From an optimization exercise on the open Yosys and OpenROAD flow, aimed at small area, a short achievable clock period and few clock cycles per item; shortcuts taken in it are not production practice.
At most, simulation tests tie the RTL to the original design; equivalence was not proved.
Not every run is shown, and edits may drop behaviour that the tests do not exercise.
For runs 2 to 12, only the layout was checked, not whether the RTL still works.

==> flow/flow/run.sh <==
#!/bin/bash
set -euo pipefail
MARGIN=8.3
bash standard.sh synth > synth.log 2>&1
bash standard.sh SETUP_SLACK_MARGIN=$MARGIN "BUFFER_PORTS_ARGS=-buffer_cell sky130_fd_sc_hd__buf_1" finish > layout.log 2>&1
==> flow/standard.sh <==
#!/bin/bash
# synth_recipe.tcl (not shown) runs the flow's synth.tcl, then flattens the netlist and writes it again
# the make line also repeats each setting of config.mk as NAME=value (left out here)
make -C /OpenROAD-flow-scripts/flow DESIGN_CONFIG=/design/flow/config.mk WORK_HOME=/design/flow/orfs CLKGATE_MAP_FILE= SYNTH_SCRIPT=/design/flow/synth_recipe.tcl "${@:-finish}"
==> flow/config.mk <==
export PLATFORM = sky130hd
export DESIGN_NAME = div
export DESIGN_NICKNAME = div
export VERILOG_FILES = /design/flow/design.v
export SDC_FILE = /design/flow/constraint.sdc
export NUM_CORES = 4
export LEC_CHECK = 0
export CAP_MARGIN = 20
export CORE_MARGIN = 2
export CORE_UTILIZATION = 40
export SLEW_MARGIN = 20
==> flow/constraint.sdc <==
create_clock -name core_clock -period 12.0 [get_ports {clk}]
set_input_delay 2.4000 -clock core_clock [delete_from_list [all_inputs] [get_ports {clk}]]
set_output_delay 2.4000 -clock core_clock [all_outputs]
set_load 0.01 [all_outputs]
==> flow/design.v <==
module div_find_ones (
    input wire [32-1 : 0]  data_in,
    output wire [4:0]               lz,
    output wire                     zero
);
wire [15:0] data_1;
wire [7:0]  data_2;
wire [3:0]  data_3;
wire [1:0]  data_4;
assign zero  = ~|data_in;
assign lz[4] = ~|data_in[31:16];
assign data_1 = (lz[4])? data_in[15:0] : data_in[31:16];
assign lz[3] = ~|data_1[15:8];
assign data_2 = (lz[3])? data_1[7:0] : data_1[15:8];
assign lz[2] = ~|data_2[7:4];
assign data_3 = (lz[2])? data_2[3:0] : data_2[7:4];
assign lz[1] = ~|data_3[3:2];
assign data_4 = (lz[1])? data_3[1:0] : data_3[3:2];
assign lz[0] = ~data_4[1];
endmodule
module div_add_ks #(parameter W = 34) (
    input  wire [W-1:0] a,
    input  wire [W-1:0] b,
    input  wire         cin,
    output wire [W-1:0] sum
);
localparam [63:0] BM0 = 64'h5555555555555555;
localparam [63:0] UP0 = 64'haaaaaaaaaaaaaaaa;
localparam [63:0] BM1 = 64'h2222222222222222;
localparam [63:0] UP1 = 64'hcccccccccccccccc;
localparam [63:0] BM2 = 64'h0808080808080808;
localparam [63:0] UP2 = 64'hf0f0f0f0f0f0f0f0;
localparam [63:0] BM3 = 64'h0080008000800080;
localparam [63:0] UP3 = 64'hff00ff00ff00ff00;
localparam [63:0] BM4 = 64'h0000800000008000;
localparam [63:0] UP4 = 64'hffff0000ffff0000;
localparam [63:0] BM5 = 64'h0000000080000000;
localparam [63:0] UP5 = 64'hffffffff00000000;
function [W-1:0] add_sk(input [W-1:0] x, input [W-1:0] y, input c);
    reg [W:0] g, p, gs, ps;
    begin
        g = {x & y, c};
        p = {x ^ y, 1'b0};
        gs = (g & BM0[W:0]) << 1;
        ps = (p & BM0[W:0]) << 1;
        g = g | (p & gs);
        p = p & (ps | ~UP0[W:0]);
        gs = (g & BM1[W:0]) << 1;
        ps = (p & BM1[W:0]) << 1;
        gs = gs | (gs << 1);
        ps = ps | (ps << 1);
        g = g | (p & gs);
        p = p & (ps | ~UP1[W:0]);
        gs = (g & BM2[W:0]) << 1;
        ps = (p & BM2[W:0]) << 1;
        gs = gs | (gs << 1);
        ps = ps | (ps << 1);
        gs = gs | (gs << 2);
        ps = ps | (ps << 2);
        g = g | (p & gs);
        p = p & (ps | ~UP2[W:0]);
        gs = (g & BM3[W:0]) << 1;
        ps = (p & BM3[W:0]) << 1;
        gs = gs | (gs << 1);
        ps = ps | (ps << 1);
        gs = gs | (gs << 2);
        ps = ps | (ps << 2);
        gs = gs | (gs << 4);
        ps = ps | (ps << 4);
        g = g | (p & gs);
        p = p & (ps | ~UP3[W:0]);
        gs = (g & BM4[W:0]) << 1;
        ps = (p & BM4[W:0]) << 1;
        gs = gs | (gs << 1);
        ps = ps | (ps << 1);
        gs = gs | (gs << 2);
        ps = ps | (ps << 2);
        gs = gs | (gs << 4);
        ps = ps | (ps << 4);
        gs = gs | (gs << 8);
        ps = ps | (ps << 8);
        g = g | (p & gs);
        p = p & (ps | ~UP4[W:0]);
        gs = (g & BM5[W:0]) << 1;
        ps = (p & BM5[W:0]) << 1;
        gs = gs | (gs << 1);
        ps = ps | (ps << 1);
        gs = gs | (gs << 2);
        ps = ps | (ps << 2);
        gs = gs | (gs << 4);
        ps = ps | (ps << 4);
        gs = gs | (gs << 8);
        ps = ps | (ps << 8);
        gs = gs | (gs << 16);
        ps = ps | (ps << 16);
        g = g | (p & gs);
        p = p & (ps | ~UP5[W:0]);
        add_sk = (x ^ y) ^ g[W-1:0];
    end
endfunction
assign sum = add_sk(a, b, cin);
endmodule
module div (
    input wire                      clk,
    input wire                      rst_n,
    input wire                      div_start,
    input wire [2:0]                div_opcode,
    input wire [32-1 : 0]  div_divident,
    input wire [32-1 : 0]  div_divisor,
    output wire [32-1 : 0] div_quotient,
    output wire [32-1 : 0] div_remainder,
    output wire                     div_finish
);
reg st_idle, st_abs, st_lz, st_shift, st_iter, st_fix, st_done;
reg [31:0] rem_r;     
reg [33:0] dsr_r;     
reg [31:0] quo_r;
reg [4:0]  lza_r;     
reg [4:0]  lzb_r;     
reg [4:0]  k_r;       
reg        sa_r;      
reg        sb_r;      
reg        cin_r;     
reg        neg_q;     
reg        neg_r;     
wire load = st_idle | st_done;
wire start_signed = (div_opcode == 3'd1);
wire [31:0] rem_neg = ~rem_r + 32'd1;
wire [31:0] b_mag = dsr_r[31:0] ^ {32{sb_r}};
wire [4:0] lz_a, lz_b;
wire       zero_a, zero_b;
div_find_ones u_lz_a (.data_in(rem_r), .lz(lz_a), .zero(zero_a));
div_find_ones u_lz_b (.data_in(b_mag), .lz(lz_b), .zero(zero_b));
wire       b_is_0 = zero_b & ~sb_r;
wire       k_neg  = (lz_b < lz_a);
wire [4:0] k      = lzb_r - lza_r;
wire       fix_lz = sa_r | ((sa_r ^ sb_r) & ~b_is_0);
wire       lz_end = st_lz & (b_is_0 | k_neg);
wire       it_end = st_iter & (k_r == 5'd0);
wire        fill = ~sb_r;
wire [33:0] s0 = k[0] ? {dsr_r[32:0], fill}     : dsr_r;
wire [33:0] s1 = k[1] ? {s0[31:0], {2{fill}}}   : s0;
wire [33:0] s2 = k[2] ? {s1[29:0], {4{fill}}}   : s1;
wire [33:0] s3 = k[3] ? {s2[25:0], {8{fill}}}   : s2;
wire [33:0] s4 = k[4] ? {s3[17:0], {16{fill}}}  : s3;
wire [33:0] sum;
div_add_ks #(.W(34)) u_add (.a({2'b00, rem_r}), .b(dsr_r), .cin(cin_r), .sum(sum));
wire        qbit = ~sum[33];
always @(posedge clk or negedge rst_n) begin
    if (!rst_n) begin
        st_idle  <= 1'b1;
        st_abs   <= 1'b0;
        st_lz    <= 1'b0;
        st_shift <= 1'b0;
        st_iter  <= 1'b0;
        st_fix   <= 1'b0;
        st_done  <= 1'b0;
    end else begin
        st_idle  <= (st_idle | st_done) & ~div_start;
        st_abs   <= div_start & start_signed & div_divident[31];
        st_lz    <= (div_start & ~(start_signed & div_divident[31])) | st_abs;
        st_shift <= st_lz & ~(b_is_0 | k_neg);
        st_iter  <= st_shift | (st_iter & (k_r != 5'd0));
        st_fix   <= (lz_end & fix_lz) | (it_end & (neg_r | neg_q));
        st_done  <= st_fix | (lz_end & ~fix_lz) | (it_end & ~(neg_r | neg_q));
    end
end
always @(posedge clk) begin
    if (load) begin
        rem_r <= div_divident;
        dsr_r <= {2'b00, div_divisor};
        sa_r  <= start_signed & div_divident[31];
        sb_r  <= start_signed & div_divisor[31];
    end
    if (st_abs) begin
        rem_r <= rem_neg;
    end
    if (st_lz) begin
        dsr_r <= {2'b11, sb_r ? dsr_r[31:0] : ~dsr_r[31:0]};
        cin_r <= ~sb_r;
        lza_r <= lz_a;
        lzb_r <= lz_b;
        quo_r <= {32{b_is_0}};
        neg_q <= (sa_r ^ sb_r) & ~b_is_0;
        neg_r <= sa_r;
    end
    if (st_shift) begin
        dsr_r <= s4;
        k_r   <= k;
    end
    if (st_iter) begin
        if (qbit) rem_r <= sum[31:0];
        quo_r <= {quo_r[30:0], qbit};
        dsr_r <= {dsr_r[33], dsr_r[33:1]};
        k_r   <= k_r - 5'd1;
    end
    if (st_fix) begin
        if (neg_r) rem_r <= rem_neg;
        if (neg_q) quo_r <= ~quo_r + 32'd1;
    end
end
assign div_quotient  = quo_r;
assign div_remainder = rem_r;
assign div_finish    = st_done;
endmodule
**Run 1: cell sizes after repair**

(2 px per um)
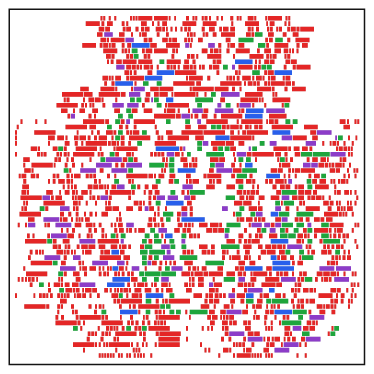
drive 1 or less: drawn in red, cells 1417, most used nand2_1. drive 2: drawn in purple, cells 102, most used dfxtp_2. drive 6 and up: drawn in blue, cells 33, most used clkbuf_16. drive 3 to 4: drawn in green, cells 160, most used buf_4.
nonclk buf count: 247
setup ws final: 8270 ps
Area growth syn-to-layout: 21.2%

**Run 1: full-chip view from the flow's report step**

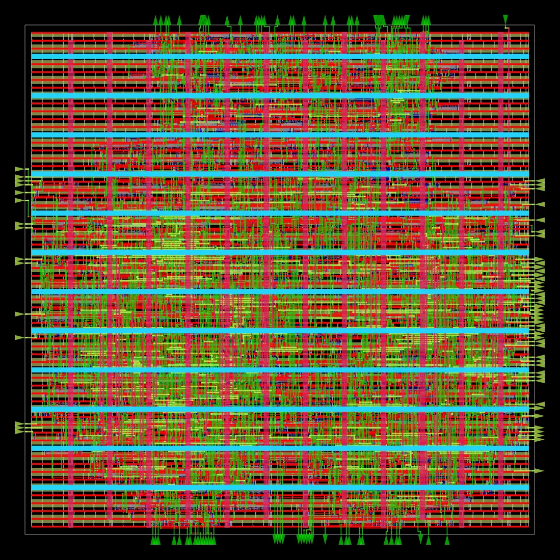
IO Pins: 135
Die Y: 177 um
fin cells: 2103
WL final: 46400 um

**Run 1: clock network drawn from the DEF**

(3 px per um)
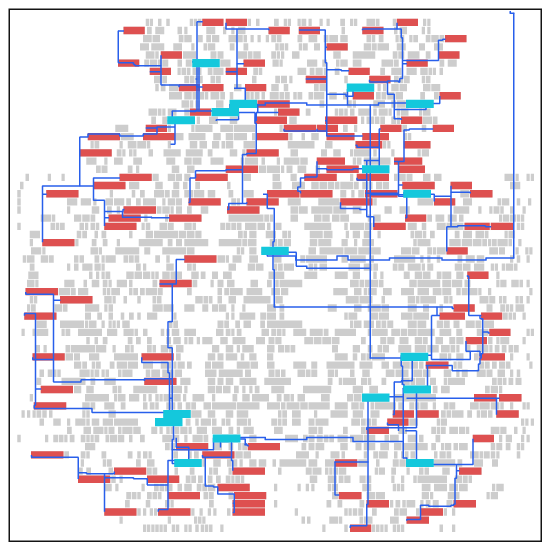
flip-flops: drawn in red, count 125. cells driving clock nets: drawn in cyan, count 17. clock wires: drawn in blue, length 2350 um.
There are 18 routed clock nets.

## run 1: stage by stage
| step | utilization, % | cells | area (um2) | setup WS [ps] |
|---|---|---|---|---|
| after floorplan | - | 1558 | 12000 | 8300 |
| after global placement | 42.9 | 1980 | 12700 | 7700 |
| after detailed placement | 42.9 | 1980 | 12700 | 7670 |
| after CTS | 46.4 | 2049 | 13700 | 8240 |
| after global routing | 49.0 | 2102 | 14500 | 8130 |
| final | 49.0 | 2103 | 14500 | 8270 |
## run 1: per-layer routing
metal / vias up / routed length (um) / track usage (%)
met5: - / 0 / 0
met4: 0 / 2010 / 11.7
met3: 127 / 3790 / 5.05
met2: 691 / 20500 / 44.2
met1: 6222 / 20100 / 39.1
li1: 6019 / - / -
## run 1: layout make-up
type / count / area, um2 / area share (%)
Antenna cell: 1 / 2.50 / 0.0173
Timing Repair Buffer: 247 / 1460 / 10.1
Tap cell: 390 / 488 / 3.37
Clock buffer: 19 / 454 / 3.14
Clock inverter: 13 / 130 / 0.899
Multi-Input combinational cell: 1257 / 8600 / 59.4
Sequential cell: 125 / 3130 / 21.6
Inverter: 50 / 203 / 1.40
Timing Repair inverter: 1 / 5.00 / 0.0346
## run 1: path summary, 6_finish.rpt
| check | to | slack [ps] |
|---|---|---|
| worst max-delay path | div_remainder[27] | 8270 |
| worst min-delay path | neg_r | 500 |
| worst max register to register | st_fix | 8320 |
| worst min register to register | neg_r | 500 |
| max in group asynchronous | st_idle | 9860 |
| min in group asynchronous | st_abs | 1840 |
## run 1: kinds of logic (layout without fill, tap and decap cells)
family,after synthesis,after routing,synth area share [%]
flip-flops,125,125,25.9
XOR/XNOR,84,84,6.16
adder cells (fa/ha/maj),50,50,5.61
AND/OR/NAND/NOR,523,523,21.5
multiplexers,82,85,8.40
buffers and inverters,179,330,5.86
AO/OA/AOI/OAI,515,515,26.5
other,0,1,0
## run 1: what timing repair did
item | in CTS | in global routing
cloned | 4 | 4
setup endpoints to repair | 54 | 53
pin swaps | 4 | 22
setup buffers | 33 | 49
resized for setup | 39 | 71
==> results.toml, run 1 <==
[run_status]
outcome = "finished clean"

[floorplanning]
die_w_um = 177
core_area_mm2 = 0.0296

[routing]
via_per_inst = 6.21
drt-pass1-iter-count = 7
drcViolationCount = 0
final_antenna_net_count = 0
wl_per_cell_um = 22.1

[clocking]
cts.path.max_buffers = 2
cts_max_level = 4
clk_pin_slew_worst_paths_ps = 70
cts_sinks = 125
clock_latency_ps = 450

[synth]
synth.area.top_cells = "edfxtp_1 (14%), dfxtp_1 (10%), nand2_1 (6.5%), o21ai_0 (6.3%), a21oi_1 (5.7%)"
synth_top_area_share_pct = 14.1
syn_nets = 1678
ys_top_cells_by_count = "nand2_1 (208), o21ai_0 (150), a21oi_1 (135)"
ys.flop_type = "dfxtp_1"
synth_area_per_cell_um2 = 7.67
yosys.cell_types.count = 94
seq_area_frac_synth_pct = 25.9
synth_edf_count = 56

[final_layout]
final_common_cell = "nand2_1"
fillCellCount = 2961
largest_reg_flops = 34
drive_gt1_share_pct = 17.2
max_flop_register = "dsr_r"

[placed_design]
place_hpwl_um = 30600
gp_congestion = 0.921
io_buffers = 134

[setup_path]
cp.depth = 1
critPathCaptureType = "output port"
critPathLaunchType = "register"
cp_slowest_cell = "dfxtp_1"
reg2reg_from = "sb_r"
slowest_delay_ps = 670
path_delay_family = "flip-flops"
crit_arrival_ps = 1330

[job]
cap_violations = 0

[sta]
timing.hold.ws_ps = 496
hold_viol_final = 0
rsz0062_at_grt = "true"
drv_slew = 0
layout_min_cycle_time_ps = 3730

[grt]
grt_max_degree = 89
grt_first_pass_wirelength_um = 69200
grt.overflow.total = 0

[worst_hold_path]
hold_depth = 0
hp-start = "sa_r"
holdCritPathClass = "register to register"
Testbench counts for the RTL of run 1, summed over its fixed seeds: cycles 187,953, ops 12,000.
==> run 1 -> run 2 <==
--- a/flow/design.v
+++ b/flow/design.v
@@ -19,84 +19,2 @@
 assign lz[0] = ~data_4[1];
-endmodule
-module div_add_ks #(parameter W = 34) (
-    input  wire [W-1:0] a,
-    input  wire [W-1:0] b,
-    input  wire         cin,
-    output wire [W-1:0] sum
-);
-localparam [63:0] BM0 = 64'h5555555555555555;
-localparam [63:0] UP0 = 64'haaaaaaaaaaaaaaaa;
-localparam [63:0] BM1 = 64'h2222222222222222;
-localparam [63:0] UP1 = 64'hcccccccccccccccc;
-localparam [63:0] BM2 = 64'h0808080808080808;
-localparam [63:0] UP2 = 64'hf0f0f0f0f0f0f0f0;
-localparam [63:0] BM3 = 64'h0080008000800080;
-localparam [63:0] UP3 = 64'hff00ff00ff00ff00;
-localparam [63:0] BM4 = 64'h0000800000008000;
-localparam [63:0] UP4 = 64'hffff0000ffff0000;
-localparam [63:0] BM5 = 64'h0000000080000000;
-localparam [63:0] UP5 = 64'hffffffff00000000;
-function [W-1:0] add_sk(input [W-1:0] x, input [W-1:0] y, input c);
-    reg [W:0] g, p, gs, ps;
-    begin
-        g = {x & y, c};
-        p = {x ^ y, 1'b0};
-        gs = (g & BM0[W:0]) << 1;
-        ps = (p & BM0[W:0]) << 1;
-        g = g | (p & gs);
-        p = p & (ps | ~UP0[W:0]);
-        gs = (g & BM1[W:0]) << 1;
-        ps = (p & BM1[W:0]) << 1;
-        gs = gs | (gs << 1);
-        ps = ps | (ps << 1);
-        g = g | (p & gs);
-        p = p & (ps | ~UP1[W:0]);
-        gs = (g & BM2[W:0]) << 1;
-        ps = (p & BM2[W:0]) << 1;
-        gs = gs | (gs << 1);
-        ps = ps | (ps << 1);
-        gs = gs | (gs << 2);
-        ps = ps | (ps << 2);
-        g = g | (p & gs);
-        p = p & (ps | ~UP2[W:0]);
-        gs = (g & BM3[W:0]) << 1;
-        ps = (p & BM3[W:0]) << 1;
-        gs = gs | (gs << 1);
-        ps = ps | (ps << 1);
-        gs = gs | (gs << 2);
-        ps = ps | (ps << 2);
-        gs = gs | (gs << 4);
-        ps = ps | (ps << 4);
-        g = g | (p & gs);
-        p = p & (ps | ~UP3[W:0]);
-        gs = (g & BM4[W:0]) << 1;
-        ps = (p & BM4[W:0]) << 1;
-        gs = gs | (gs << 1);
-        ps = ps | (ps << 1);
-        gs = gs | (gs << 2);
-        ps = ps | (ps << 2);
-        gs = gs | (gs << 4);
-        ps = ps | (ps << 4);
-        gs = gs | (gs << 8);
-        ps = ps | (ps << 8);
-        g = g | (p & gs);
-        p = p & (ps | ~UP4[W:0]);
-        gs = (g & BM5[W:0]) << 1;
-        ps = (p & BM5[W:0]) << 1;
-        gs = gs | (gs << 1);
-        ps = ps | (ps << 1);
-        gs = gs | (gs << 2);
-        ps = ps | (ps << 2);
-        gs = gs | (gs << 4);
-        ps = ps | (ps << 4);
-        gs = gs | (gs << 8);
-        ps = ps | (ps << 8);
-        gs = gs | (gs << 16);
-        ps = ps | (ps << 16);
-        g = g | (p & gs);
-        p = p & (ps | ~UP5[W:0]);
-        add_sk = (x ^ y) ^ g[W-1:0];
-    end
-endfunction
-assign sum = add_sk(a, b, cin);
 endmodule
@@ -122,3 +40,2 @@
 reg        sb_r;      
-reg        cin_r;     
 reg        neg_q;     
@@ -145,4 +62,3 @@
 wire [33:0] s4 = k[4] ? {s3[17:0], {16{fill}}}  : s3;
-wire [33:0] sum;
-div_add_ks #(.W(34)) u_add (.a({2'b00, rem_r}), .b(dsr_r), .cin(cin_r), .sum(sum));
+wire [33:0] sum = {2'b00, rem_r} + dsr_r + {33'd0, ~sb_r};
 wire        qbit = ~sum[33];
@@ -170,3 +86,3 @@
         rem_r <= div_divident;
-        dsr_r <= {2'b00, div_divisor};
+        dsr_r <= {{2{start_signed & div_divisor[31]}}, div_divisor};
         sa_r  <= start_signed & div_divident[31];
@@ -178,4 +94,3 @@
     if (st_lz) begin
-        dsr_r <= {2'b11, sb_r ? dsr_r[31:0] : ~dsr_r[31:0]};
-        cin_r <= ~sb_r;
+        dsr_r <= sb_r ? dsr_r : ~dsr_r;
         lza_r <= lz_a;
==> flow/flow/run.sh (replaced) <==
#!/bin/bash
set -euo pipefail
MARGIN=7.5
bash standard.sh synth > synth.log 2>&1
bash standard.sh SETUP_SLACK_MARGIN=$MARGIN finish > layout.log 2>&1
==> results.toml, run 2 <==
[run_status]
outcome = "finished clean"

[routing]
drt-pass1-iter-count = 6
via_per_inst = 6.17
drcViolationCount = 0
final_antenna_net_count = 0
wl_per_cell_um = 21.0

[setup_path]
critPathCaptureType = "output port"
path_delay_family = "flip-flops"
crit_arrival_ps = 1800
critPathLaunchType = "register"
cp_slowest_cell = "dfxtp_1"
slowest_delay_ps = 700

[synth]
synth_area_per_cell_um2 = 7.33
yosys.cell_types.count = 78
synth_area_mm2 = 0.0121
ys.flop_type = "dfxtp_1"
synth.area.top_cells = "edfxtp_1 (14%), dfxtp_1 (10%), a21oi_1 (7.5%), nand2_1 (7.3%), o21ai_0 (7.2%)"
synth_edf_count = 55
ys_top_cells_by_count = "nand2_1 (235), a21oi_1 (181), o21ai_0 (173)"
ys_ff_latch = 124
syn_nets = 1767
seq_area_frac_synth_pct = 25.4
synth_top_area_share_pct = 13.7

[clocking]
cts_max_level = 4
ctsHoldBuffers = 0
cts.path.max_buffers = 2
cts_root_buf = "clkbuf_16"
clk_pin_slew_worst_paths_ps = 70

[sta]
drv_slew = 0
layout_min_cycle_time_ps = 4200
rsz0062_at_grt = "false"
hold_viol_final = 0

[final_layout]
antenna-diode-count = 0
max_flop_register = "dsr_r"
final_common_cell = "nand2_1"
postLayoutCellArea_mm2 = 0.0144
drive_gt1_share_pct = 7.06
largest_reg_flops = 34

[job]
cap_violations = 0

[placed_design]
place_area_mm2 = 0.0137
place_hpwl_um = 31500
gp_congestion = 0.956

[grt]
grt.overflow.total = 0
grt_max_degree = 71
grt_first_pass_wirelength_um = 67900

[floorplanning]
io_pins = 135
core_area_mm2 = 0.0297

[worst_hold_path]
holdCritPathClass = "register to register"
## run 2: cell count changes after synthesis, moves of 9 or more
| cell | before | now |
|---|---|---|
| a21oi_1 | 135 | 181 |
| nor2_1 | 107 | 140 |
| nand2_1 | 208 | 235 |
| o21ai_0 | 150 | 173 |
| o21ai_1 | 23 | 1 |
| or3_1 | 10 | 22 |
| nor3_1 | 44 | 33 |
| o221ai_1 | 7 | 17 |
| nand4_1 | 17 | 8 |
## run 2: per-layer routing
layer	track usage [%]	vias to the layer above	share of wire, %
li1	-	6165	-
met1	39.4	6161	45
met2	42.4	644	44
met3	3.56	99	7.6
met4	10.6	0	3.4
met5	0	-	0
## run 2: cell families after synthesis
kind of cell | after synthesis | synth area share, %
AO/OA/AOI/OAI | 565 | 28.2
XOR/XNOR | 87 | 6.30
adder cells (fa/ha/maj) | 47 | 5.05
buffers and inverters | 173 | 5.41
flip-flops | 124 | 25.4
multiplexers | 78 | 7.59
AND/OR/NAND/NOR | 576 | 22.1
## run 2: area by class of cell
class / instances / area, um2
clock buffers: 20 / 468
well taps: 390 / 488
inverters: 51 / 199
clock inverters: 12 / 110
fillers: 2963 / 15400
repair buffers: 168 / 1600
multi-input cells: 1353 / 8430
flip-flops and latches: 124 / 3070
## run 2: worst paths after layout
check	from	end	slack, ps	depth (start not counted)
worst min-delay path	sa_r	neg_r	460	0
min in group asynchronous	rst_n	st_done	2240	1
worst max-delay path	rem_r[21]	div_remainder[21]	7800	1
worst max register to register	sb_r	rem_r[20]	7830	14
max in group asynchronous	rst_n	st_idle	9460	1
worst min register to register	sa_r	neg_r	460	0
## run 2: timing repair
item	in CTS	in global routing
resized for setup	1	5
cloned	0	0
pin swaps	0	1
endpoints found under the setup margin	7	27
buffers inserted	0	7
## run 2: per-stage QoR
step | setup slack (ps) | instances | utilization, % | hold WS [ps]
2_1_floorplan | 7680 | 1650 | - | 426
3_3_place_gp | 7540 | 2079 | 46.1 | 448
3_5_place_dp | 7360 | 2079 | 46.1 | 442
4_1_cts | 7500 | 2111 | 48.1 | 457
5_1_grt | 7580 | 2118 | 48.3 | 467
6_report | 7800 | 2118 | 48.3 | 457
**Run 2: the metal 1 layer**

(4 px per um) Supply wires on this layer in grey.
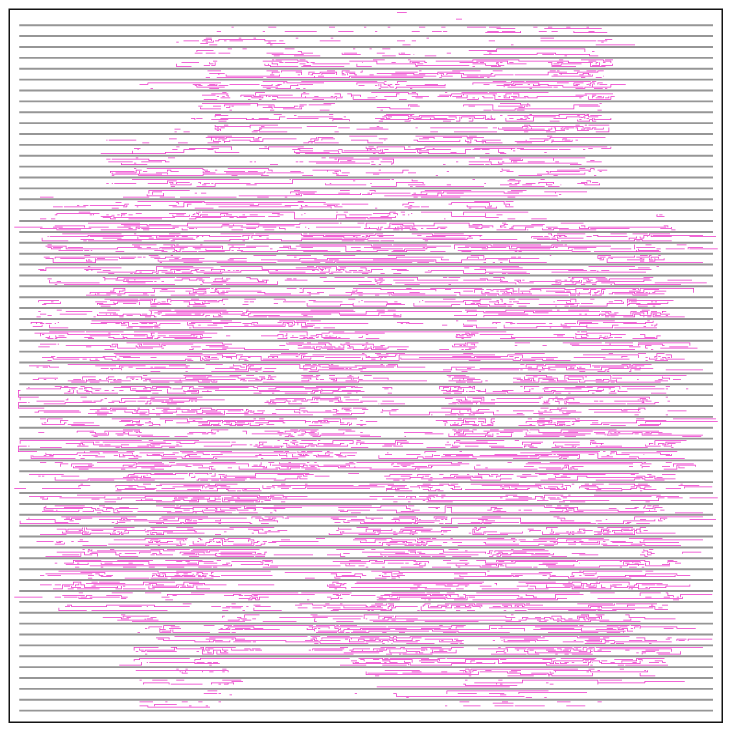
1663 nets have wire on it. The layer holds 45% of the routed length. The longest straight run is 48.1 um.
WL final: 44500 um
via count: 13069
GR Layer Usage met1: 39.4%

**Run 2: clock network drawn from the DEF**

(3 px per um)
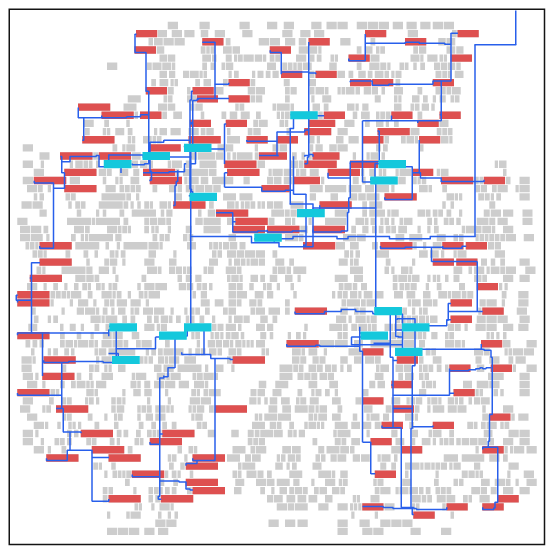
cells driving clock nets: drawn in cyan, count 17. flip-flops: drawn in red, count 124. clock wires: drawn in blue, length 2410 um.
There are 18 routed clock nets.
clock latency (worst-skew pair): 440 ps
clk_skew: 20.7 ps

**Run 2: cell sizes after repair**

(2 px per um)
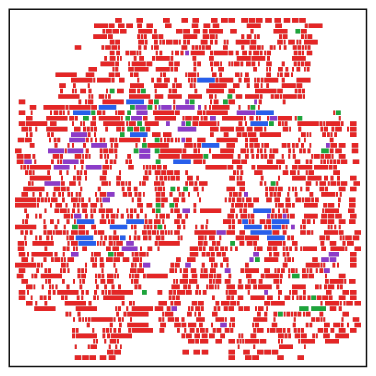
drive 1 or less: drawn in red, cells 1606, most used nand2_1. drive 3 to 4: drawn in green, cells 46, most used buf_4. drive 6 and up: drawn in blue, cells 22, most used clkbuf_16. drive 2: drawn in purple, cells 54.
Area growth syn-to-layout: 18.7%
nonclk buf count: 168
setup ws final: 7800 ps

**Run 2: full-chip view from the flow's report step**

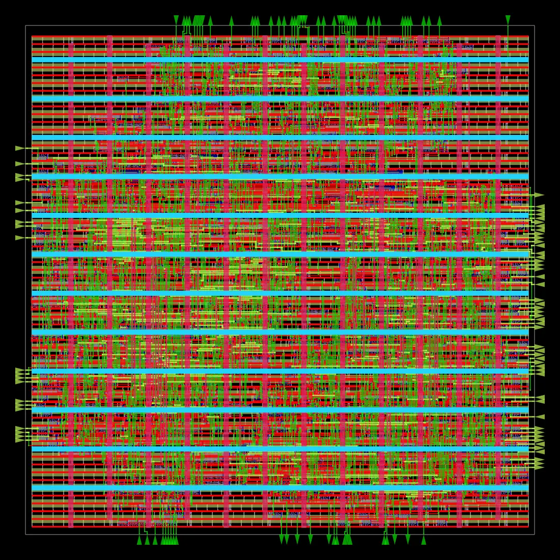
die extent in x: 178 um
fin util: 48.3%

==> run 2 -> run 3 <==
--- a/flow/flow/run.sh
+++ b/flow/flow/run.sh
@@ -2,3 +2,3 @@
 set -euo pipefail
-MARGIN=7.5
+MARGIN=8.8
 bash standard.sh synth > synth.log 2>&1
==> results.toml, run 3 <==
[floorplanning]
io_pins = 135
core_area_mm2 = 0.0297
die_w_um = 178

[placed_design]
place_hpwl_um = 31200
dp_slack_ps = 7410

[synth]
synthMuxAreaShare_pct = 7.59
synthXorXnorAreaFrac_pct = 6.30
syn_nets = 1767
ys.flop_type = "dfxtp_1"
seq_area_frac_synth_pct = 25.4
synth_top_family_by_area = "compound AO/OA/AOI/OAI gates"
synth_area_mm2 = 0.0121
synthAdderAreaFrac_pct = 5.05
synth-compound-area-share_pct = 28.2

[routing]
final_antenna_net_count = 0
drcViolationCount = 0
drt-pass1-iter-count = 8
via_per_inst = 6.22
wl_per_cell_um = 21.8

[setup_path]
cp-startpoint = "sb_r"
critPathLaunchType = "register"
slowest_delay_ps = 440
cp_slowest_cell = "o31ai_1"

[final_layout]
largest_reg_flops = 34
final_common_cell = "nand2_1"

[clocking]
ctsHoldBuffers = 0
cts_max_level = 4

[run_status]
outcome = "finished clean"

[job]
cap_violations = 0

[grt]
grt.overflow.total = 0

[worst_hold_path]
hp-start = "sa_r"

[sta]
hold_viol_final = 0
[run 3: cell counts after synthesis]
No cell type changed its count.
[run 3: path summary, 6_finish.rpt]
check	slack (ps)	endpoint	depth (start not counted)
setup / recovery	8470	st_shift	13
hold / removal	500	neg_r	0
setup reg to reg	8470	st_shift	13
hold reg to reg	500	neg_r	0
max in group asynchronous	9480	st_idle	1
min in group asynchronous	2230	st_lz	1
[run 3: metrics by stage]
step,hold slack [ps],utilization [%]
3_5_place_dp,465,46.5
4_1_cts,519,55.7
3_3_place_gp,475,46.5
6_report,505,59.0
5_1_grt,539,59.0
2_1_floorplan,426,-
[run 3: logic make-up (layout without fill, tap and decap cells)]
kind of cell / Yosys count / in the layout
fa+ha+maj: 47 / 47
simple gates: 576 / 578
other cells: 0 / 1
compound gates: 565 / 565
xor+xnor: 87 / 87
flops: 124 / 124
mux: 78 / 78
buf+inv: 173 / 468
[run 3: critical path: cells and delay by family, from the launching register on]
kind                       cells  cell delay (ps)
DFF                            1              400
and+or+nand+nor                3              800
AOI/OAI and AO/OA              7             1670
buffers and inverters          2              290
adders and majority gates      1              280
[run 3: timing repair]
item | in CTS | in global routing
setup buffers | 181 | 46
setup endpoints to repair | 175 | 167
pin swaps | 34 | 67
cloned | 3 | 3
endpoints found under the hold margin | 0 | 0
resized for setup | 551 | 150
[run 3: routing by layer]
layer / global-route usage (%) / vias to the layer above / part of all wire (%)
li1: - / 6640 / -
met1: 43.3 / 6866 / 42
met2: 47.7 / 858 / 44
met3: 5.18 / 170 / 10
met4: 11.8 / 0 / 4.4
met5: 0 / - / 0
[run 3: layout make-up]
cell class              instances  area [um2]  area share [%]
inverters                      51         214            1.22
diodes                          1        2.50          0.0143
flip-flops and latches        124        3300            18.8
clock buffers                  17         425            2.43
multi-input cells            1355        9420            53.7
well taps                     390         488            2.78
repair buffers                383        3510            20.0
clock inverters                15         150           0.856
repair inverters                2        12.5          0.0714
**Run 3: the metal 1 layer**

(4 px per um) Supply wires on this layer in grey.
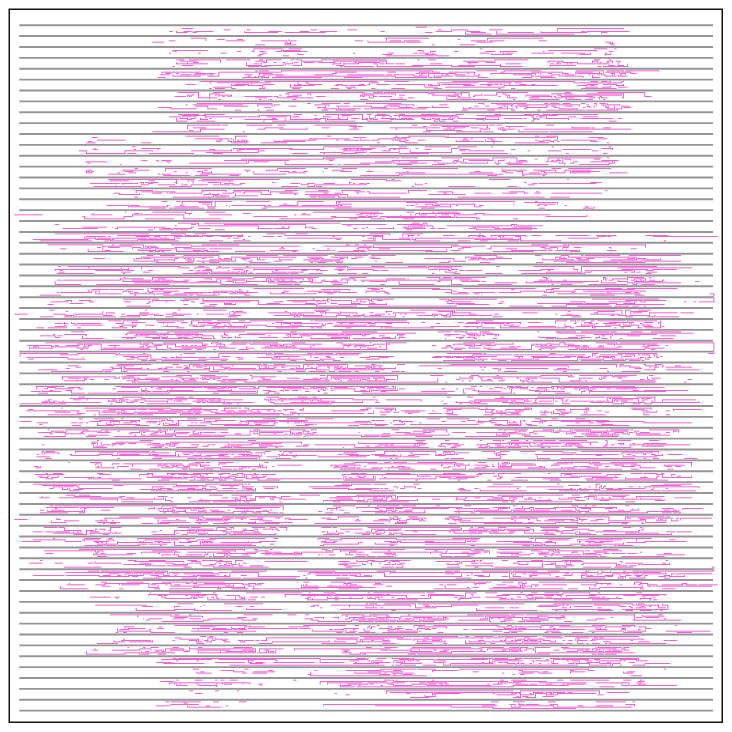
1861 nets have wire on it. The layer carries 21.3 mm of wire. The layer holds 42% of the routed length. The longest straight run is 48.3 um. The wires run mostly horizontal.
WL final: 51100 um
GR Layer Usage met1: 43.3%
via count: 14534

**Run 3: clock network drawn from the DEF**

(3 px per um)
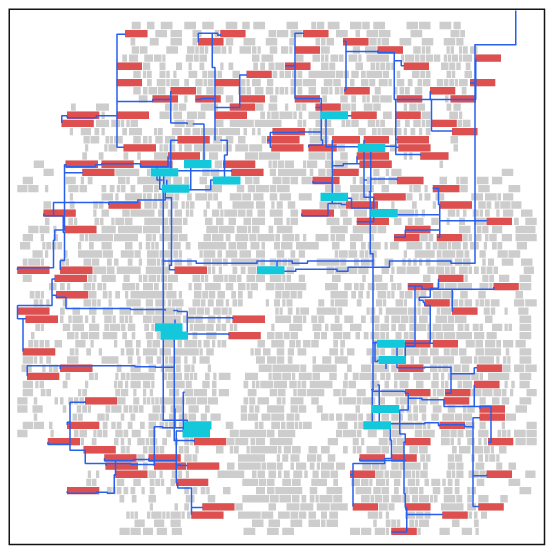
cells driving clock nets: drawn in cyan, count 17. clock wires: drawn in blue, length 2330 um. flip-flops: drawn in red, count 124.
Position of the flops: all over the die.
clk_skew: 15.6 ps

**Run 3: full-chip view from the flow's report step**

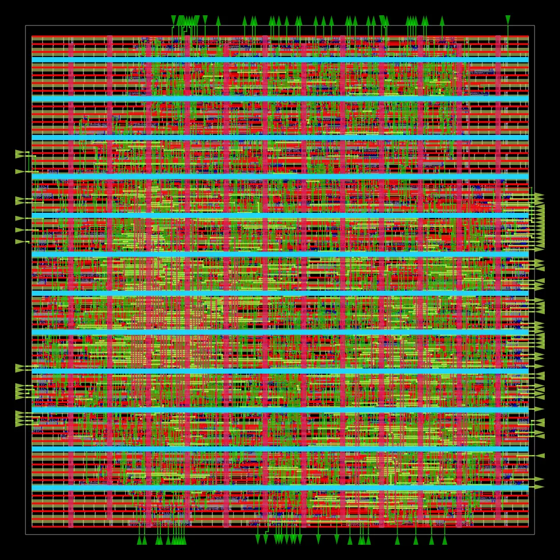
Finished Cell Area: 0.0175 mm2
fin util: 59.0%

**Run 3: cell sizes after repair**

(2 px per um)
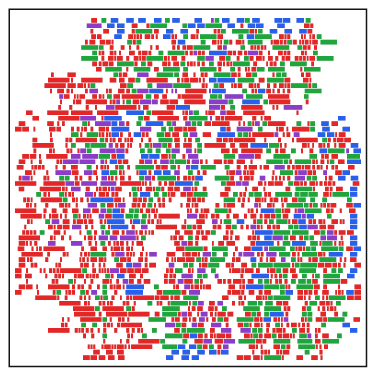
drive 3 to 4: drawn in green, cells 352, most used buf_4. drive 1 or less: drawn in red, cells 1331, most used nand2_1. drive 2: drawn in purple, cells 137, most used a21oi_2. drive 6 and up: drawn in blue, cells 127, most used buf_6.
nonclk buf count: 383
Area growth syn-to-layout: 45.0%
setup ws final: 8470 ps

==> run 3 -> run 4 <==
--- a/flow/design.v
+++ b/flow/design.v
@@ -19,2 +19,28 @@
 assign lz[0] = ~data_4[1];
+endmodule
+module div_add_ks #(parameter W = 34) (
+    input  wire [W-1:0] a,
+    input  wire [W-1:0] b,
+    input  wire         cin,
+    output wire [W-1:0] sum
+);
+wire [W:0] g [0:6];
+wire [W:0] p [0:6];
+assign g[0] = {a & b, cin};
+assign p[0] = {a ^ b, 1'b0};
+genvar l, i;
+generate
+    for (l = 0; l < 6; l = l + 1) begin : lvl
+        for (i = 0; i <= W; i = i + 1) begin : bitn
+            if (i >= (1 << l)) begin : comb
+                assign g[l+1][i] = g[l][i] | (p[l][i] & g[l][i-(1<<l)]);
+                assign p[l+1][i] = p[l][i] & p[l][i-(1<<l)];
+            end else begin : pass
+                assign g[l+1][i] = g[l][i];
+                assign p[l+1][i] = p[l][i];
+            end
+        end
+    end
+endgenerate
+assign sum = p[0][W:1] ^ g[6][W-1:0];
 endmodule
@@ -62,3 +88,4 @@
 wire [33:0] s4 = k[4] ? {s3[17:0], {16{fill}}}  : s3;
-wire [33:0] sum = {2'b00, rem_r} + dsr_r + {33'd0, ~sb_r};
+wire [33:0] sum;
+div_add_ks #(.W(34)) u_add (.a({2'b00, rem_r}), .b(dsr_r), .cin(~sb_r), .sum(sum));
 wire        qbit = ~sum[33];
--- a/flow/flow/run.sh
+++ b/flow/flow/run.sh
@@ -2,3 +2,3 @@
 set -euo pipefail
-MARGIN=8.8
+MARGIN=8.1
 bash standard.sh synth > synth.log 2>&1
==> results.toml, run 4 <==
[placed_design]
place_hpwl_um = 31700
place_area_mm2 = 0.0137

[setup_path]
critPathLaunchType = "register"
cp-startpoint = "rem_r[26]"
critPathCaptureType = "output port"
path_delay_family = "buffers and inverters"
rrSetupSlack_ps = 8210
slowest_delay_ps = 570
worst-path-buf-inv = 1
crit_arrival_ps = 1460
rr_endpoint = "st_fix"
rr_worst_depth = 14
cp_slowest_cell = "clkdlybuf4s50_1"

[routing]
wl_per_cell_um = 21.5
drcViolationCount = 0
final_antenna_net_count = 0
drt-pass1-iter-count = 6
via_per_inst = 6.15

[final_layout]
antenna-diode-count = 0
final_common_cell = "nand2_1"
largest_reg_flops = 34
max_flop_register = "dsr_r"
multiInputGateArea_mm2 = 0.00863

[sta]
timing.hold.ws_ps = 516
layout_min_cycle_time_ps = 3860
tightest_slew_ps = 1080
hold_viol_final = 0
finalSetupViolCount = 0

[synth]
synth.area.top_cells = "edfxtp_1 (13%), dfxtp_1 (10%), o21ai_0 (6.8%), nand2_1 (6.7%), a21oi_1 (6.3%)"
yosysTopAreaCell = "edfxtp_1"
syn_nets = 1748
synth_area_mm2 = 0.0122
ys.flop_type = "dfxtp_1"
ys.warnings.count = 2
seq_area_frac_synth_pct = 25.1

[worst_hold_path]
min_to = "neg_r"
hp-start = "sa_r"
hold_depth = 0

[floorplanning]
start_util_pct = 40.3
core_area_mm2 = 0.0303
die_w_um = 179
io_pins = 135

[clocking]
clk_pin_slew_worst_paths_ps = 70
cts_sinks = 124
cts_max_level = 4
cts_tree = "built"

[grt]
grt.overflow.total = 0
grt.total_usage_pct = 27.7

[run_status]
outcome = "finished clean"

[job]
cap_violations = 0
run 4: changes by cell type in the layout (fill, tap and decap cells not counted), moves of 14 or more:
cell             change
clkdlybuf4s50_1     +69
dfxtp_2             +39
a211oi_1            +14
buf_6               -84
o21ai_1             -21
o21ai_0             +28
dfxtp_4             -50
buf_4              -165
o211ai_1            +15
run 4: kinds of logic (layout without fill, tap and decap cells):
kind of cell,Yosys count,in the layout,share of synthesized area (%)
XOR/XNOR,93,93,6.66
AND/OR/NAND/NOR,562,562,21.4
adder cells (fa/ha/maj),47,47,4.93
buffers and inverters,170,266,6.07
AO/OA/AOI/OAI,553,554,28.1
multiplexers,82,84,7.72
flip-flops,124,124,25.1
run 4: worst max-delay path by stage:
stage                              endpoint  slack, ps  cells past startpoint
after floorplan                      st_fix       8360                     16
after global routing                 st_fix       8100                     14
final                     div_remainder[26]       8140                      1
after detailed placement          dsr_r[13]       7600                     14
after CTS                         dsr_r[13]       8070                     14
after global placement            dsr_r[13]       7520                     14
run 4: stage by stage:
stage / setup WS, ps / utilization (%) / cells
floorplan: 8360 / - / 1631
global placement: 7520 / 45.2 / 2059
detailed placement: 7600 / 45.2 / 2059
CTS: 8070 / 47.6 / 2097
global route: 8100 / 48.8 / 2126
finish: 8140 / 48.8 / 2126
run 4: layer usage:
layer,vias to the layer above,global-route usage (%),routed length [um]
met4,0,10.2,1390
met2,628,43.3,20700
met3,103,3.99,3470
met5,-,0,0
li1,6169,-,-
met1,6168,38.5,20100
run 4: final cells by class:
cell class	count	share of cell area [%]
Clock buffer	18	2.90
Clock inverter	14	0.895
Inverter	44	1.15
Multi-Input combinational cell	1340	58.2
Sequential cell	124	21.3
Tap cell	396	3.34
Timing Repair Buffer	190	12.1
run 4: repair_timing:
action,in CTS,in global routing
setup endpoints to repair,69,47
pin swaps,3,8
setup buffers,4,27
gates cloned,2,2
hold buffers,0,0
endpoints found under the hold margin,0,0
gates resized for setup,51,43
**Run 4: clock network drawn from the DEF**

(3 px per um)
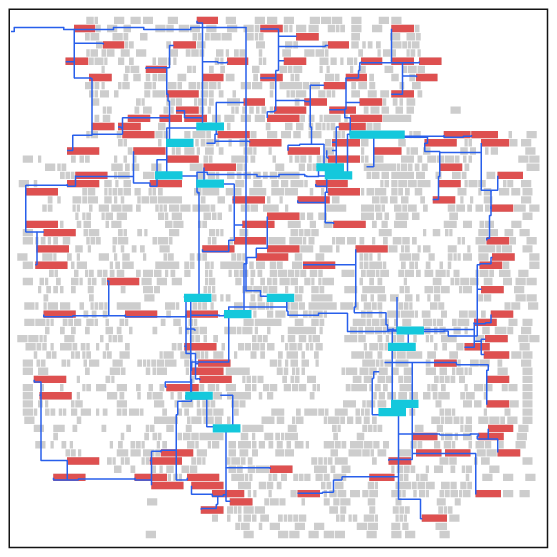
flip-flops: drawn in red, count 124. cells driving clock nets: drawn in cyan, count 17. clock wires: drawn in blue, length 2260 um.
There are 18 routed clock nets. Position of the flops: all over the die.
clk_skew: 15.8 ps
clock latency (worst-skew pair): 430 ps

**Run 4: the metal 1 layer**

(4 px per um) Supply wires on this layer in grey.
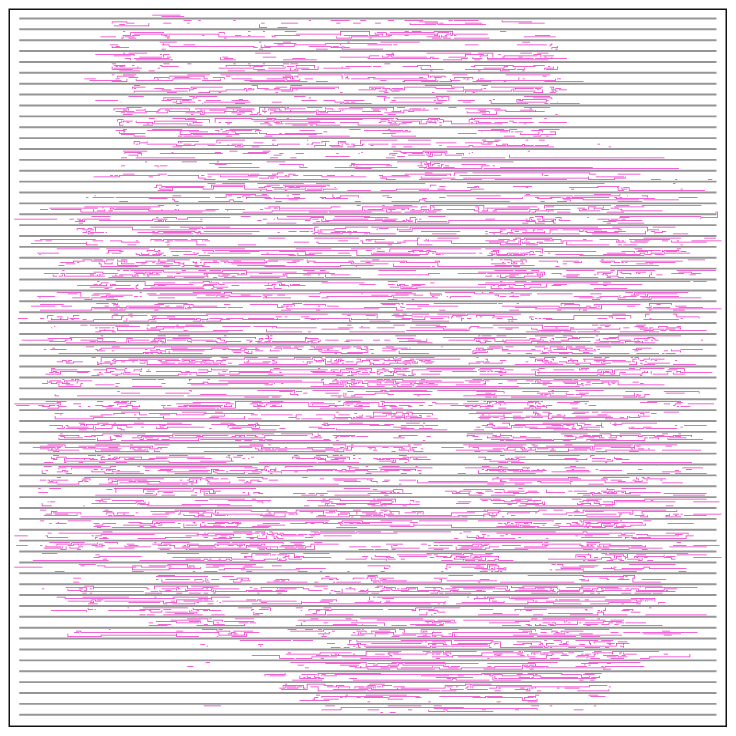
The layer carries 20.1 mm of wire. The layer holds 44% of the routed length. The longest straight run is 52.0 um.
GR Layer Usage met1: 38.5%
WL final: 45600 um
via count: 13068

**Run 4: sequential cells coloured by netlist name**

(2 px per um) Other sequential cells in the stronger grey, the rest of the logic in the fainter grey.
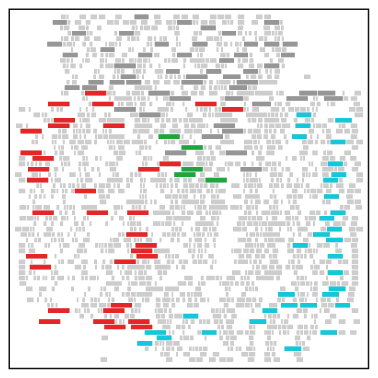
rem_r: drawn in cyan, placed flops 32. dsr_r: drawn in red, placed flops 34. lzb_r: drawn in green, placed flops 5, where centre.
Another 53 sequential cells are not coloured.
fin util: 48.8%
Reg area: 0.00316 mm2

**Run 4: cell sizes after repair**

(2 px per um)
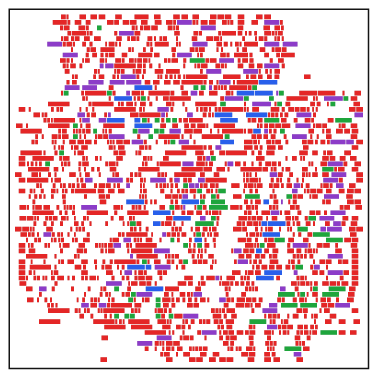
drive 6 and up: drawn in blue, cells 29, most used clkbuf_16. drive 3 to 4: drawn in green, cells 82, most used buf_4. drive 1 or less: drawn in red, cells 1506, most used nand2_1. drive 2: drawn in purple, cells 113, most used dfxtp_2.
Finished Cell Area: 0.0148 mm2
setup ws final: 8140 ps
nonclk buf count: 190
Area growth syn-to-layout: 21.1%

==> run 4 -> run 5 <==
--- a/flow/flow/run.sh
+++ b/flow/flow/run.sh
@@ -2,3 +2,3 @@
 set -euo pipefail
-MARGIN=8.1
+MARGIN=8.6
 bash standard.sh synth > synth.log 2>&1
==> results.toml, run 5 <==
[routing]
drcViolationCount = 0
via_per_inst = 6.25
final_antenna_net_count = 0
wl_per_cell_um = 22.9
drt-pass1-iter-count = 6
dr_wl_met2_um = 22800
top_layer = "met4"

[setup_path]
path_delay_family = "compound AO/OA/AOI/OAI gates"
cp_slowest_cell = "or4_4"
critPathLaunchType = "register"
worst-path-buf-inv = 1

[sta]
tightest_slew_ps = 1110
hold_viol_final = 0

[final_layout]
final_common_cell = "nand2_1"
post-route-util_pct = 53.2

[synth]
ys.warnings.count = 2
seq_area_frac_synth_pct = 25.1
ys.flop_type = "dfxtp_1"

[floorplanning]
io_pins = 135

[clocking]
clk_pin_slew_worst_paths_ps = 70
cts_max_level = 4
cts_sinks = 124

[worst_hold_path]
min_to = "neg_r"

[placed_design]
place_hpwl_um = 31700

[run_status]
outcome = "finished clean"

[grt]
grt.total_usage_pct = 31.1
-- run 5: through the flow --
| stage | instances |
|---|---|
| 3_3_place_gp | 2054 |
| 4_1_cts | 2214 |
| 5_1_grt | 2228 |
| 6_report | 2228 |
| 2_1_floorplan | 1631 |
| 3_5_place_dp | 2054 |
-- run 5: worst max-delay path by stage --
stage	end	cells after the start
floorplan	st_fix	16
global placement	dsr_r[13]	13
detailed placement	dsr_r[29]	14
CTS	st_fix	14
global route	st_fix	14
finish	st_fix	14
-- run 5: cell families (layout without fill, tap and decap cells) --
logic type / Yosys count / count (layout) / synth area share, %
AO/OA/AOI/OAI: 553 / 555 / 28.1
multiplexers: 82 / 88 / 7.72
adder cells (fa/ha/maj): 47 / 47 / 4.93
AND/OR/NAND/NOR: 562 / 562 / 21.4
XOR/XNOR: 93 / 93 / 6.66
buffers and inverters: 170 / 363 / 6.07
flip-flops: 124 / 124 / 25.1
-- run 5: final cells by class --
| cell class | count | area [um2] | area share, % |
|---|---|---|---|
| Inverter | 44 | 181 | 1.12 |
| Multi-Input combinational cell | 1345 | 9130 | 56.6 |
| Clock buffer | 17 | 425 | 2.64 |
| Tap cell | 396 | 495 | 3.07 |
| Timing Repair Buffer | 287 | 2400 | 14.9 |
| Sequential cell | 124 | 3290 | 20.4 |
| Clock inverter | 15 | 201 | 1.25 |
-- run 5: per-layer routing --
| layer | vias up | global-route usage, % |
|---|---|---|
| met5 | - | 0 |
| met4 | 0 | 14.0 |
| met3 | 178 | 5.79 |
| met2 | 732 | 48.1 |
| met1 | 6634 | 42.1 |
| li1 | 6383 | - |
-- run 5: timing repair --
item | CTS | global route
hold buffers | 0 | 0
resized for setup | 468 | 57
cloned | 12 | 0
setup buffers | 116 | 14
endpoints found under the setup margin | 166 | 77
pin swaps | 32 | 25
**Run 5: clock network drawn from the DEF**

(3 px per um)
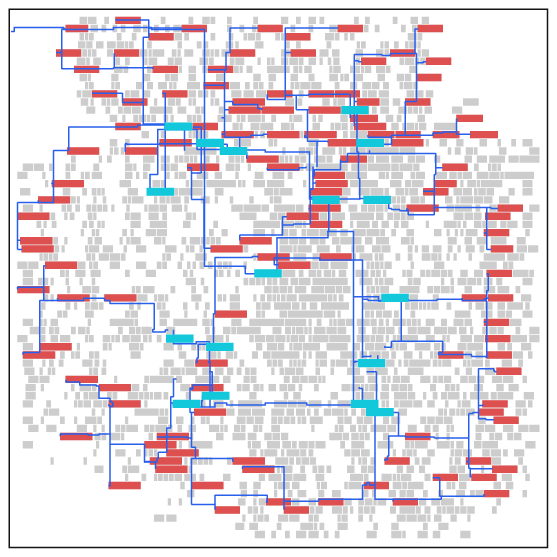
cells driving clock nets: drawn in cyan, count 17. clock wires: drawn in blue, length 2440 um. flip-flops: drawn in red, count 124.
Position of the flops: all over the die. There are 18 routed clock nets.
clk_skew: 13.1 ps

**Run 5: the metal 1 layer**

(4 px per um) Supply wires on this layer in grey.
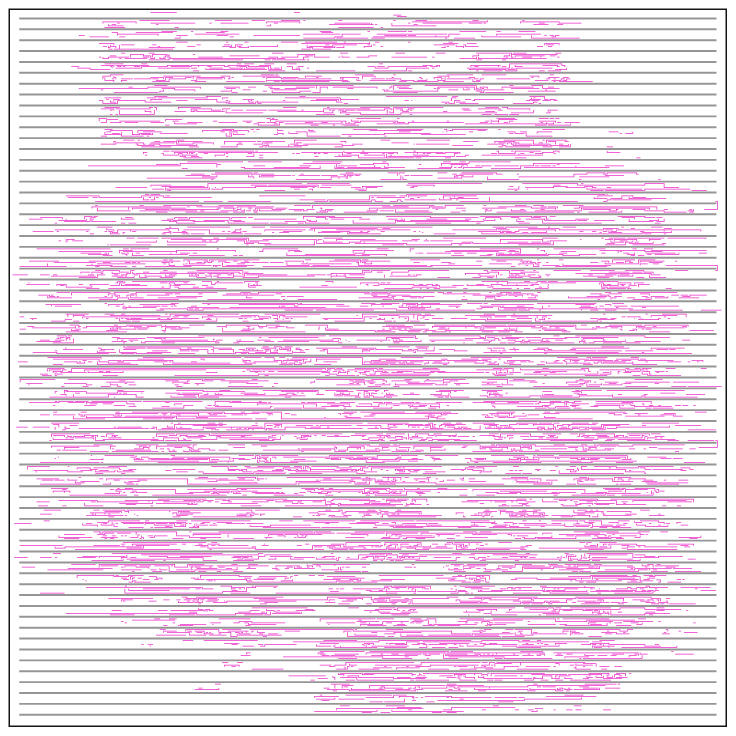
The layer holds 42% of the routed length. The wires run mostly horizontal.
WL final: 50900 um
via count: 13927
GR Layer Usage met1: 42.1%

**Run 5: sequential cells coloured by netlist name**

(2 px per um) Other sequential cells in the stronger grey, the rest of the logic in the fainter grey.
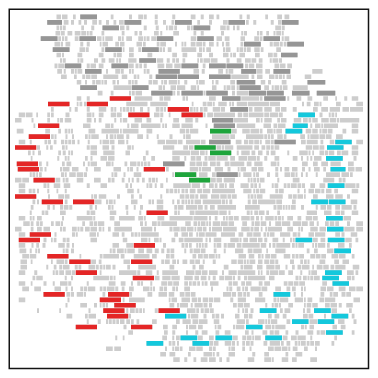
rem_r: drawn in cyan, placed flops 32. lzb_r: drawn in green, placed flops 5, where centre. dsr_r: drawn in red, placed flops 34.
Another 53 sequential cells are not coloured.
Reg area: 0.00329 mm2

**Run 5: full-chip view from the flow's report step**

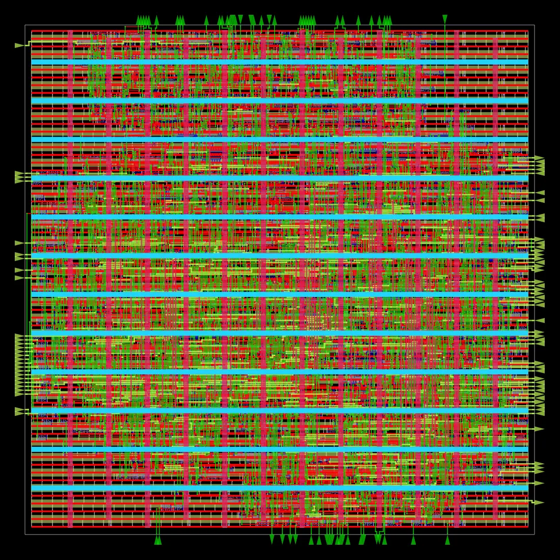
die extent in x: 179 um
fin cells: 2228

==> run 5 -> run 6 <==
--- a/flow/design.v
+++ b/flow/design.v
@@ -66,2 +66,3 @@
 reg        sb_r;      
+reg        cin_r;     
 reg        neg_q;     
@@ -89,3 +90,3 @@
 wire [33:0] sum;
-div_add_ks #(.W(34)) u_add (.a({2'b00, rem_r}), .b(dsr_r), .cin(~sb_r), .sum(sum));
+div_add_ks #(.W(34)) u_add (.a({2'b00, rem_r}), .b(dsr_r), .cin(cin_r), .sum(sum));
 wire        qbit = ~sum[33];
@@ -113,3 +114,3 @@
         rem_r <= div_divident;
-        dsr_r <= {{2{start_signed & div_divisor[31]}}, div_divisor};
+        dsr_r <= {2'b00, div_divisor};
         sa_r  <= start_signed & div_divident[31];
@@ -121,3 +122,4 @@
     if (st_lz) begin
-        dsr_r <= sb_r ? dsr_r : ~dsr_r;
+        dsr_r <= {2'b11, sb_r ? dsr_r[31:0] : ~dsr_r[31:0]};
+        cin_r <= ~sb_r;
         lza_r <= lz_a;
--- a/flow/flow/run.sh
+++ b/flow/flow/run.sh
@@ -2,3 +2,3 @@
 set -euo pipefail
-MARGIN=8.6
+MARGIN=8.1
 bash standard.sh synth > synth.log 2>&1
==> results.toml, run 6 <==
[grt]
grt.total_usage_pct = 26.5

[placed_design]
dp_slack_ps = 7860
place_hpwl_um = 31400
dp_cells = 2042

[routing]
final_antenna_net_count = 0
drcViolationCount = 0
drt-pass1-iter-count = 7
wl_per_cell_um = 21.2
via_per_inst = 6.09

[sta]
hold_viol_final = 0
tightest_slew_ps = 1110
timing.hold.ws_ps = 456
finalSetupViolCount = 0

[floorplanning]
io_pins = 135

[final_layout]
post-route-util_pct = 48.7
final_common_cell = "nand2_1"

[setup_path]
path_delay_family = "buffers and inverters"
cp_slowest_cell = "clkdlybuf4s50_1"
cp-startpoint = "rem_r[17]"
cp.depth = 1
worst-path-buf-inv = 1
critPathLaunchType = "register"
slowest_delay_ps = 580

[run_status]
outcome = "finished clean"

[synth]
ys.warnings.count = 2
ys_ff_latch = 125
seq_area_frac_synth_pct = 25.1
ys_top_cells_by_count = "nand2_1 (222), o21ai_0 (167), a21oi_1 (134)"
ys.flop_type = "dfxtp_1"
yosys.cell_types.count = 93
synth.area.top_cells = "edfxtp_1 (14%), dfxtp_1 (10%), o21ai_0 (6.8%), nand2_1 (6.7%), a21oi_1 (5.4%)"

[clocking]
clk_pin_slew_worst_paths_ps = 70
cts_sinks = 125
cts_made_buffers = 17
cts_max_level = 4

[job]
cap_violations = 0

[worst_hold_path]
min_to = "neg_r"
## run 6: cell families after synthesis
group,count (synthesis),share of synthesized area (%)
and+or+nand+nor,539,20.9
xor gates and xnor gates,102,7.23
DFF,125,25.1
buffers and inverters,180,5.87
adders and majority gates,47,4.88
AOI/OAI and AO/OA,541,27.6
muxes,85,8.47
## run 6: worst max-delay path by stage
stage / endpoint / slack, ps
after floorplan: st_fix / 8550
after global placement: st_fix / 7890
after detailed placement: st_fix / 7860
after CTS: div_remainder[15] / 8100
after global routing: dsr_r[29] / 8060
final: div_remainder[17] / 8130
## run 6: timing repair
| item | 4_1_cts | 5_1_grt |
|---|---|---|
| setup buffers | 5 | 17 |
| endpoints found under the setup margin | 61 | 68 |
| resized for setup | 50 | 50 |
| pin swaps | 1 | 4 |
| hold buffers | 0 | 0 |
| cloned | 0 | 2 |
## run 6: layout make-up
class / count / area [um2]
clock buffer: 19 / 464
clock inverter: 13 / 115
fill: 3028 / 15600
inverter: 49 / 193
multi-input combinational: 1314 / 8660
sequential: 125 / 3200
tap: 396 / 495
timing repair buffer: 181 / 1740
timing repair inverter: 1 / 5.00
## run 6: metal layers
metal / share of wire (%) / vias up / wire length (um) / global-route usage, %
li1: - / 6086 / - / -
met4: 2.5 / 0 / 1120 / 8.42
met5: 0 / - / 0 / 0
met2: 46 / 493 / 20500 / 43.5
met1: 46 / 6114 / 20300 / 36.0
met3: 5.6 / 75 / 2490 / 3.95
**Run 6: clock network drawn from the DEF**

(3 px per um)
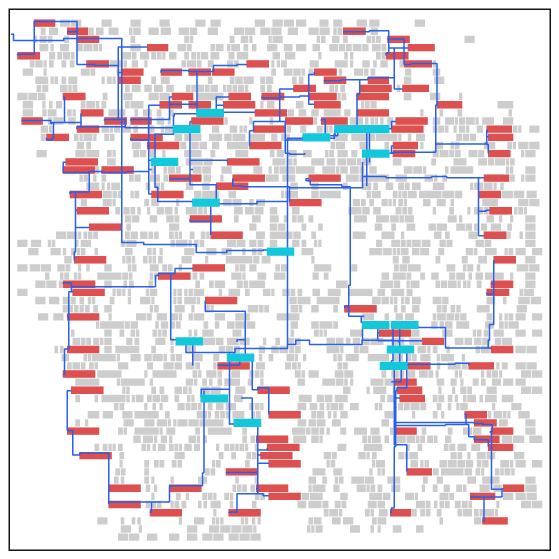
flip-flops: drawn in red, count 125. clock wires: drawn in blue, length 2330 um. cells driving clock nets: drawn in cyan, count 17.
Position of the flops: all over the die. There are 18 routed clock nets.
clk_skew: 17.2 ps
clock latency (worst-skew pair): 440 ps

**Run 6: the metal 1 layer**

(4 px per um) Supply wires on this layer in grey.
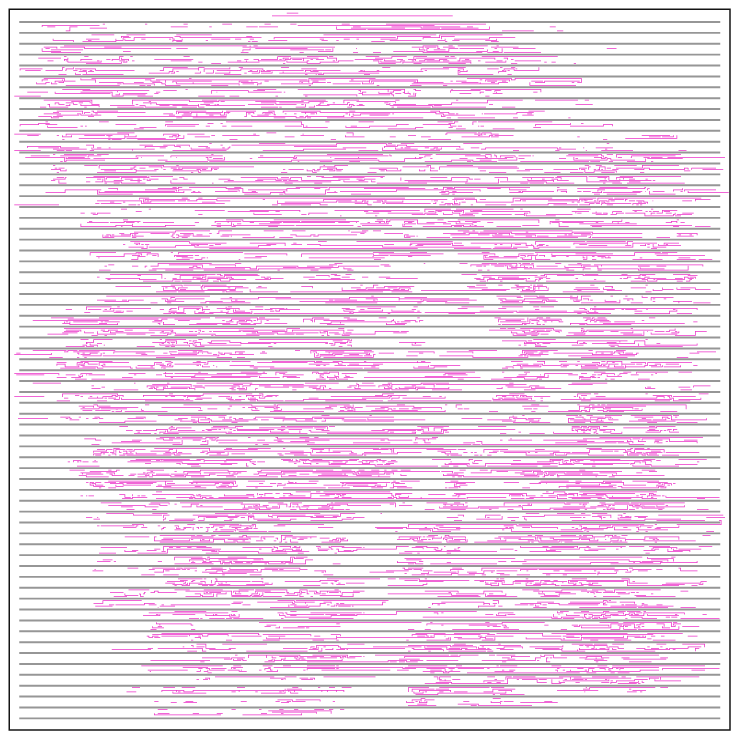
The wires run mostly horizontal. 1656 nets have wire on it. The longest straight run is 52.0 um. The layer holds 46% of the routed length. The layer carries 20.3 mm of wire.
GR Layer Usage met1: 36.0%
WL final: 44400 um
via count: 12768

**Run 6: full-chip view from the flow's report step**

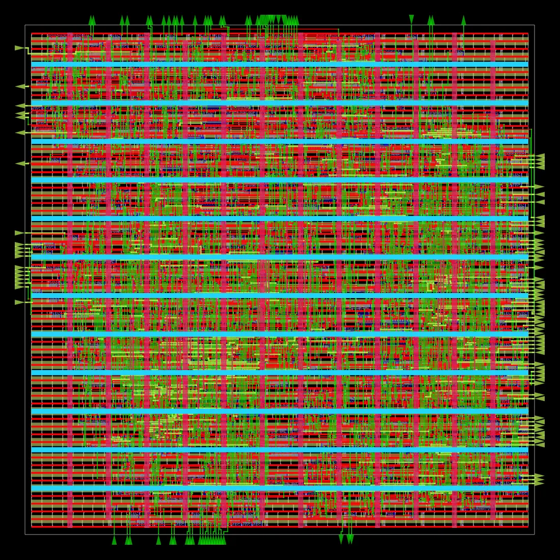
Die Y: 180 um
# rows: 64
Die Area: 0.0323 mm2
fin cells: 2098
die extent in x: 180 um

**Run 6: cell sizes after repair**

(2 px per um)
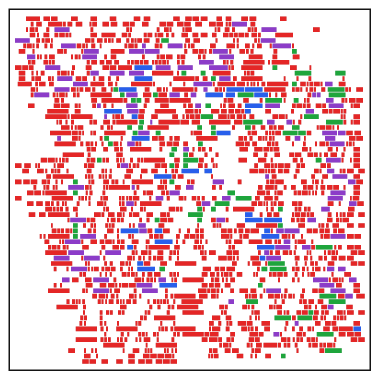
drive 3 to 4: drawn in green, cells 78, most used buf_4. drive 2: drawn in purple, cells 115, most used dfxtp_2. drive 1 or less: drawn in red, cells 1477, most used nand2_1. drive 6 and up: drawn in blue, cells 32, most used clkbuf_16.
nonclk buf count: 181
Finished Cell Area: 0.0149 mm2
setup ws final: 8130 ps
Area growth syn-to-layout: 20.3%

==> run 6 -> run 7 <==
--- a/flow/flow/run.sh
+++ b/flow/flow/run.sh
@@ -2,3 +2,3 @@
 set -euo pipefail
-MARGIN=8.1
+MARGIN=8.4
 bash standard.sh synth > synth.log 2>&1
==> results.toml, run 7 <==
[clocking]
cts_made_buffers = 17
clk_pin_slew_worst_paths_ps = 70
clock_latency_ps = 440
cts.path.max_buffers = 2
cts_sinks = 125
cts_max_level = 4

[run_status]
outcome = "finished clean"

[grt]
grt.total_usage_pct = 27.4
met2_usage_pct = 44.5
grt-busiest-layer = "met2"
met3_usage_pct = 4.44
grt_first_pass_wirelength_um = 70500

[routing]
wl_per_cell_um = 21.8
drt-pass1-iter-count = 6
via_per_inst = 6.11
final_antenna_net_count = 0
drcViolationCount = 0

[sta]
finalSetupViolCount = 0
tightest_slew_ps = 1170
rsz0062_at_grt = "true"
hold_viol_final = 0

[job]
cap_violations = 0

[setup_path]
cp_slowest_cell = "edfxtp_1"
cp.required_ps = 12340
critPathLaunchType = "register"
slowest_delay_ps = 550

[synth]
synthMuxAreaShare_pct = 8.47
synth_top_family_by_area = "compound AO/OA/AOI/OAI gates"
ys.warnings.count = 2
synth_top_area_share_pct = 13.6
seq_area_frac_synth_pct = 25.1
ys.flop_type = "dfxtp_1"
synthXorXnorAreaFrac_pct = 7.23
ys_ff_latch = 125
yosys.cell_types.count = 93
synth.area.top_cells = "edfxtp_1 (14%), dfxtp_1 (10%), o21ai_0 (6.8%), nand2_1 (6.7%), a21oi_1 (5.4%)"
synth-simple-area-share_pct = 20.9
ys_top_cells_by_count = "nand2_1 (222), o21ai_0 (167), a21oi_1 (134)"

[final_layout]
final_common_cell = "nand2_1"
syn2layout_area_growth_pct = 26.3
fillCellCount = 2981
max_flop_register = "dsr_r"
top_regs = "dsr_r (34), quo_r (32), rem_r (32)"

[floorplanning]
die_w_um = 180
num_rows = 64
die_h_um = 180

[placed_design]
dp_cells = 2042
place_hpwl_um = 31400
## run 7: cell counts after synthesis
No cell type changed its count.
## run 7: per-layer routing
layer / up-vias / part of all wire [%] / wire length (um)
met5: - / 0 / 0
met3: 104 / 6.9 / 3250
met1: 6267 / 44 / 20700
met4: 0 / 3.1 / 1450
li1: 6214 / - / -
met2: 616 / 46 / 21600
## run 7: layout make-up
type | instances | area (um2) | share of cell area, %
Timing Repair inverter | 1 | 7.51 | 0.0481
Timing Repair Buffer | 241 | 2240 | 14.4
Tap cell | 396 | 495 | 3.17
Clock inverter | 13 | 115 | 0.737
Multi-Input combinational cell | 1314 | 8850 | 56.7
Sequential cell | 125 | 3240 | 20.8
Antenna cell | 1 | 2.50 | 0.0160
Clock buffer | 19 | 464 | 2.97
Inverter | 49 | 200 | 1.28
## run 7: what timing repair did
item / in CTS / in global routing
endpoints found under the setup margin: 112 / 79
pin swaps: 1 / 23
resized for setup: 175 / 55
cloned: 1 / 6
hold buffers: 0 / 0
buffers inserted: 32 / 45
## run 7: through the flow
step           setup slack [ps]  util, %  cell area (um2)  hold slack (ps)
4_1_cts                    8260     48.7            14900              457
3_5_place_dp               7860     45.5            13900              440
6_report                   8400     51.2            15600              458
3_3_place_gp               7890     45.5            13900              441
5_1_grt                    8260     51.2            15600              476
2_1_floorplan              8550        -            12400              426
## run 7: path summary, 6_finish.rpt
| check | slack [ps] | endpoint | from | depth (start not counted) |
|---|---|---|---|---|
| worst max-delay path | 8400 | st_fix | dsr_r[8] | 16 |
| worst min-delay path | 460 | neg_r | sa_r | 0 |
| worst max register to register | 8400 | st_fix | dsr_r[8] | 16 |
| worst min register to register | 460 | neg_r | sa_r | 0 |
| max in group asynchronous | 9440 | st_idle | rst_n | 1 |
| min in group asynchronous | 2250 | st_abs | rst_n | 1 |
## run 7: critical path: cells and delay by family (launching register included)
family	cells	cell delay, ps
mux	1	220
fa+ha+maj	1	150
compound gates	9	1480
simple gates	3	780
flops	1	550
buf+inv	2	290
**Run 7: clock network drawn from the DEF**

(3 px per um)
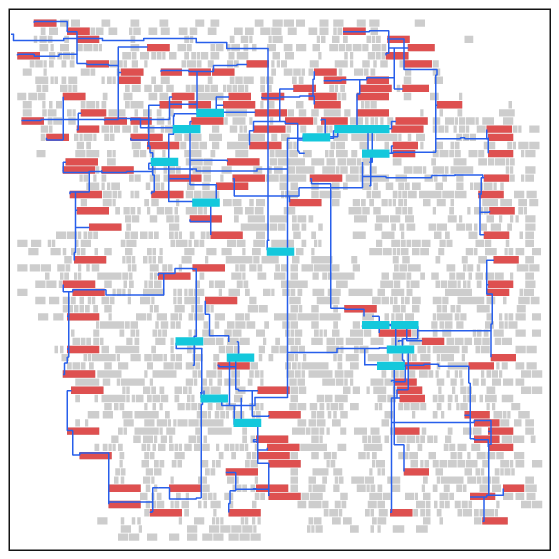
flip-flops: drawn in red, count 125. clock wires: drawn in blue, length 2330 um. cells driving clock nets: drawn in cyan, count 17.
Position of the flops: all over the die. There are 18 routed clock nets.
clk_skew: 16.9 ps

**Run 7: the metal 1 layer**

(4 px per um) Supply wires on this layer in grey.
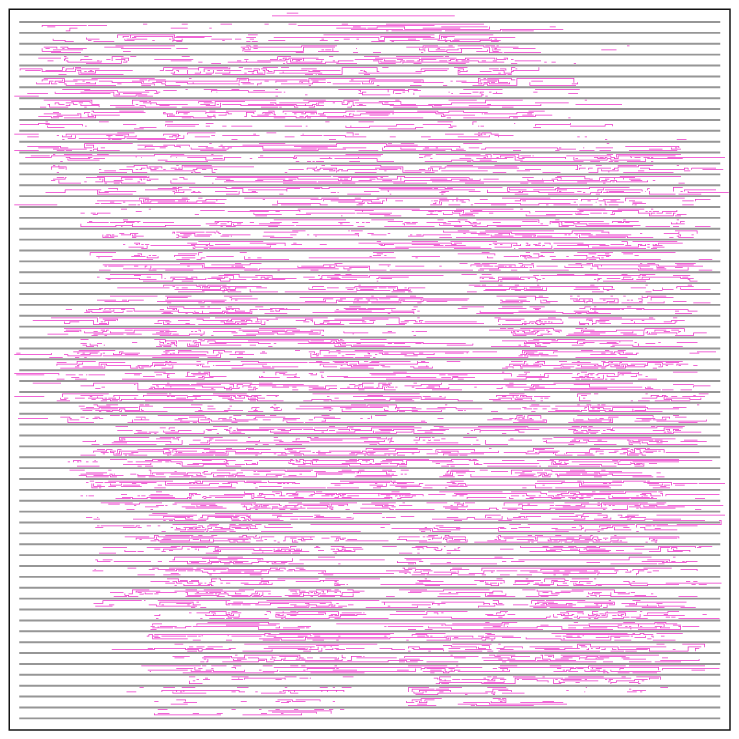
The layer carries 20.7 mm of wire. The longest straight run is 49.7 um. The wires run mostly horizontal. The layer holds 44% of the routed length. 1718 nets have wire on it.
GR Layer Usage met1: 37.3%
WL final: 47000 um
via count: 13201

**Run 7: full-chip view from the flow's report step**

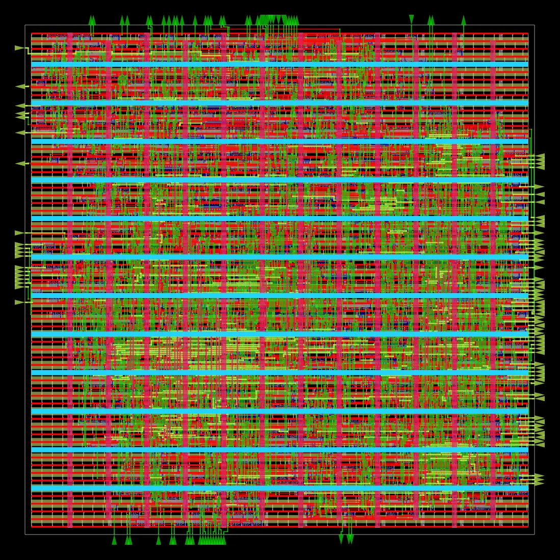
fin util: 51.2%
fin cells: 2159

**Run 7: cell sizes after repair**

(2 px per um)
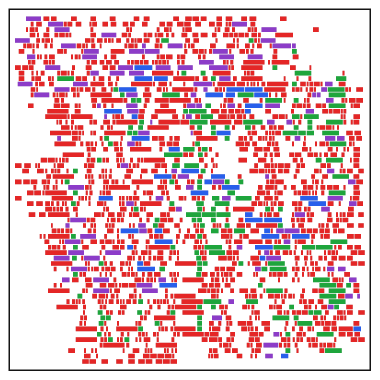
drive 3 to 4: drawn in green, cells 161, most used buf_4. drive 6 and up: drawn in blue, cells 42, most used clkbuf_16. drive 1 or less: drawn in red, cells 1443, most used nand2_1. drive 2: drawn in purple, cells 116, most used dfxtp_2.
nonclk buf count: 241
setup ws final: 8400 ps

==> run 7 -> run 8 <==
--- a/flow/design.v
+++ b/flow/design.v
@@ -34,5 +34,5 @@
         for (i = 0; i <= W; i = i + 1) begin : bitn
-            if (i >= (1 << l)) begin : comb
-                assign g[l+1][i] = g[l][i] | (p[l][i] & g[l][i-(1<<l)]);
-                assign p[l+1][i] = p[l][i] & p[l][i-(1<<l)];
+            if ((i >> l) % 2 == 1) begin : comb
+                assign g[l+1][i] = g[l][i] | (p[l][i] & g[l][((i >> l) << l) - 1]);
+                assign p[l+1][i] = p[l][i] & p[l][((i >> l) << l) - 1];
             end else begin : pass
--- a/flow/flow/run.sh
+++ b/flow/flow/run.sh
@@ -2,3 +2,3 @@
 set -euo pipefail
-MARGIN=8.4
+MARGIN=8.3
 bash standard.sh synth > synth.log 2>&1
==> results.toml, run 8 <==
[run_status]
outcome = "finished clean"

[synth]
ys_ff_latch = 125
ys_top_cells_by_count = "nand2_1 (190), o21ai_0 (154), a21oi_1 (129)"
synth.area.top_cells = "edfxtp_1 (14%), dfxtp_1 (10%), o21ai_0 (6.5%), nand2_1 (6.0%), a21oi_1 (5.4%)"
synth_top_area_share_pct = 14.1
ys.flop_type = "dfxtp_1"
seq_area_frac_synth_pct = 26.0

[clocking]
clk_pin_slew_worst_paths_ps = 70
cts_made_buffers = 17
cts_sinks = 125
ctsHoldBuffers = 0
cts_max_level = 4
cts_tree = "built"
cts.path.max_buffers = 2

[grt]
grt.total_usage_pct = 27.7
grt_first_pass_wirelength_um = 67600

[worst_hold_path]
hold_depth = 0
hp-start = "sa_r"
holdCritPathClass = "register to register"

[floorplanning]
die_w_um = 177

[routing]
via_per_inst = 6.11
final_antenna_net_count = 0
drt-pass1-iter-count = 5
wl_per_cell_um = 21.4
drcViolationCount = 0

[setup_path]
crit_arrival_ps = 4020
rrSetupSlack_ps = 8270
rr_worst_depth = 13
cp.required_ps = 12290
rr_endpoint = "st_fix"
critPathLaunchType = "register"
reg2reg_from = "rem_r[12]"

[placed_design]
dp_cells = 1946
place_area_mm2 = 0.0134
dp_slack_ps = 7750
place_hpwl_um = 29600

[sta]
layout_min_cycle_time_ps = 3730
timing.hold.ws_ps = 462
rsz0062_at_grt = "true"
tightest_slew_ps = 896
finalSetupViolCount = 0
hold_viol_final = 0

[final_layout]
final_common_cell = "nand2_1"
fillCellCount = 2873
top_regs = "dsr_r (34), quo_r (32), rem_r (32)"
max_flop_register = "dsr_r"
## run 8: changes by cell type after synthesis, moves of 6 or more
cell     delta
nand3_1    -18
o21ai_0    -13
nor2_1     -14
nor3_1      +7
xor2_1     -12
nand2_1    -32
and3_1      -6
o31a_1      -6
or3_1      +11
inv_1       -6
## run 8: critical path, stage by stage (launching register included)
cell and delay (ps):
dfxtp_4 400, or4_4 580, o311ai_1 440, o2111a_2 440, o21a_1 180, a211o_1 100, nor2_1 40, o21ai_1 370
ha_4 200, nand4_1 70, or2_4 240, a311o_1 350, nand2_2 100, o32ai_2 80
## run 8: layout make-up
| class | instances | area (um2) | share of cell area [%] |
|---|---|---|---|
| inverters | 45 | 175 | 1.17 |
| clock inverters | 12 | 144 | 0.958 |
| multi-input cells | 1229 | 8390 | 55.9 |
| well taps | 390 | 488 | 3.25 |
| flip-flops and latches | 125 | 3250 | 21.6 |
| repair inverters | 1 | 7.51 | 0.0500 |
| repair buffers | 235 | 2090 | 13.9 |
| clock buffers | 20 | 479 | 3.19 |
## run 8: worst max path at each step
stage	start	endpoint	cells after the start
6_report	rem_r[12]	st_fix	13
3_3_place_gp	dsr_r[0]	rem_r[26]	12
4_1_cts	rem_r[22]	st_fix	15
2_1_floorplan	dsr_r[21]	st_fix	14
3_5_place_dp	dsr_r[0]	rem_r[31]	12
5_1_grt	sb_r	st_fix	15
## run 8: layer usage
| metal | track usage (%) | share of wire [%] |
|---|---|---|
| met5 | 0 | 0 |
| met4 | 11.5 | 3.7 |
| met3 | 3.87 | 7.9 |
| met2 | 41.8 | 44 |
| met1 | 39.4 | 45 |
## run 8: repair_timing
action                                 CTS  global route
endpoints found under the hold margin    0             0
gates cloned                             5             1
pin swaps                               11            12
resized for setup                      181            27
setup endpoints to repair              110            52
setup buffers                           37            36
## run 8: cell families (layout without fill, tap and decap cells)
logic type	count (synthesis)	count (layout)	share of synthesized area (%)
buffers and inverters	176	313	5.91
multiplexers	81	81	8.22
AND/OR/NAND/NOR	481	482	19.7
flip-flops	125	125	26.0
AO/OA/AOI/OAI	527	528	28.2
XOR/XNOR	88	88	6.46
adder cells (fa/ha/maj)	50	50	5.62
**Run 8: clock network drawn from the DEF**

(3 px per um)
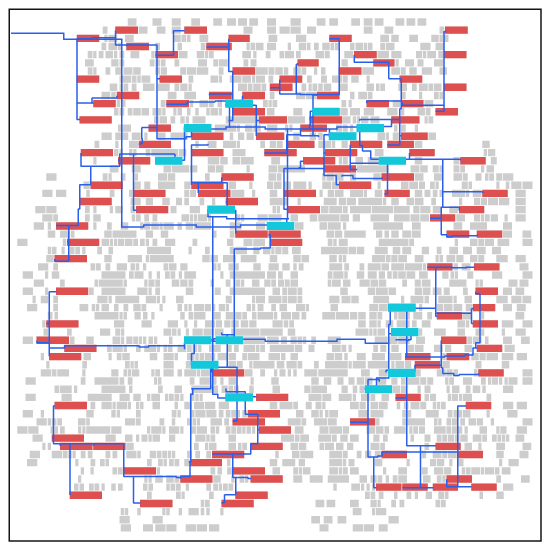
cells driving clock nets: drawn in cyan, count 17. clock wires: drawn in blue, length 2120 um. flip-flops: drawn in red, count 125.
There are 18 routed clock nets. Position of the flops: all over the die.
clock latency (worst-skew pair): 430 ps
clk_skew: 16.1 ps

**Run 8: the metal 1 layer**

(4 px per um) Supply wires on this layer in grey.
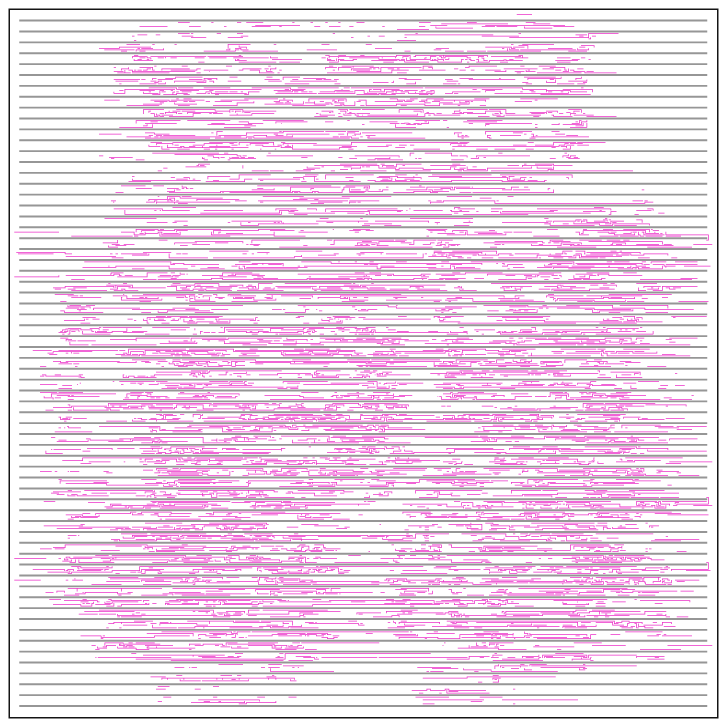
The layer carries 19600 um of wire. The wires run mostly horizontal. The longest straight run is 46.5 um. 1631 nets have wire on it. The layer holds 45% of the routed length.
WL final: 43900 um
via count: 12567
GR Layer Usage met1: 39.4%

**Run 8: cell sizes after repair**

(2 px per um)
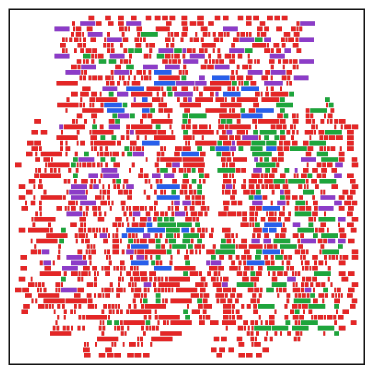
drive 3 to 4: drawn in green, cells 163, most used buf_4. drive 6 and up: drawn in blue, cells 33, most used clkbuf_16. drive 1 or less: drawn in red, cells 1368, most used nand2_1. drive 2: drawn in purple, cells 103, most used dfxtp_2.
setup ws final: 8270 ps
nonclk buf count: 235
Finished Cell Area: 0.0150 mm2
Area growth syn-to-layout: 25.9%

**Run 8: full-chip view from the flow's report step**

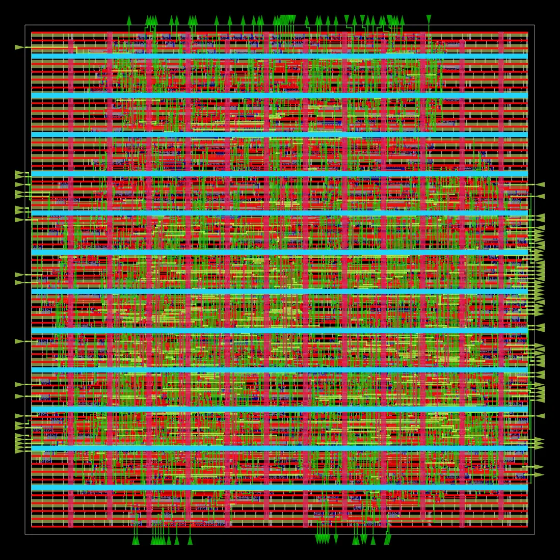
fin util: 51.0%
Die Area: 0.0312 mm2
# rows: 63
fin cells: 2057
Die Y: 177 um

==> run 8 -> run 9 <==
==> flow/flow/run.sh (replaced) <==
#!/bin/bash
set -euo pipefail
MARGIN=8.3
bash standard.sh synth > synth.log 2>&1
bash standard.sh SETUP_SLACK_MARGIN=$MARGIN "BUFFER_PORTS_ARGS=-buffer_cell sky130_fd_sc_hd__buf_1" finish > layout.log 2>&1
==> results.toml, run 9 <==
[grt]
grt.total_usage_pct = 27.0

[placed_design]
dp_slack_ps = 7860
place_hpwl_um = 29400

[sta]
layout_min_cycle_time_ps = 3720
hold_viol_final = 0
tightest_slew_ps = 1080

[synth]
synthXorXnorAreaFrac_pct = 6.46
synth_top_area_share_pct = 14.1
seq_area_frac_synth_pct = 26.0
ys_ff_latch = 125
ys.flop_type = "dfxtp_1"
synth.area.top_cells = "edfxtp_1 (14%), dfxtp_1 (10%), o21ai_0 (6.5%), nand2_1 (6.0%), a21oi_1 (5.4%)"
synthAdderAreaFrac_pct = 5.62
synth_top_family_by_area = "compound AO/OA/AOI/OAI gates"
synth-compound-area-share_pct = 28.2
synth-simple-area-share_pct = 19.7

[routing]
final_antenna_net_count = 0
drcViolationCount = 0

[setup_path]
worst-path-buf-inv = 1
cp_slowest_cell = "or4_4"
cp.required_ps = 12290
critPathLaunchType = "register"
crit_chain = "buf_12, or4_4, mux2i_4, nand4_4, or3_4, a221oi_2, a31oi_1, o221a_2, ha_4, nand4_1, or2_4, a311o_1, nand2_2, o32ai_2"
slowest_delay_ps = 520

[run_status]
outcome = "finished clean"

[clocking]
cts_max_level = 4
cts.path.max_buffers = 2
cts_sinks = 125
cts_tree = "built"

[final_layout]
max_flop_register = "dsr_r"
final_common_cell = "nand2_1"
top_regs = "dsr_r (34), quo_r (32), rem_r (32)"

[floorplanning]
num_rows = 63
die_area_mm2 = 0.0312

[worst_hold_path]
holdCritPathClass = "register to register"
-- run 9: final timing paths --
check / from / endpoint / slack, ps / cells past startpoint
max: sb_r / st_fix / 8280 / 14
min: sa_r / neg_r / 470 / 0
max reg2reg: sb_r / st_fix / 8280 / 14
min reg2reg: sa_r / neg_r / 470 / 0
max in group asynchronous: rst_n / st_idle / 9800 / 1
min in group asynchronous: rst_n / st_done / 1870 / 1
-- run 9: metrics by stage --
| step | utilization, % | area, um2 | cells | hold WS, ps |
|---|---|---|---|---|
| 2_1_floorplan | - | 11900 | 1528 | 426 |
| 3_3_place_gp | 42.7 | 12600 | 1943 | 442 |
| 3_5_place_dp | 42.7 | 12600 | 1943 | 446 |
| 4_1_cts | 45.8 | 13500 | 1999 | 474 |
| 5_1_grt | 47.4 | 14000 | 2051 | 486 |
| 6_report | 47.4 | 14000 | 2051 | 470 |
-- run 9: logic make-up (layout without fill, tap and decap cells) --
logic type,after synthesis,in the layout
compound gates,527,527
xor+xnor,88,88
fa+ha+maj,50,50
buf+inv,176,308
flops,125,125
mux,81,81
simple gates,481,482
-- run 9: area by class of cell --
type | count | area (um2)
clock buffers | 22 | 485
multi-input cells | 1228 | 8330
inverters | 45 | 173
repair inverters | 1 | 5.00
clock inverters | 10 | 77.6
repair buffers | 230 | 1310
fillers | 2972 | 15500
flip-flops and latches | 125 | 3120
well taps | 390 | 488
-- run 9: repair_timing --
item | CTS | global route
gates resized for setup | 31 | 25
cloned | 4 | 0
hold endpoints to repair | 0 | 0
hold buffers | 0 | 0
pin swaps | 7 | 12
buffers inserted | 20 | 52
endpoints found under the setup margin | 52 | 46
-- run 9: metal layers --
layer	part of all wire (%)	GRT usage (%)	vias up
li1	-	-	5881
met1	45	38.4	5939
met2	44	40.8	588
met3	8.3	4.53	81
met4	3.0	10.7	0
met5	0	0	-
**Run 9: sequential cells coloured by netlist name**

(2 px per um) Other sequential cells in the stronger grey, the rest of the logic in the fainter grey.
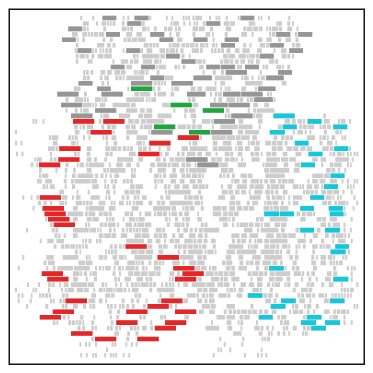
rem_r: drawn in cyan, placed flops 32. dsr_r: drawn in red, placed flops 34. lzb_r: drawn in green, placed flops 5.
Another 54 sequential cells are not coloured.
fraction of area in registers: 22.3%
fin util: 47.4%

**Run 9: full-chip view from the flow's report step**

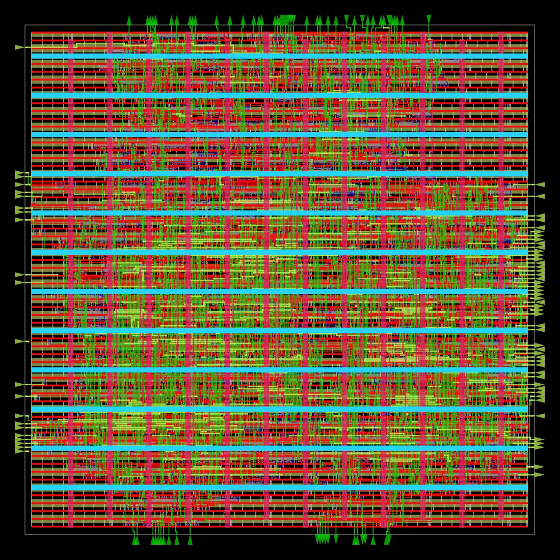
WL final: 43200 um
fin cells: 2051
die extent in x: 177 um
Finished Cell Area: 0.0140 mm2

**Run 9: clock network drawn from the DEF**

(3 px per um)
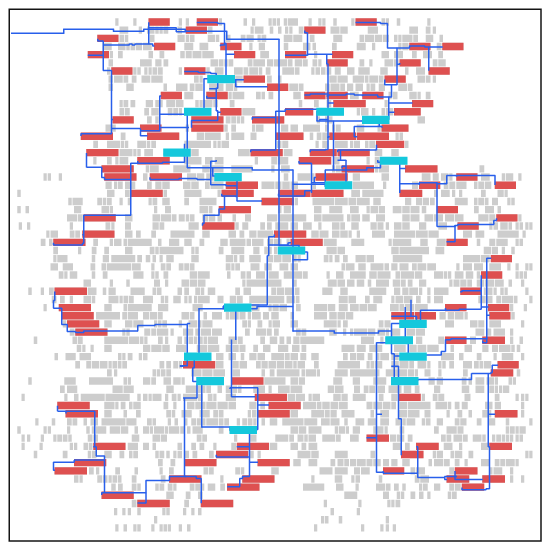
clock wires: drawn in blue, length 2190 um. flip-flops: drawn in red, count 125. cells driving clock nets: drawn in cyan, count 17.
There are 18 routed clock nets.
clock latency (worst-skew pair): 440 ps
clk_skew: 15.5 ps

**Run 9: cell sizes after repair**

(2 px per um)
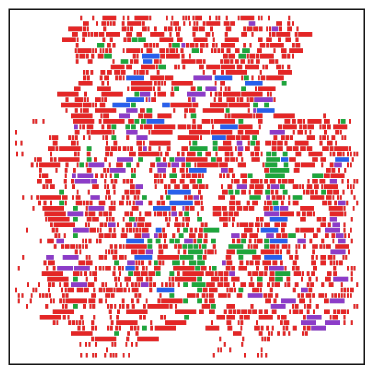
drive 1 or less: drawn in red, cells 1418, most used nand2_1. drive 6 and up: drawn in blue, cells 28, most used clkbuf_16. drive 2: drawn in purple, cells 85, most used mux2_2. drive 3 to 4: drawn in green, cells 130, most used buf_4.
nonclk buf count: 230
Area growth syn-to-layout: 17.2%
setup ws final: 8280 ps

==> run 9 -> run 10 <==
==> flow/design.v (replaced) <==
module div_find_ones (
    input wire [32-1 : 0]  data_in,
    output wire [4:0]               lz,
    output wire                     zero
);
wire [15:0] data_1;
wire [7:0]  data_2;
wire [3:0]  data_3;
wire [1:0]  data_4;
assign zero  = ~|data_in;
assign lz[4] = ~|data_in[31:16];
assign data_1 = (lz[4])? data_in[15:0] : data_in[31:16];
assign lz[3] = ~|data_1[15:8];
assign data_2 = (lz[3])? data_1[7:0] : data_1[15:8];
assign lz[2] = ~|data_2[7:4];
assign data_3 = (lz[2])? data_2[3:0] : data_2[7:4];
assign lz[1] = ~|data_3[3:2];
assign data_4 = (lz[1])? data_3[1:0] : data_3[3:2];
assign lz[0] = ~data_4[1];
endmodule
module div (
    input wire                      clk,
    input wire                      rst_n,
    input wire                      div_start,
    input wire [2:0]                div_opcode,
    input wire [32-1 : 0]  div_divident,
    input wire [32-1 : 0]  div_divisor,
    output wire [32-1 : 0] div_quotient,
    output wire [32-1 : 0] div_remainder,
    output wire                     div_finish
);
localparam S_IDLE  = 3'd0;
localparam S_ABS   = 3'd1;
localparam S_ALIGN = 3'd2;
localparam S_ITER  = 3'd3;
localparam S_FIX   = 3'd4;
localparam S_DONE  = 3'd5;
reg [2:0]  state;
reg [31:0] rem_r;     
reg [31:0] dsr_r;     
reg [31:0] quo_r;
reg [4:0]  cnt_r;
reg        sgn_r;     
reg        neg_q;     
reg        neg_r;     
wire sa = sgn_r & rem_r[31];
wire sb = sgn_r & dsr_r[31];
wire [4:0] lz_a, lz_b;
wire       zero_a, zero_b;
div_find_ones u_lz_a (.data_in(rem_r), .lz(lz_a), .zero(zero_a));
div_find_ones u_lz_b (.data_in(dsr_r), .lz(lz_b), .zero(zero_b));
wire [5:0]  k     = {1'b0, lz_b} - {1'b0, lz_a};
wire [32:0] diff  = {1'b0, rem_r} - {1'b0, dsr_r};
wire start_signed = (div_opcode == 3'd1);
wire start_neg    = start_signed & (div_divident[31] | div_divisor[31]);
always @(posedge clk or negedge rst_n) begin
    if (!rst_n) begin
        state <= S_IDLE;
    end else if (div_start) begin
        state <= start_neg ? S_ABS : S_ALIGN;
    end else begin
        case (state)
        S_ABS:   state <= S_ALIGN;
        S_ALIGN: state <= (zero_b | k[5]) ? ((neg_q | neg_r) ? S_FIX : S_DONE) : S_ITER;
        S_ITER:  state <= (cnt_r == 5'd0) ? ((neg_q | neg_r) ? S_FIX : S_DONE) : S_ITER;
        S_FIX:   state <= S_DONE;
        default: state <= S_IDLE;
        endcase
    end
end
always @(posedge clk) begin
    if (div_start) begin
        rem_r <= div_divident;
        dsr_r <= div_divisor;
        sgn_r <= start_signed;
        neg_q <= 1'b0;
        neg_r <= 1'b0;
    end else begin
        case (state)
        S_ABS: begin
            rem_r <= sa ? (~rem_r + 32'd1) : rem_r;
            dsr_r <= sb ? (~dsr_r + 32'd1) : dsr_r;
            neg_q <= sa ^ sb;
            neg_r <= sa;
        end
        S_ALIGN: begin
            cnt_r <= k[4:0];
            dsr_r <= dsr_r << k[4:0];
            quo_r <= zero_b ? 32'hFFFF_FFFF : 32'd0;
            if (zero_b) neg_q <= 1'b0;
        end
        S_ITER: begin
            if (!diff[32]) rem_r <= diff[31:0];
            quo_r <= {quo_r[30:0], ~diff[32]};
            dsr_r <= {1'b0, dsr_r[31:1]};
            cnt_r <= cnt_r - 5'd1;
        end
        S_FIX: begin
            rem_r <= neg_r ? (~rem_r + 32'd1) : rem_r;
            quo_r <= neg_q ? (~quo_r + 32'd1) : quo_r;
        end
        default: ;
        endcase
    end
end
assign div_quotient  = quo_r;
assign div_remainder = rem_r;
assign div_finish    = (state == S_DONE);
endmodule
==> flow/run.sh (new file) <==
#!/bin/bash
# synth_recipe.tcl (not shown) runs the flow's synth.tcl, then flattens the netlist and writes it again
# the make line also repeats each setting of config.mk as NAME=value (left out here)
make -C /OpenROAD-flow-scripts/flow DESIGN_CONFIG=/design/flow/config.mk WORK_HOME=/design/flow/orfs CLKGATE_MAP_FILE= SYNTH_SCRIPT=/design/flow/synth_recipe.tcl finish
removed: flow/flow/run.sh
removed: flow/standard.sh
==> results.toml, run 10 <==
[clocking]
cts.path.max_buffers = 2
cts_max_level = 3
postCtsResizedCells = 0
ctsHoldBuffers = 0
cts_sinks = 107
cts_tree = "built"
post_cts_buffers = 0
clock_latency_ps = 370

[synth]
synthXorXnorAreaFrac_pct = 7.70
seq_area_frac_synth_pct = 28.8
synth.area.top_cells = "edfxtp_1 (28%), mux2i_1 (5.2%), a21oi_1 (4.9%), xnor2_1 (4.8%), ha_1 (4.6%)"
synth_top_family_by_area = "compound AO/OA/AOI/OAI gates"
synth-compound-area-share_pct = 23.1
ys_ff_latch = 107
synth_top_area_share_pct = 27.8
synth-simple-area-share_pct = 17.8

[placed_design]
place_hpwl_um = 28500
dp_cells = 1701

[setup_path]
crit_chain = "or4_1, nor2_1, and3_1, inv_6, nor4_4, nor2_2, nor4b_2, a211o_1, a21oi_1, o21a_1, ha_2, fa_1, buf_4, inv_1, nand3_1, o21ai_0, mux2i_1, mux4_2, nor2_1, a211oi_1, a21oi_1, mux2_2"
worst-path-buf-inv = 3
cp.required_ps = 12130
slowest_delay_ps = 680
cp_slowest_cell = "or4_1"

[final_layout]
top_regs = "dsr_r (32), quo_r (32), rem_r (32)"
fin_cells = 1717
post-route-util_pct = 47.7
fillCellCount = 2662
final_common_cell = "clkdlybuf4s50_1"

[sta]
layout_min_cycle_time_ps = 6420

[routing]
drcViolationCount = 0

[run_status]
outcome = "finished clean"

[worst_hold_path]
holdCritPathClass = "register to register"

[grt]
grt.total_usage_pct = 26.2

[floorplanning]
die_w_um = 170
run 10: final timing paths:
kind                                 from         to  depth (start not counted)
worst max-delay path            rem_r[16]  dsr_r[30]                         22
worst min-delay path                neg_r      neg_r                          2
worst max register to register  rem_r[16]  dsr_r[30]                         22
worst min register to register      neg_r      neg_r                          2
max in group asynchronous           rst_n   state[1]                          1
min in group asynchronous           rst_n   state[2]                          1
run 10: worst register-to-register path, cell delays in order (launching register included):
cell      delay, ps
edfxtp_1        500
or4_1           680
nor2_1          180
and3_1          600
inv_6           110
nor4_4          310
nor2_2           90
nor4b_2         280
a211o_1         130
a21oi_1          60
o21a_1          170
ha_2            180
fa_1            480
buf_4           390
inv_1           360
nand3_1         140
o21ai_0         130
mux2i_1         350
mux4_2          320
nor2_1           50
a211oi_1        330
a21oi_1          70
mux2_2          270
run 10: logic make-up (layout without fill, tap and decap cells):
kind of cell	Yosys count	count (layout)
multiplexers	107	107
buffers and inverters	152	231
adder cells (fa/ha/maj)	43	43
AND/OR/NAND/NOR	396	396
AO/OA/AOI/OAI	395	395
XOR/XNOR	97	97
flip-flops	107	107
run 10: final cells by class:
type                       count  area [um2]  area share (%)
clock buffer                   9         225            1.75
clock inverter                 7        80.1           0.621
inverter                      67         256            1.99
multi-input combinational   1038        7280            56.5
sequential                   107        3180            24.6
tap                          341         427            3.31
timing repair buffer         148        1440            11.2
run 10: stage by stage:
step | worst slack [ps] | hold slack [ps]
2_1_floorplan | 6540 | 449
3_3_place_gp | 5730 | 477
3_5_place_dp | 5700 | 475
4_1_cts | 5670 | 487
5_1_grt | 5070 | 503
6_report | 5580 | 489
run 10: routing by layer:
| metal | global-route usage, % | vias up | wire length [um] |
|---|---|---|---|
| met2 | 41.3 | 542 | 17300 |
| met4 | 8.77 | 0 | 1150 |
| met3 | 3.74 | 77 | 2950 |
| met1 | 36.8 | 5178 | 17200 |
| li1 | - | 5013 | - |
| met5 | 0 | - | 0 |
**Run 10: cell sizes after repair**

(2 px per um)
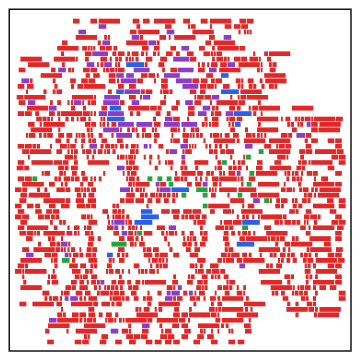
drive 1 or less: drawn in red, cells 1259, most used clkdlybuf4s50_1. drive 6 and up: drawn in blue, cells 15, most used clkbuf_16. drive 2: drawn in purple, cells 82, most used mux2_2. drive 3 to 4: drawn in green, cells 20, most used buf_4.
Area growth syn-to-layout: 16.8%
nonclk buf count: 148
Finished Cell Area: 0.0129 mm2

**Run 10: the metal 1 layer**

(4 px per um) Supply wires on this layer in grey.
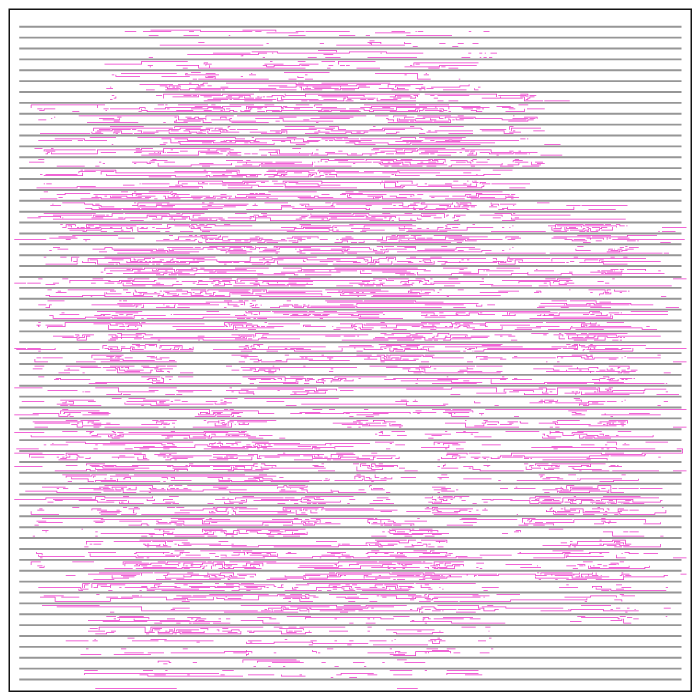
The wires run mostly horizontal. The layer carries 17200 um of wire. 1375 nets have wire on it.
GR Layer Usage met1: 36.8%
via count: 10810
WL final: 38600 um

**Run 10: clock network drawn from the DEF**

(3 px per um)
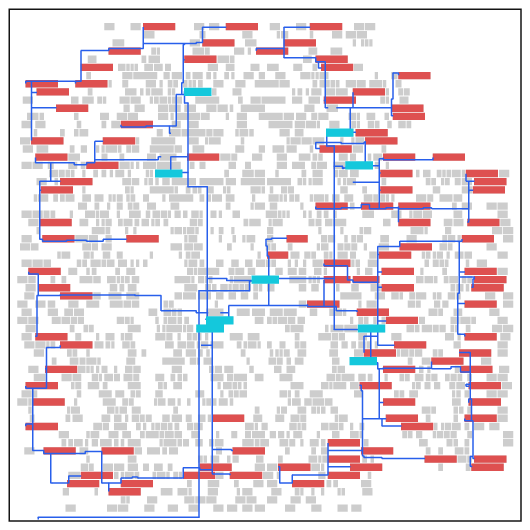
flip-flops: drawn in red, count 107. cells driving clock nets: drawn in cyan, count 9. clock wires: drawn in blue, length 1770 um.
There are 10 routed clock nets. Position of the flops: all over the die.
clk_skew: 19.6 ps

**Run 10: full-chip view from the flow's report step**

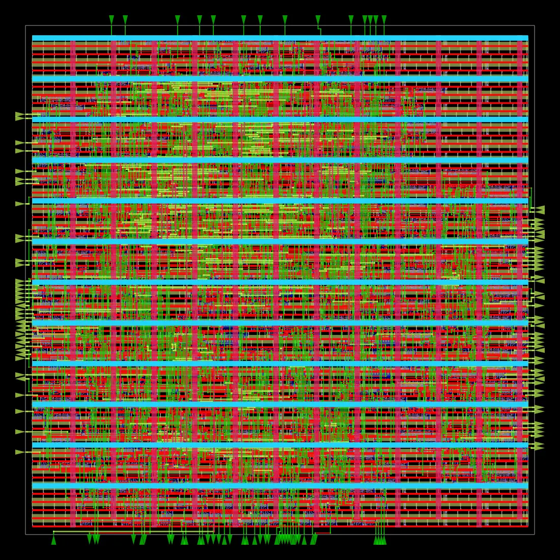
# rows: 60
Die Area: 0.0289 mm2

==> run 10 -> run 11 <==
==> flow/flow/run.sh (new file) <==
#!/bin/bash
set -euo pipefail
MARGIN=8.5
bash standard.sh synth > synth.log 2>&1
bash standard.sh SETUP_SLACK_MARGIN=$MARGIN finish > layout.log 2>&1
==> flow/standard.sh (new file) <==
#!/bin/bash
# synth_recipe.tcl (not shown) runs the flow's synth.tcl, then flattens the netlist and writes it again
# the make line also repeats each setting of config.mk as NAME=value (left out here)
make -C /OpenROAD-flow-scripts/flow DESIGN_CONFIG=/design/flow/config.mk WORK_HOME=/design/flow/orfs CLKGATE_MAP_FILE= SYNTH_SCRIPT=/design/flow/synth_recipe.tcl "${@:-finish}"
removed: flow/run.sh
==> results.toml, run 11 <==
[setup_path]
reg2reg_from = "rem_r[18]"
rr_endpoint = "dsr_r[24]"
crit_chain = "or4_4, nor2_4, and3_4, inv_8, o211a_4, nand4b_1, o211ai_1, or3_1, o21a_1, ha_4, fa_2, buf_12, buf_4, buf_4, mux4_2, mux2i_1, mux2i_1, mux2_4, a22oi_2, o21ai_1, mux2_2"
slowest_delay_ps = 590
cp.required_ps = 12130
cp_slowest_cell = "or4_4"

[grt]
met2_usage_pct = 48.3
grt-busiest-layer = "met2"
met3_usage_pct = 5.77

[routing]
wl_met3_um = 4070
top_layer = "met4"
wirelength_met1_um = 18900
drcViolationCount = 0

[worst_hold_path]
hold_depth = 2
holdCritPathClass = "register to register"

[synth]
synth.area.top_cells = "edfxtp_1 (28%), mux2i_1 (5.2%), a21oi_1 (4.9%), xnor2_1 (4.8%), ha_1 (4.6%)"
synth_top_area_share_pct = 27.8
seq_area_frac_synth_pct = 28.8

[clocking]
cts_sinks = 107
cts.path.max_buffers = 2
ctsHoldBuffers = 0
cts_max_level = 3
cts_tree = "built"

[placed_design]
place_hpwl_um = 28100
dp_cells = 1697

[final_layout]
syn2layout_area_growth_pct = 46.1
fin_cells = 1956
final_common_cell = "buf_4"
top_regs = "dsr_r (32), quo_r (32), rem_r (32)"

[run_status]
outcome = "finished clean"

[floorplanning]
num_rows = 60
die_w_um = 170

[sta]
layout_min_cycle_time_ps = 5400
run 11: cell count changes in the layout (fill, tap and decap cells not counted), moves of 10 or more:
| cell | before | now |
|---|---|---|
| buf_4 | 15 | 168 |
| buf_12 | 0 | 10 |
| mux2i_2 | 0 | 12 |
| clkdlybuf4s15_1 | 0 | 18 |
| nand2_1 | 120 | 108 |
| o21ai_0 | 94 | 77 |
| a21oi_1 | 107 | 95 |
| mux2i_1 | 57 | 41 |
| clkdlybuf4s50_1 | 133 | 68 |
| dlygate4sd2_1 | 0 | 14 |
| buf_6 | 0 | 91 |
run 11: cell type report:
type	instances	area, um2
sequential	107	3180
timing repair buffer	385	3790
fill	2385	10900
inverter	67	272
clock inverter	7	70.1
multi-input combinational	1040	8160
clock buffer	9	225
tap	341	427
run 11: worst max path at each step:
stage / from / end / slack [ps] / cells past startpoint
after floorplan: rem_r[23] / dsr_r[24] / 6920 / 22
after global placement: rem_r[23] / dsr_r[2] / 5670 / 20
after detailed placement: rem_r[26] / dsr_r[3] / 5700 / 19
after CTS: rem_r[20] / dsr_r[26] / 6730 / 19
after global routing: rem_r[18] / dsr_r[24] / 6470 / 21
final: rem_r[18] / dsr_r[24] / 6600 / 21
run 11: kinds of logic after synthesis:
family | Yosys count | synth area share, %
AOI/OAI and AO/OA | 395 | 23.1
and+or+nand+nor | 396 | 17.8
muxes | 107 | 12.1
xor gates and xnor gates | 97 | 7.70
adders and majority gates | 43 | 5.01
DFF | 107 | 28.8
buffers and inverters | 152 | 5.45
run 11: what timing repair did:
item / in CTS / in global routing
pin swaps: 25 / 37
endpoints found under the setup margin: 249 / 142
buffers inserted: 174 / 61
gates cloned: 6 / 2
resized for setup: 343 / 147
run 11: stage by stage:
| step | utilization [%] | hold slack (ps) | setup WS [ps] | area, um2 |
|---|---|---|---|---|
| 2_1_floorplan | - | 448 | 6920 | 11200 |
| 3_5_place_dp | 46.6 | 479 | 5700 | 12600 |
| 3_3_place_gp | 46.6 | 474 | 5670 | 12600 |
| 5_1_grt | 59.7 | 510 | 6470 | 16100 |
| 4_1_cts | 55.6 | 491 | 6730 | 15000 |
| 6_report | 59.7 | 500 | 6600 | 16100 |
**Run 11: sequential cells coloured by netlist name**

(2 px per um) Other sequential cells in the stronger grey, the rest of the logic in the fainter grey.
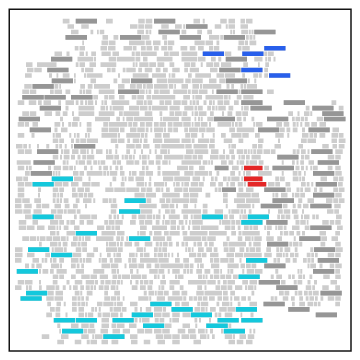
state: drawn in red, placed flops 3. cnt_r: drawn in blue, placed flops 5. rem_r: drawn in cyan, placed flops 32.
Another 67 sequential cells are not coloured.
Reg area: 0.00318 mm2
fin util: 59.7%
fraction of area in registers: 19.7%

**Run 11: clock network drawn from the DEF**

(3 px per um)
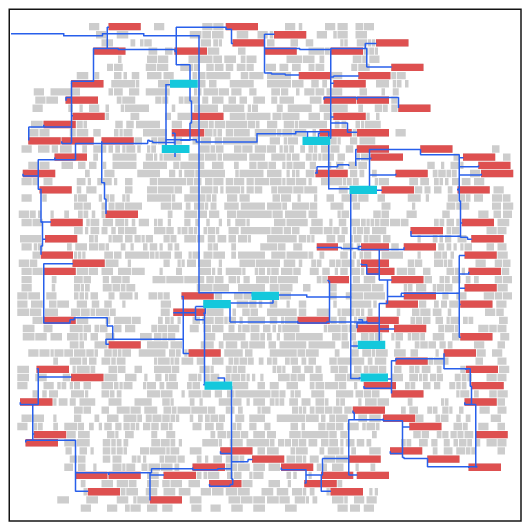
cells driving clock nets: drawn in cyan, count 9. flip-flops: drawn in red, count 107. clock wires: drawn in blue, length 1860 um.
There are 10 routed clock nets. Position of the flops: all over the die.
clk_skew: 14.8 ps
clock latency (worst-skew pair): 380 ps

**Run 11: cell sizes after repair**

(2 px per um)
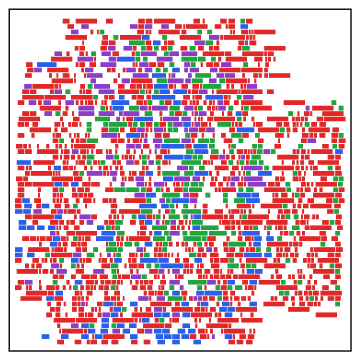
drive 6 and up: drawn in blue, cells 130, most used buf_6. drive 2: drawn in purple, cells 145, most used mux2_2. drive 1 or less: drawn in red, cells 1104, most used nand2_1. drive 3 to 4: drawn in green, cells 236, most used buf_4.
nonclk buf count: 385
setup ws final: 6600 ps

**Run 11: the metal 1 layer**

(4 px per um) Supply wires on this layer in grey.
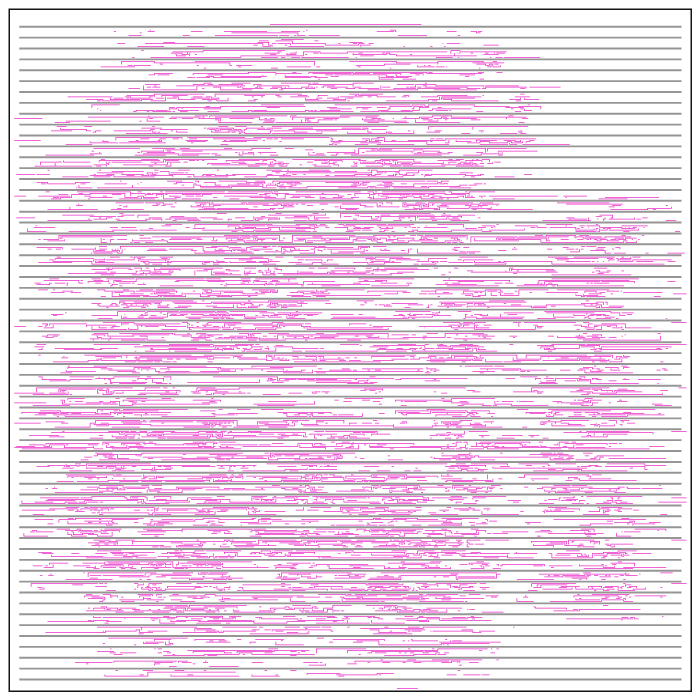
The longest straight run is 56.6 um. The wires run mostly horizontal. The layer holds 41% of the routed length.
via count: 12312
WL final: 45700 um
GR Layer Usage met1: 40.2%

==> run 11 -> run 12 <==
--- a/flow/design.v
+++ b/flow/design.v
@@ -39,5 +39,5 @@
 reg [31:0] rem_r;     
-reg [31:0] dsr_r;     
+reg [32:0] dsr_r;     
 reg [31:0] quo_r;
-reg [4:0]  cnt_r;
+reg [3:0]  cnt_r;
 reg        sgn_r;     
@@ -50,5 +50,9 @@
 div_find_ones u_lz_a (.data_in(rem_r), .lz(lz_a), .zero(zero_a));
-div_find_ones u_lz_b (.data_in(dsr_r), .lz(lz_b), .zero(zero_b));
+div_find_ones u_lz_b (.data_in(dsr_r[31:0]), .lz(lz_b), .zero(zero_b));
 wire [5:0]  k     = {1'b0, lz_b} - {1'b0, lz_a};
-wire [32:0] diff  = {1'b0, rem_r} - {1'b0, dsr_r};
+wire [4:0]  sh    = k[4:0] | 5'd1;
+wire [33:0] diff1 = {2'b0, rem_r} - {1'b0, dsr_r};
+wire [31:0] rem1  = diff1[33] ? rem_r : diff1[31:0];
+wire [32:0] diff2 = {1'b0, rem1} - {1'b0, dsr_r[32:1]};
+wire [31:0] rem2  = diff2[32] ? rem1 : diff2[31:0];
 wire start_signed = (div_opcode == 3'd1);
@@ -64,3 +68,3 @@
         S_ALIGN: state <= (zero_b | k[5]) ? ((neg_q | neg_r) ? S_FIX : S_DONE) : S_ITER;
-        S_ITER:  state <= (cnt_r == 5'd0) ? ((neg_q | neg_r) ? S_FIX : S_DONE) : S_ITER;
+        S_ITER:  state <= (cnt_r == 4'd0) ? ((neg_q | neg_r) ? S_FIX : S_DONE) : S_ITER;
         S_FIX:   state <= S_DONE;
@@ -73,3 +77,3 @@
         rem_r <= div_divident;
-        dsr_r <= div_divisor;
+        dsr_r <= {1'b0, div_divisor};
         sgn_r <= start_signed;
@@ -81,3 +85,3 @@
             rem_r <= sa ? (~rem_r + 32'd1) : rem_r;
-            dsr_r <= sb ? (~dsr_r + 32'd1) : dsr_r;
+            dsr_r <= {1'b0, sb ? (~dsr_r[31:0] + 32'd1) : dsr_r[31:0]};
             neg_q <= sa ^ sb;
@@ -86,4 +90,4 @@
         S_ALIGN: begin
-            cnt_r <= k[4:0];
-            dsr_r <= dsr_r << k[4:0];
+            cnt_r <= sh[4:1];
+            dsr_r <= {1'b0, dsr_r[31:0]} << sh;
             quo_r <= zero_b ? 32'hFFFF_FFFF : 32'd0;
@@ -92,6 +96,6 @@
         S_ITER: begin
-            if (!diff[32]) rem_r <= diff[31:0];
-            quo_r <= {quo_r[30:0], ~diff[32]};
-            dsr_r <= {1'b0, dsr_r[31:1]};
-            cnt_r <= cnt_r - 5'd1;
+            rem_r <= rem2;
+            quo_r <= {quo_r[29:0], ~diff1[33], ~diff2[32]};
+            dsr_r <= {2'b0, dsr_r[32:2]};
+            cnt_r <= cnt_r - 4'd1;
         end
==> flow/run.sh (new file) <==
#!/bin/bash
# synth_recipe.tcl (not shown) runs the flow's synth.tcl, then flattens the netlist and writes it again
# the make line also repeats each setting of config.mk as NAME=value (left out here)
make -C /OpenROAD-flow-scripts/flow DESIGN_CONFIG=/design/flow/config.mk WORK_HOME=/design/flow/orfs CLKGATE_MAP_FILE= SYNTH_SCRIPT=/design/flow/synth_recipe.tcl finish
removed: flow/flow/run.sh
removed: flow/standard.sh
==> results.toml, run 12 <==
[setup_path]
path_class = "register to register"
rrSetupSlack_ps = 4190
rr_endpoint = "rem_r[31]"
critPathLaunchType = "register"
cp.required_ps = 12230
cp-startpoint = "dsr_r[1]"
endpoint = "rem_r[31]"
reg2reg_from = "dsr_r[1]"

[synth]
seq_area_frac_synth_pct = 25.3
ys_top_cells_by_count = "nor2_1 (139), a21oi_1 (134), nand2_1 (112)"
synth.area.top_cells = "edfxtp_1 (24%), ha_1 (7.2%), xnor2_1 (5.5%), a21oi_1 (5.4%), nor2_1 (4.2%)"
synth_edf_count = 101
yosysMostFrequentCell = "nor2_1"
synth_top_area_share_pct = 24.2
syn_inst = 1511
yosys.cell_types.count = 90
ys.warnings.count = 1

[sta]
fin_skew_ps = 18.0
hold_viol_final = 0
fin_tns_setup_ps = 0
finalSetupViolCount = 0
max_clock_freq_ghz = 0.128
layout_min_cycle_time_ps = 7810
timing.hold.ws_ps = 531
rsz0062_at_grt = "false"

[clocking]
post_cts_buffers = 0
cts_tree = "built"
cts_sinks = 107
cts_max_level = 3
cts_made_buffers = 9
cts.path.max_buffers = 2
ctsHoldBuffers = 0
postCtsResizedCells = 0
clock_latency_ps = 390

[grt]
grt_max_degree = 52
grt.overflow.total = 0
grt_first_pass_wirelength_um = 69400

[job]
cap_violations = 0

[final_layout]
largest_reg_flops = 33
top_regs = "dsr_r (33), quo_r (32), rem_r (32)"
final_common_cell = "nor2_1"
fillCellCount = 3046
final_cell_mix = "nor2_1 (137), a21oi_1 (133), clkdlybuf4s50_1 (133)"
drive_gt1_share_pct = 7.98
nNetsFinal = 1745

[worst_hold_path]
holdCritPathClass = "register to register"

[run_status]
outcome = "finished clean"

[routing]
drcViolationCount = 0
wl_per_cell_um = 22.6
final_antenna_net_count = 0

[placed_design]
gp_congestion = 0.990
place_hpwl_um = 33900

[floorplanning]
num_rows = 64
die_w_um = 181
==> run 12: metal layers <==
metal | vias up | share of wire, % | GRT usage [%]
li1 | 5891 | - | -
met5 | - | 0 | 0
met2 | 559 | 44 | 42.0
met1 | 6019 | 44 | 36.8
met4 | 0 | 3.7 | 10.9
met3 | 93 | 7.8 | 5.14
==> run 12: critical path, cell delays in order, from the launching register on <==
cell	delay (ps)
edfxtp_1	490
inv_1	220
ha_1	260
nor2b_1	120
o21ai_0	220
a21boi_0	160
o21ai_1	240
a31oi_1	160
o31ai_1	640
a21boi_0	300
o21ai_1	350
a311oi_4	200
buf_4	320
nor2_1	180
a21oi_1	60
ha_1	380
a21o_1	210
a21o_1	190
a21o_1	180
a21o_1	180
a221o_1	360
a31o_2	250
a21oi_1	330
a21oi_2	100
buf_4	240
nor2_2	810
a221oi_1	240
a32oi_1	230
==> run 12: worst min path at each step <==
stage | start | cells after the start | to | slack, ps
finish | neg_r | 2 | neg_r | 530
floorplan | neg_r | 2 | neg_r | 460
global placement | neg_r | 2 | neg_r | 480
CTS | neg_r | 2 | neg_r | 520
global route | neg_r | 2 | neg_r | 590
detailed placement | neg_r | 2 | neg_r | 500
==> run 12: metrics by stage <==
step | utilization [%] | cell area [um2] | instances | worst slack, ps
final | 47.3 | 14500 | 2001 | 4190
after global routing | 47.3 | 14500 | 2001 | 3640
after CTS | 47.3 | 14500 | 2001 | 4330
after detailed placement | 46.4 | 14200 | 1985 | 4380
after global placement | 46.4 | 14200 | 1984 | 4560
after floorplan | - | 12500 | 1511 | 5790
==> run 12: cell families after synthesis <==
kind of cell	synth area share (%)
muxes	7.44
AOI/OAI and AO/OA	27.4
and+or+nand+nor	18.1
DFF	25.3
buffers and inverters	4.99
adders and majority gates	7.68
xor gates and xnor gates	9.11
==> run 12: area by class of cell <==
| type | count | area, um2 | area share, % |
|---|---|---|---|
| sequential | 107 | 3170 | 21.8 |
| clock inverter | 7 | 63.8 | 0.440 |
| multi-input combinational | 1253 | 8780 | 60.5 |
| timing repair buffer | 158 | 1520 | 10.5 |
| clock buffer | 9 | 225 | 1.55 |
| tap | 396 | 495 | 3.41 |
| inverter | 71 | 267 | 1.84 |
**Run 12: the metal 1 layer**

(4 px per um) Supply wires on this layer in grey.
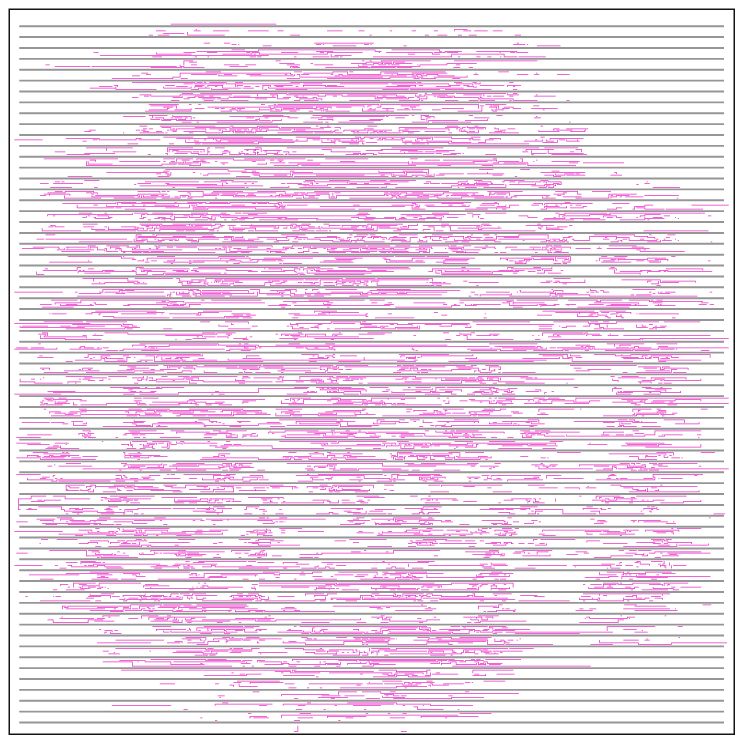
The longest straight run is 48.8 um. The wires run mostly horizontal.
WL final: 45200 um
via count: 12562
GR Layer Usage met1: 36.8%

**Run 12: cell sizes after repair**

(2 px per um)
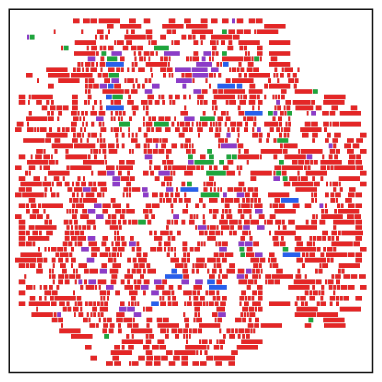
drive 2: drawn in purple, cells 76, most used mux2_2. drive 3 to 4: drawn in green, cells 36, most used buf_4. drive 1 or less: drawn in red, cells 1477, most used nor2_1. drive 6 and up: drawn in blue, cells 16, most used clkbuf_16.
setup ws final: 4190 ps
Area growth syn-to-layout: 16.0%
Finished Cell Area: 0.0145 mm2
nonclk buf count: 158

**Run 12: sequential cells coloured by netlist name**

(2 px per um) Other sequential cells in the stronger grey, the rest of the logic in the fainter grey.
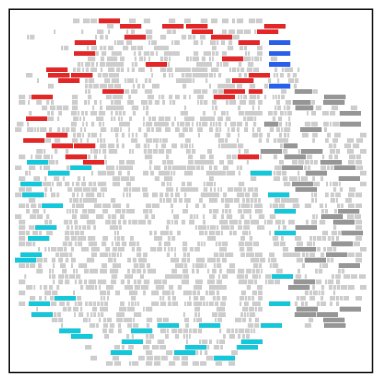
rem_r: drawn in cyan, placed flops 32. dsr_r: drawn in red, placed flops 33. cnt_r: drawn in blue, placed flops 4, where upper right.
fraction of area in registers: 21.8%
fin util: 47.3%
Reg area: 0.00317 mm2

**Run 12: full-chip view from the flow's report step**

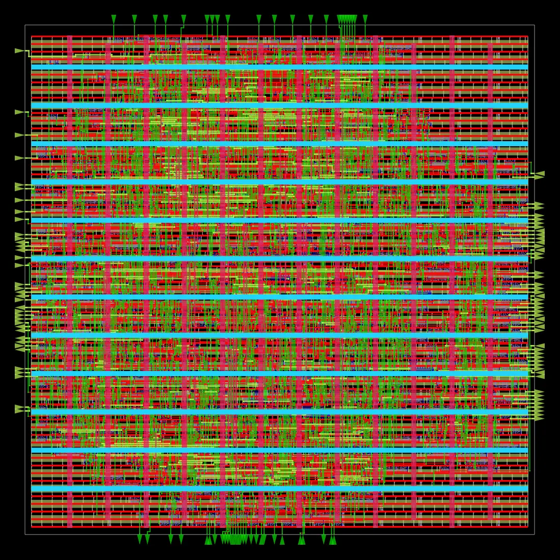
fin cells: 2001
Die Y: 181 um
Die Area: 0.0327 mm2


==> notes/layouts.md <==
Pictures saved along the way, in no particular order.

Sequential cells coloured by netlist name.
(2 px per um) Other sequential cells in the stronger grey, the rest of the logic in the fainter grey.
shot_01.png
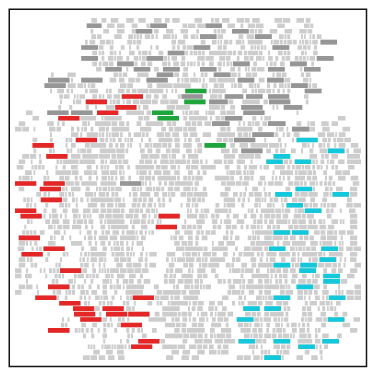
shot_02.png
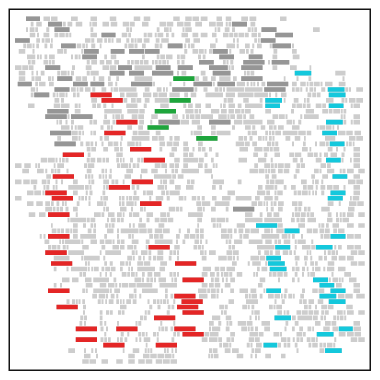
shot_02.png is run 6.
shot_01.png is run 3.

==> re-timing with driven ports <==
Ports are ideal in the flow. The routed layouts listed here were re-timed in OpenROAD. Step 1, drivers: a clkbuf_16 drives clk and a buf_2 each remaining input, both assumed. Step 2 also shifts input and output timing later by t, the mid clock arrival at the registers, as if the neighbouring blocks saw the same clock. Three values: ideal ports, drivers, drivers and shift; two values: the first two.
| run | t, ns | setup WS [ns] | latest minus earliest clock arrival (ns) |
|---|---|---|---|
| run 1 | 0.493 | 8.274 / 8.221 / 8.318 | 0.021 / 0.022 |
| run 2 | 0.483 | 7.804 / 7.754 / 7.665 | 0.021 / 0.021 |
| run 3 | 0.487 | 8.466 / 8.446 / 8.317 | 0.016 / 0.016 |
| run 4 | 0.475 | 8.144 / 8.093 / 7.898 | 0.016 / 0.016 |
| run 5 | 0.489 | 8.255 / 8.255 / 7.970 | 0.014 / 0.014 |
| run 6 | 0.480 | 8.127 / 8.075 / 8.077 | 0.017 / 0.017 |
| run 7 | 0.483 | 8.399 / 8.370 / 8.095 | 0.017 / 0.017 |
| run 8 | 0.475 | 8.268 / 8.268 / 8.145 | 0.016 / 0.016 |
| run 9 | 0.481 | 8.283 / 8.260 / 8.283 | 0.015 / 0.016 |
| run 10 | 0.412 | 5.583 / 5.583 / 5.583 | 0.019 / 0.019 |
| run 11 | 0.426 | 6.601 / 6.601 / 6.601 | 0.015 / 0.015 |
| run 12 | 0.431 | 4.193 / 4.193 / 4.193 | 0.018 / 0.018 |
After both steps every run listed still meets setup and hold. For run 7, which loses most, drivers alone change the setup slack by -0.029 ns; drivers and shift together by -0.304 ns.
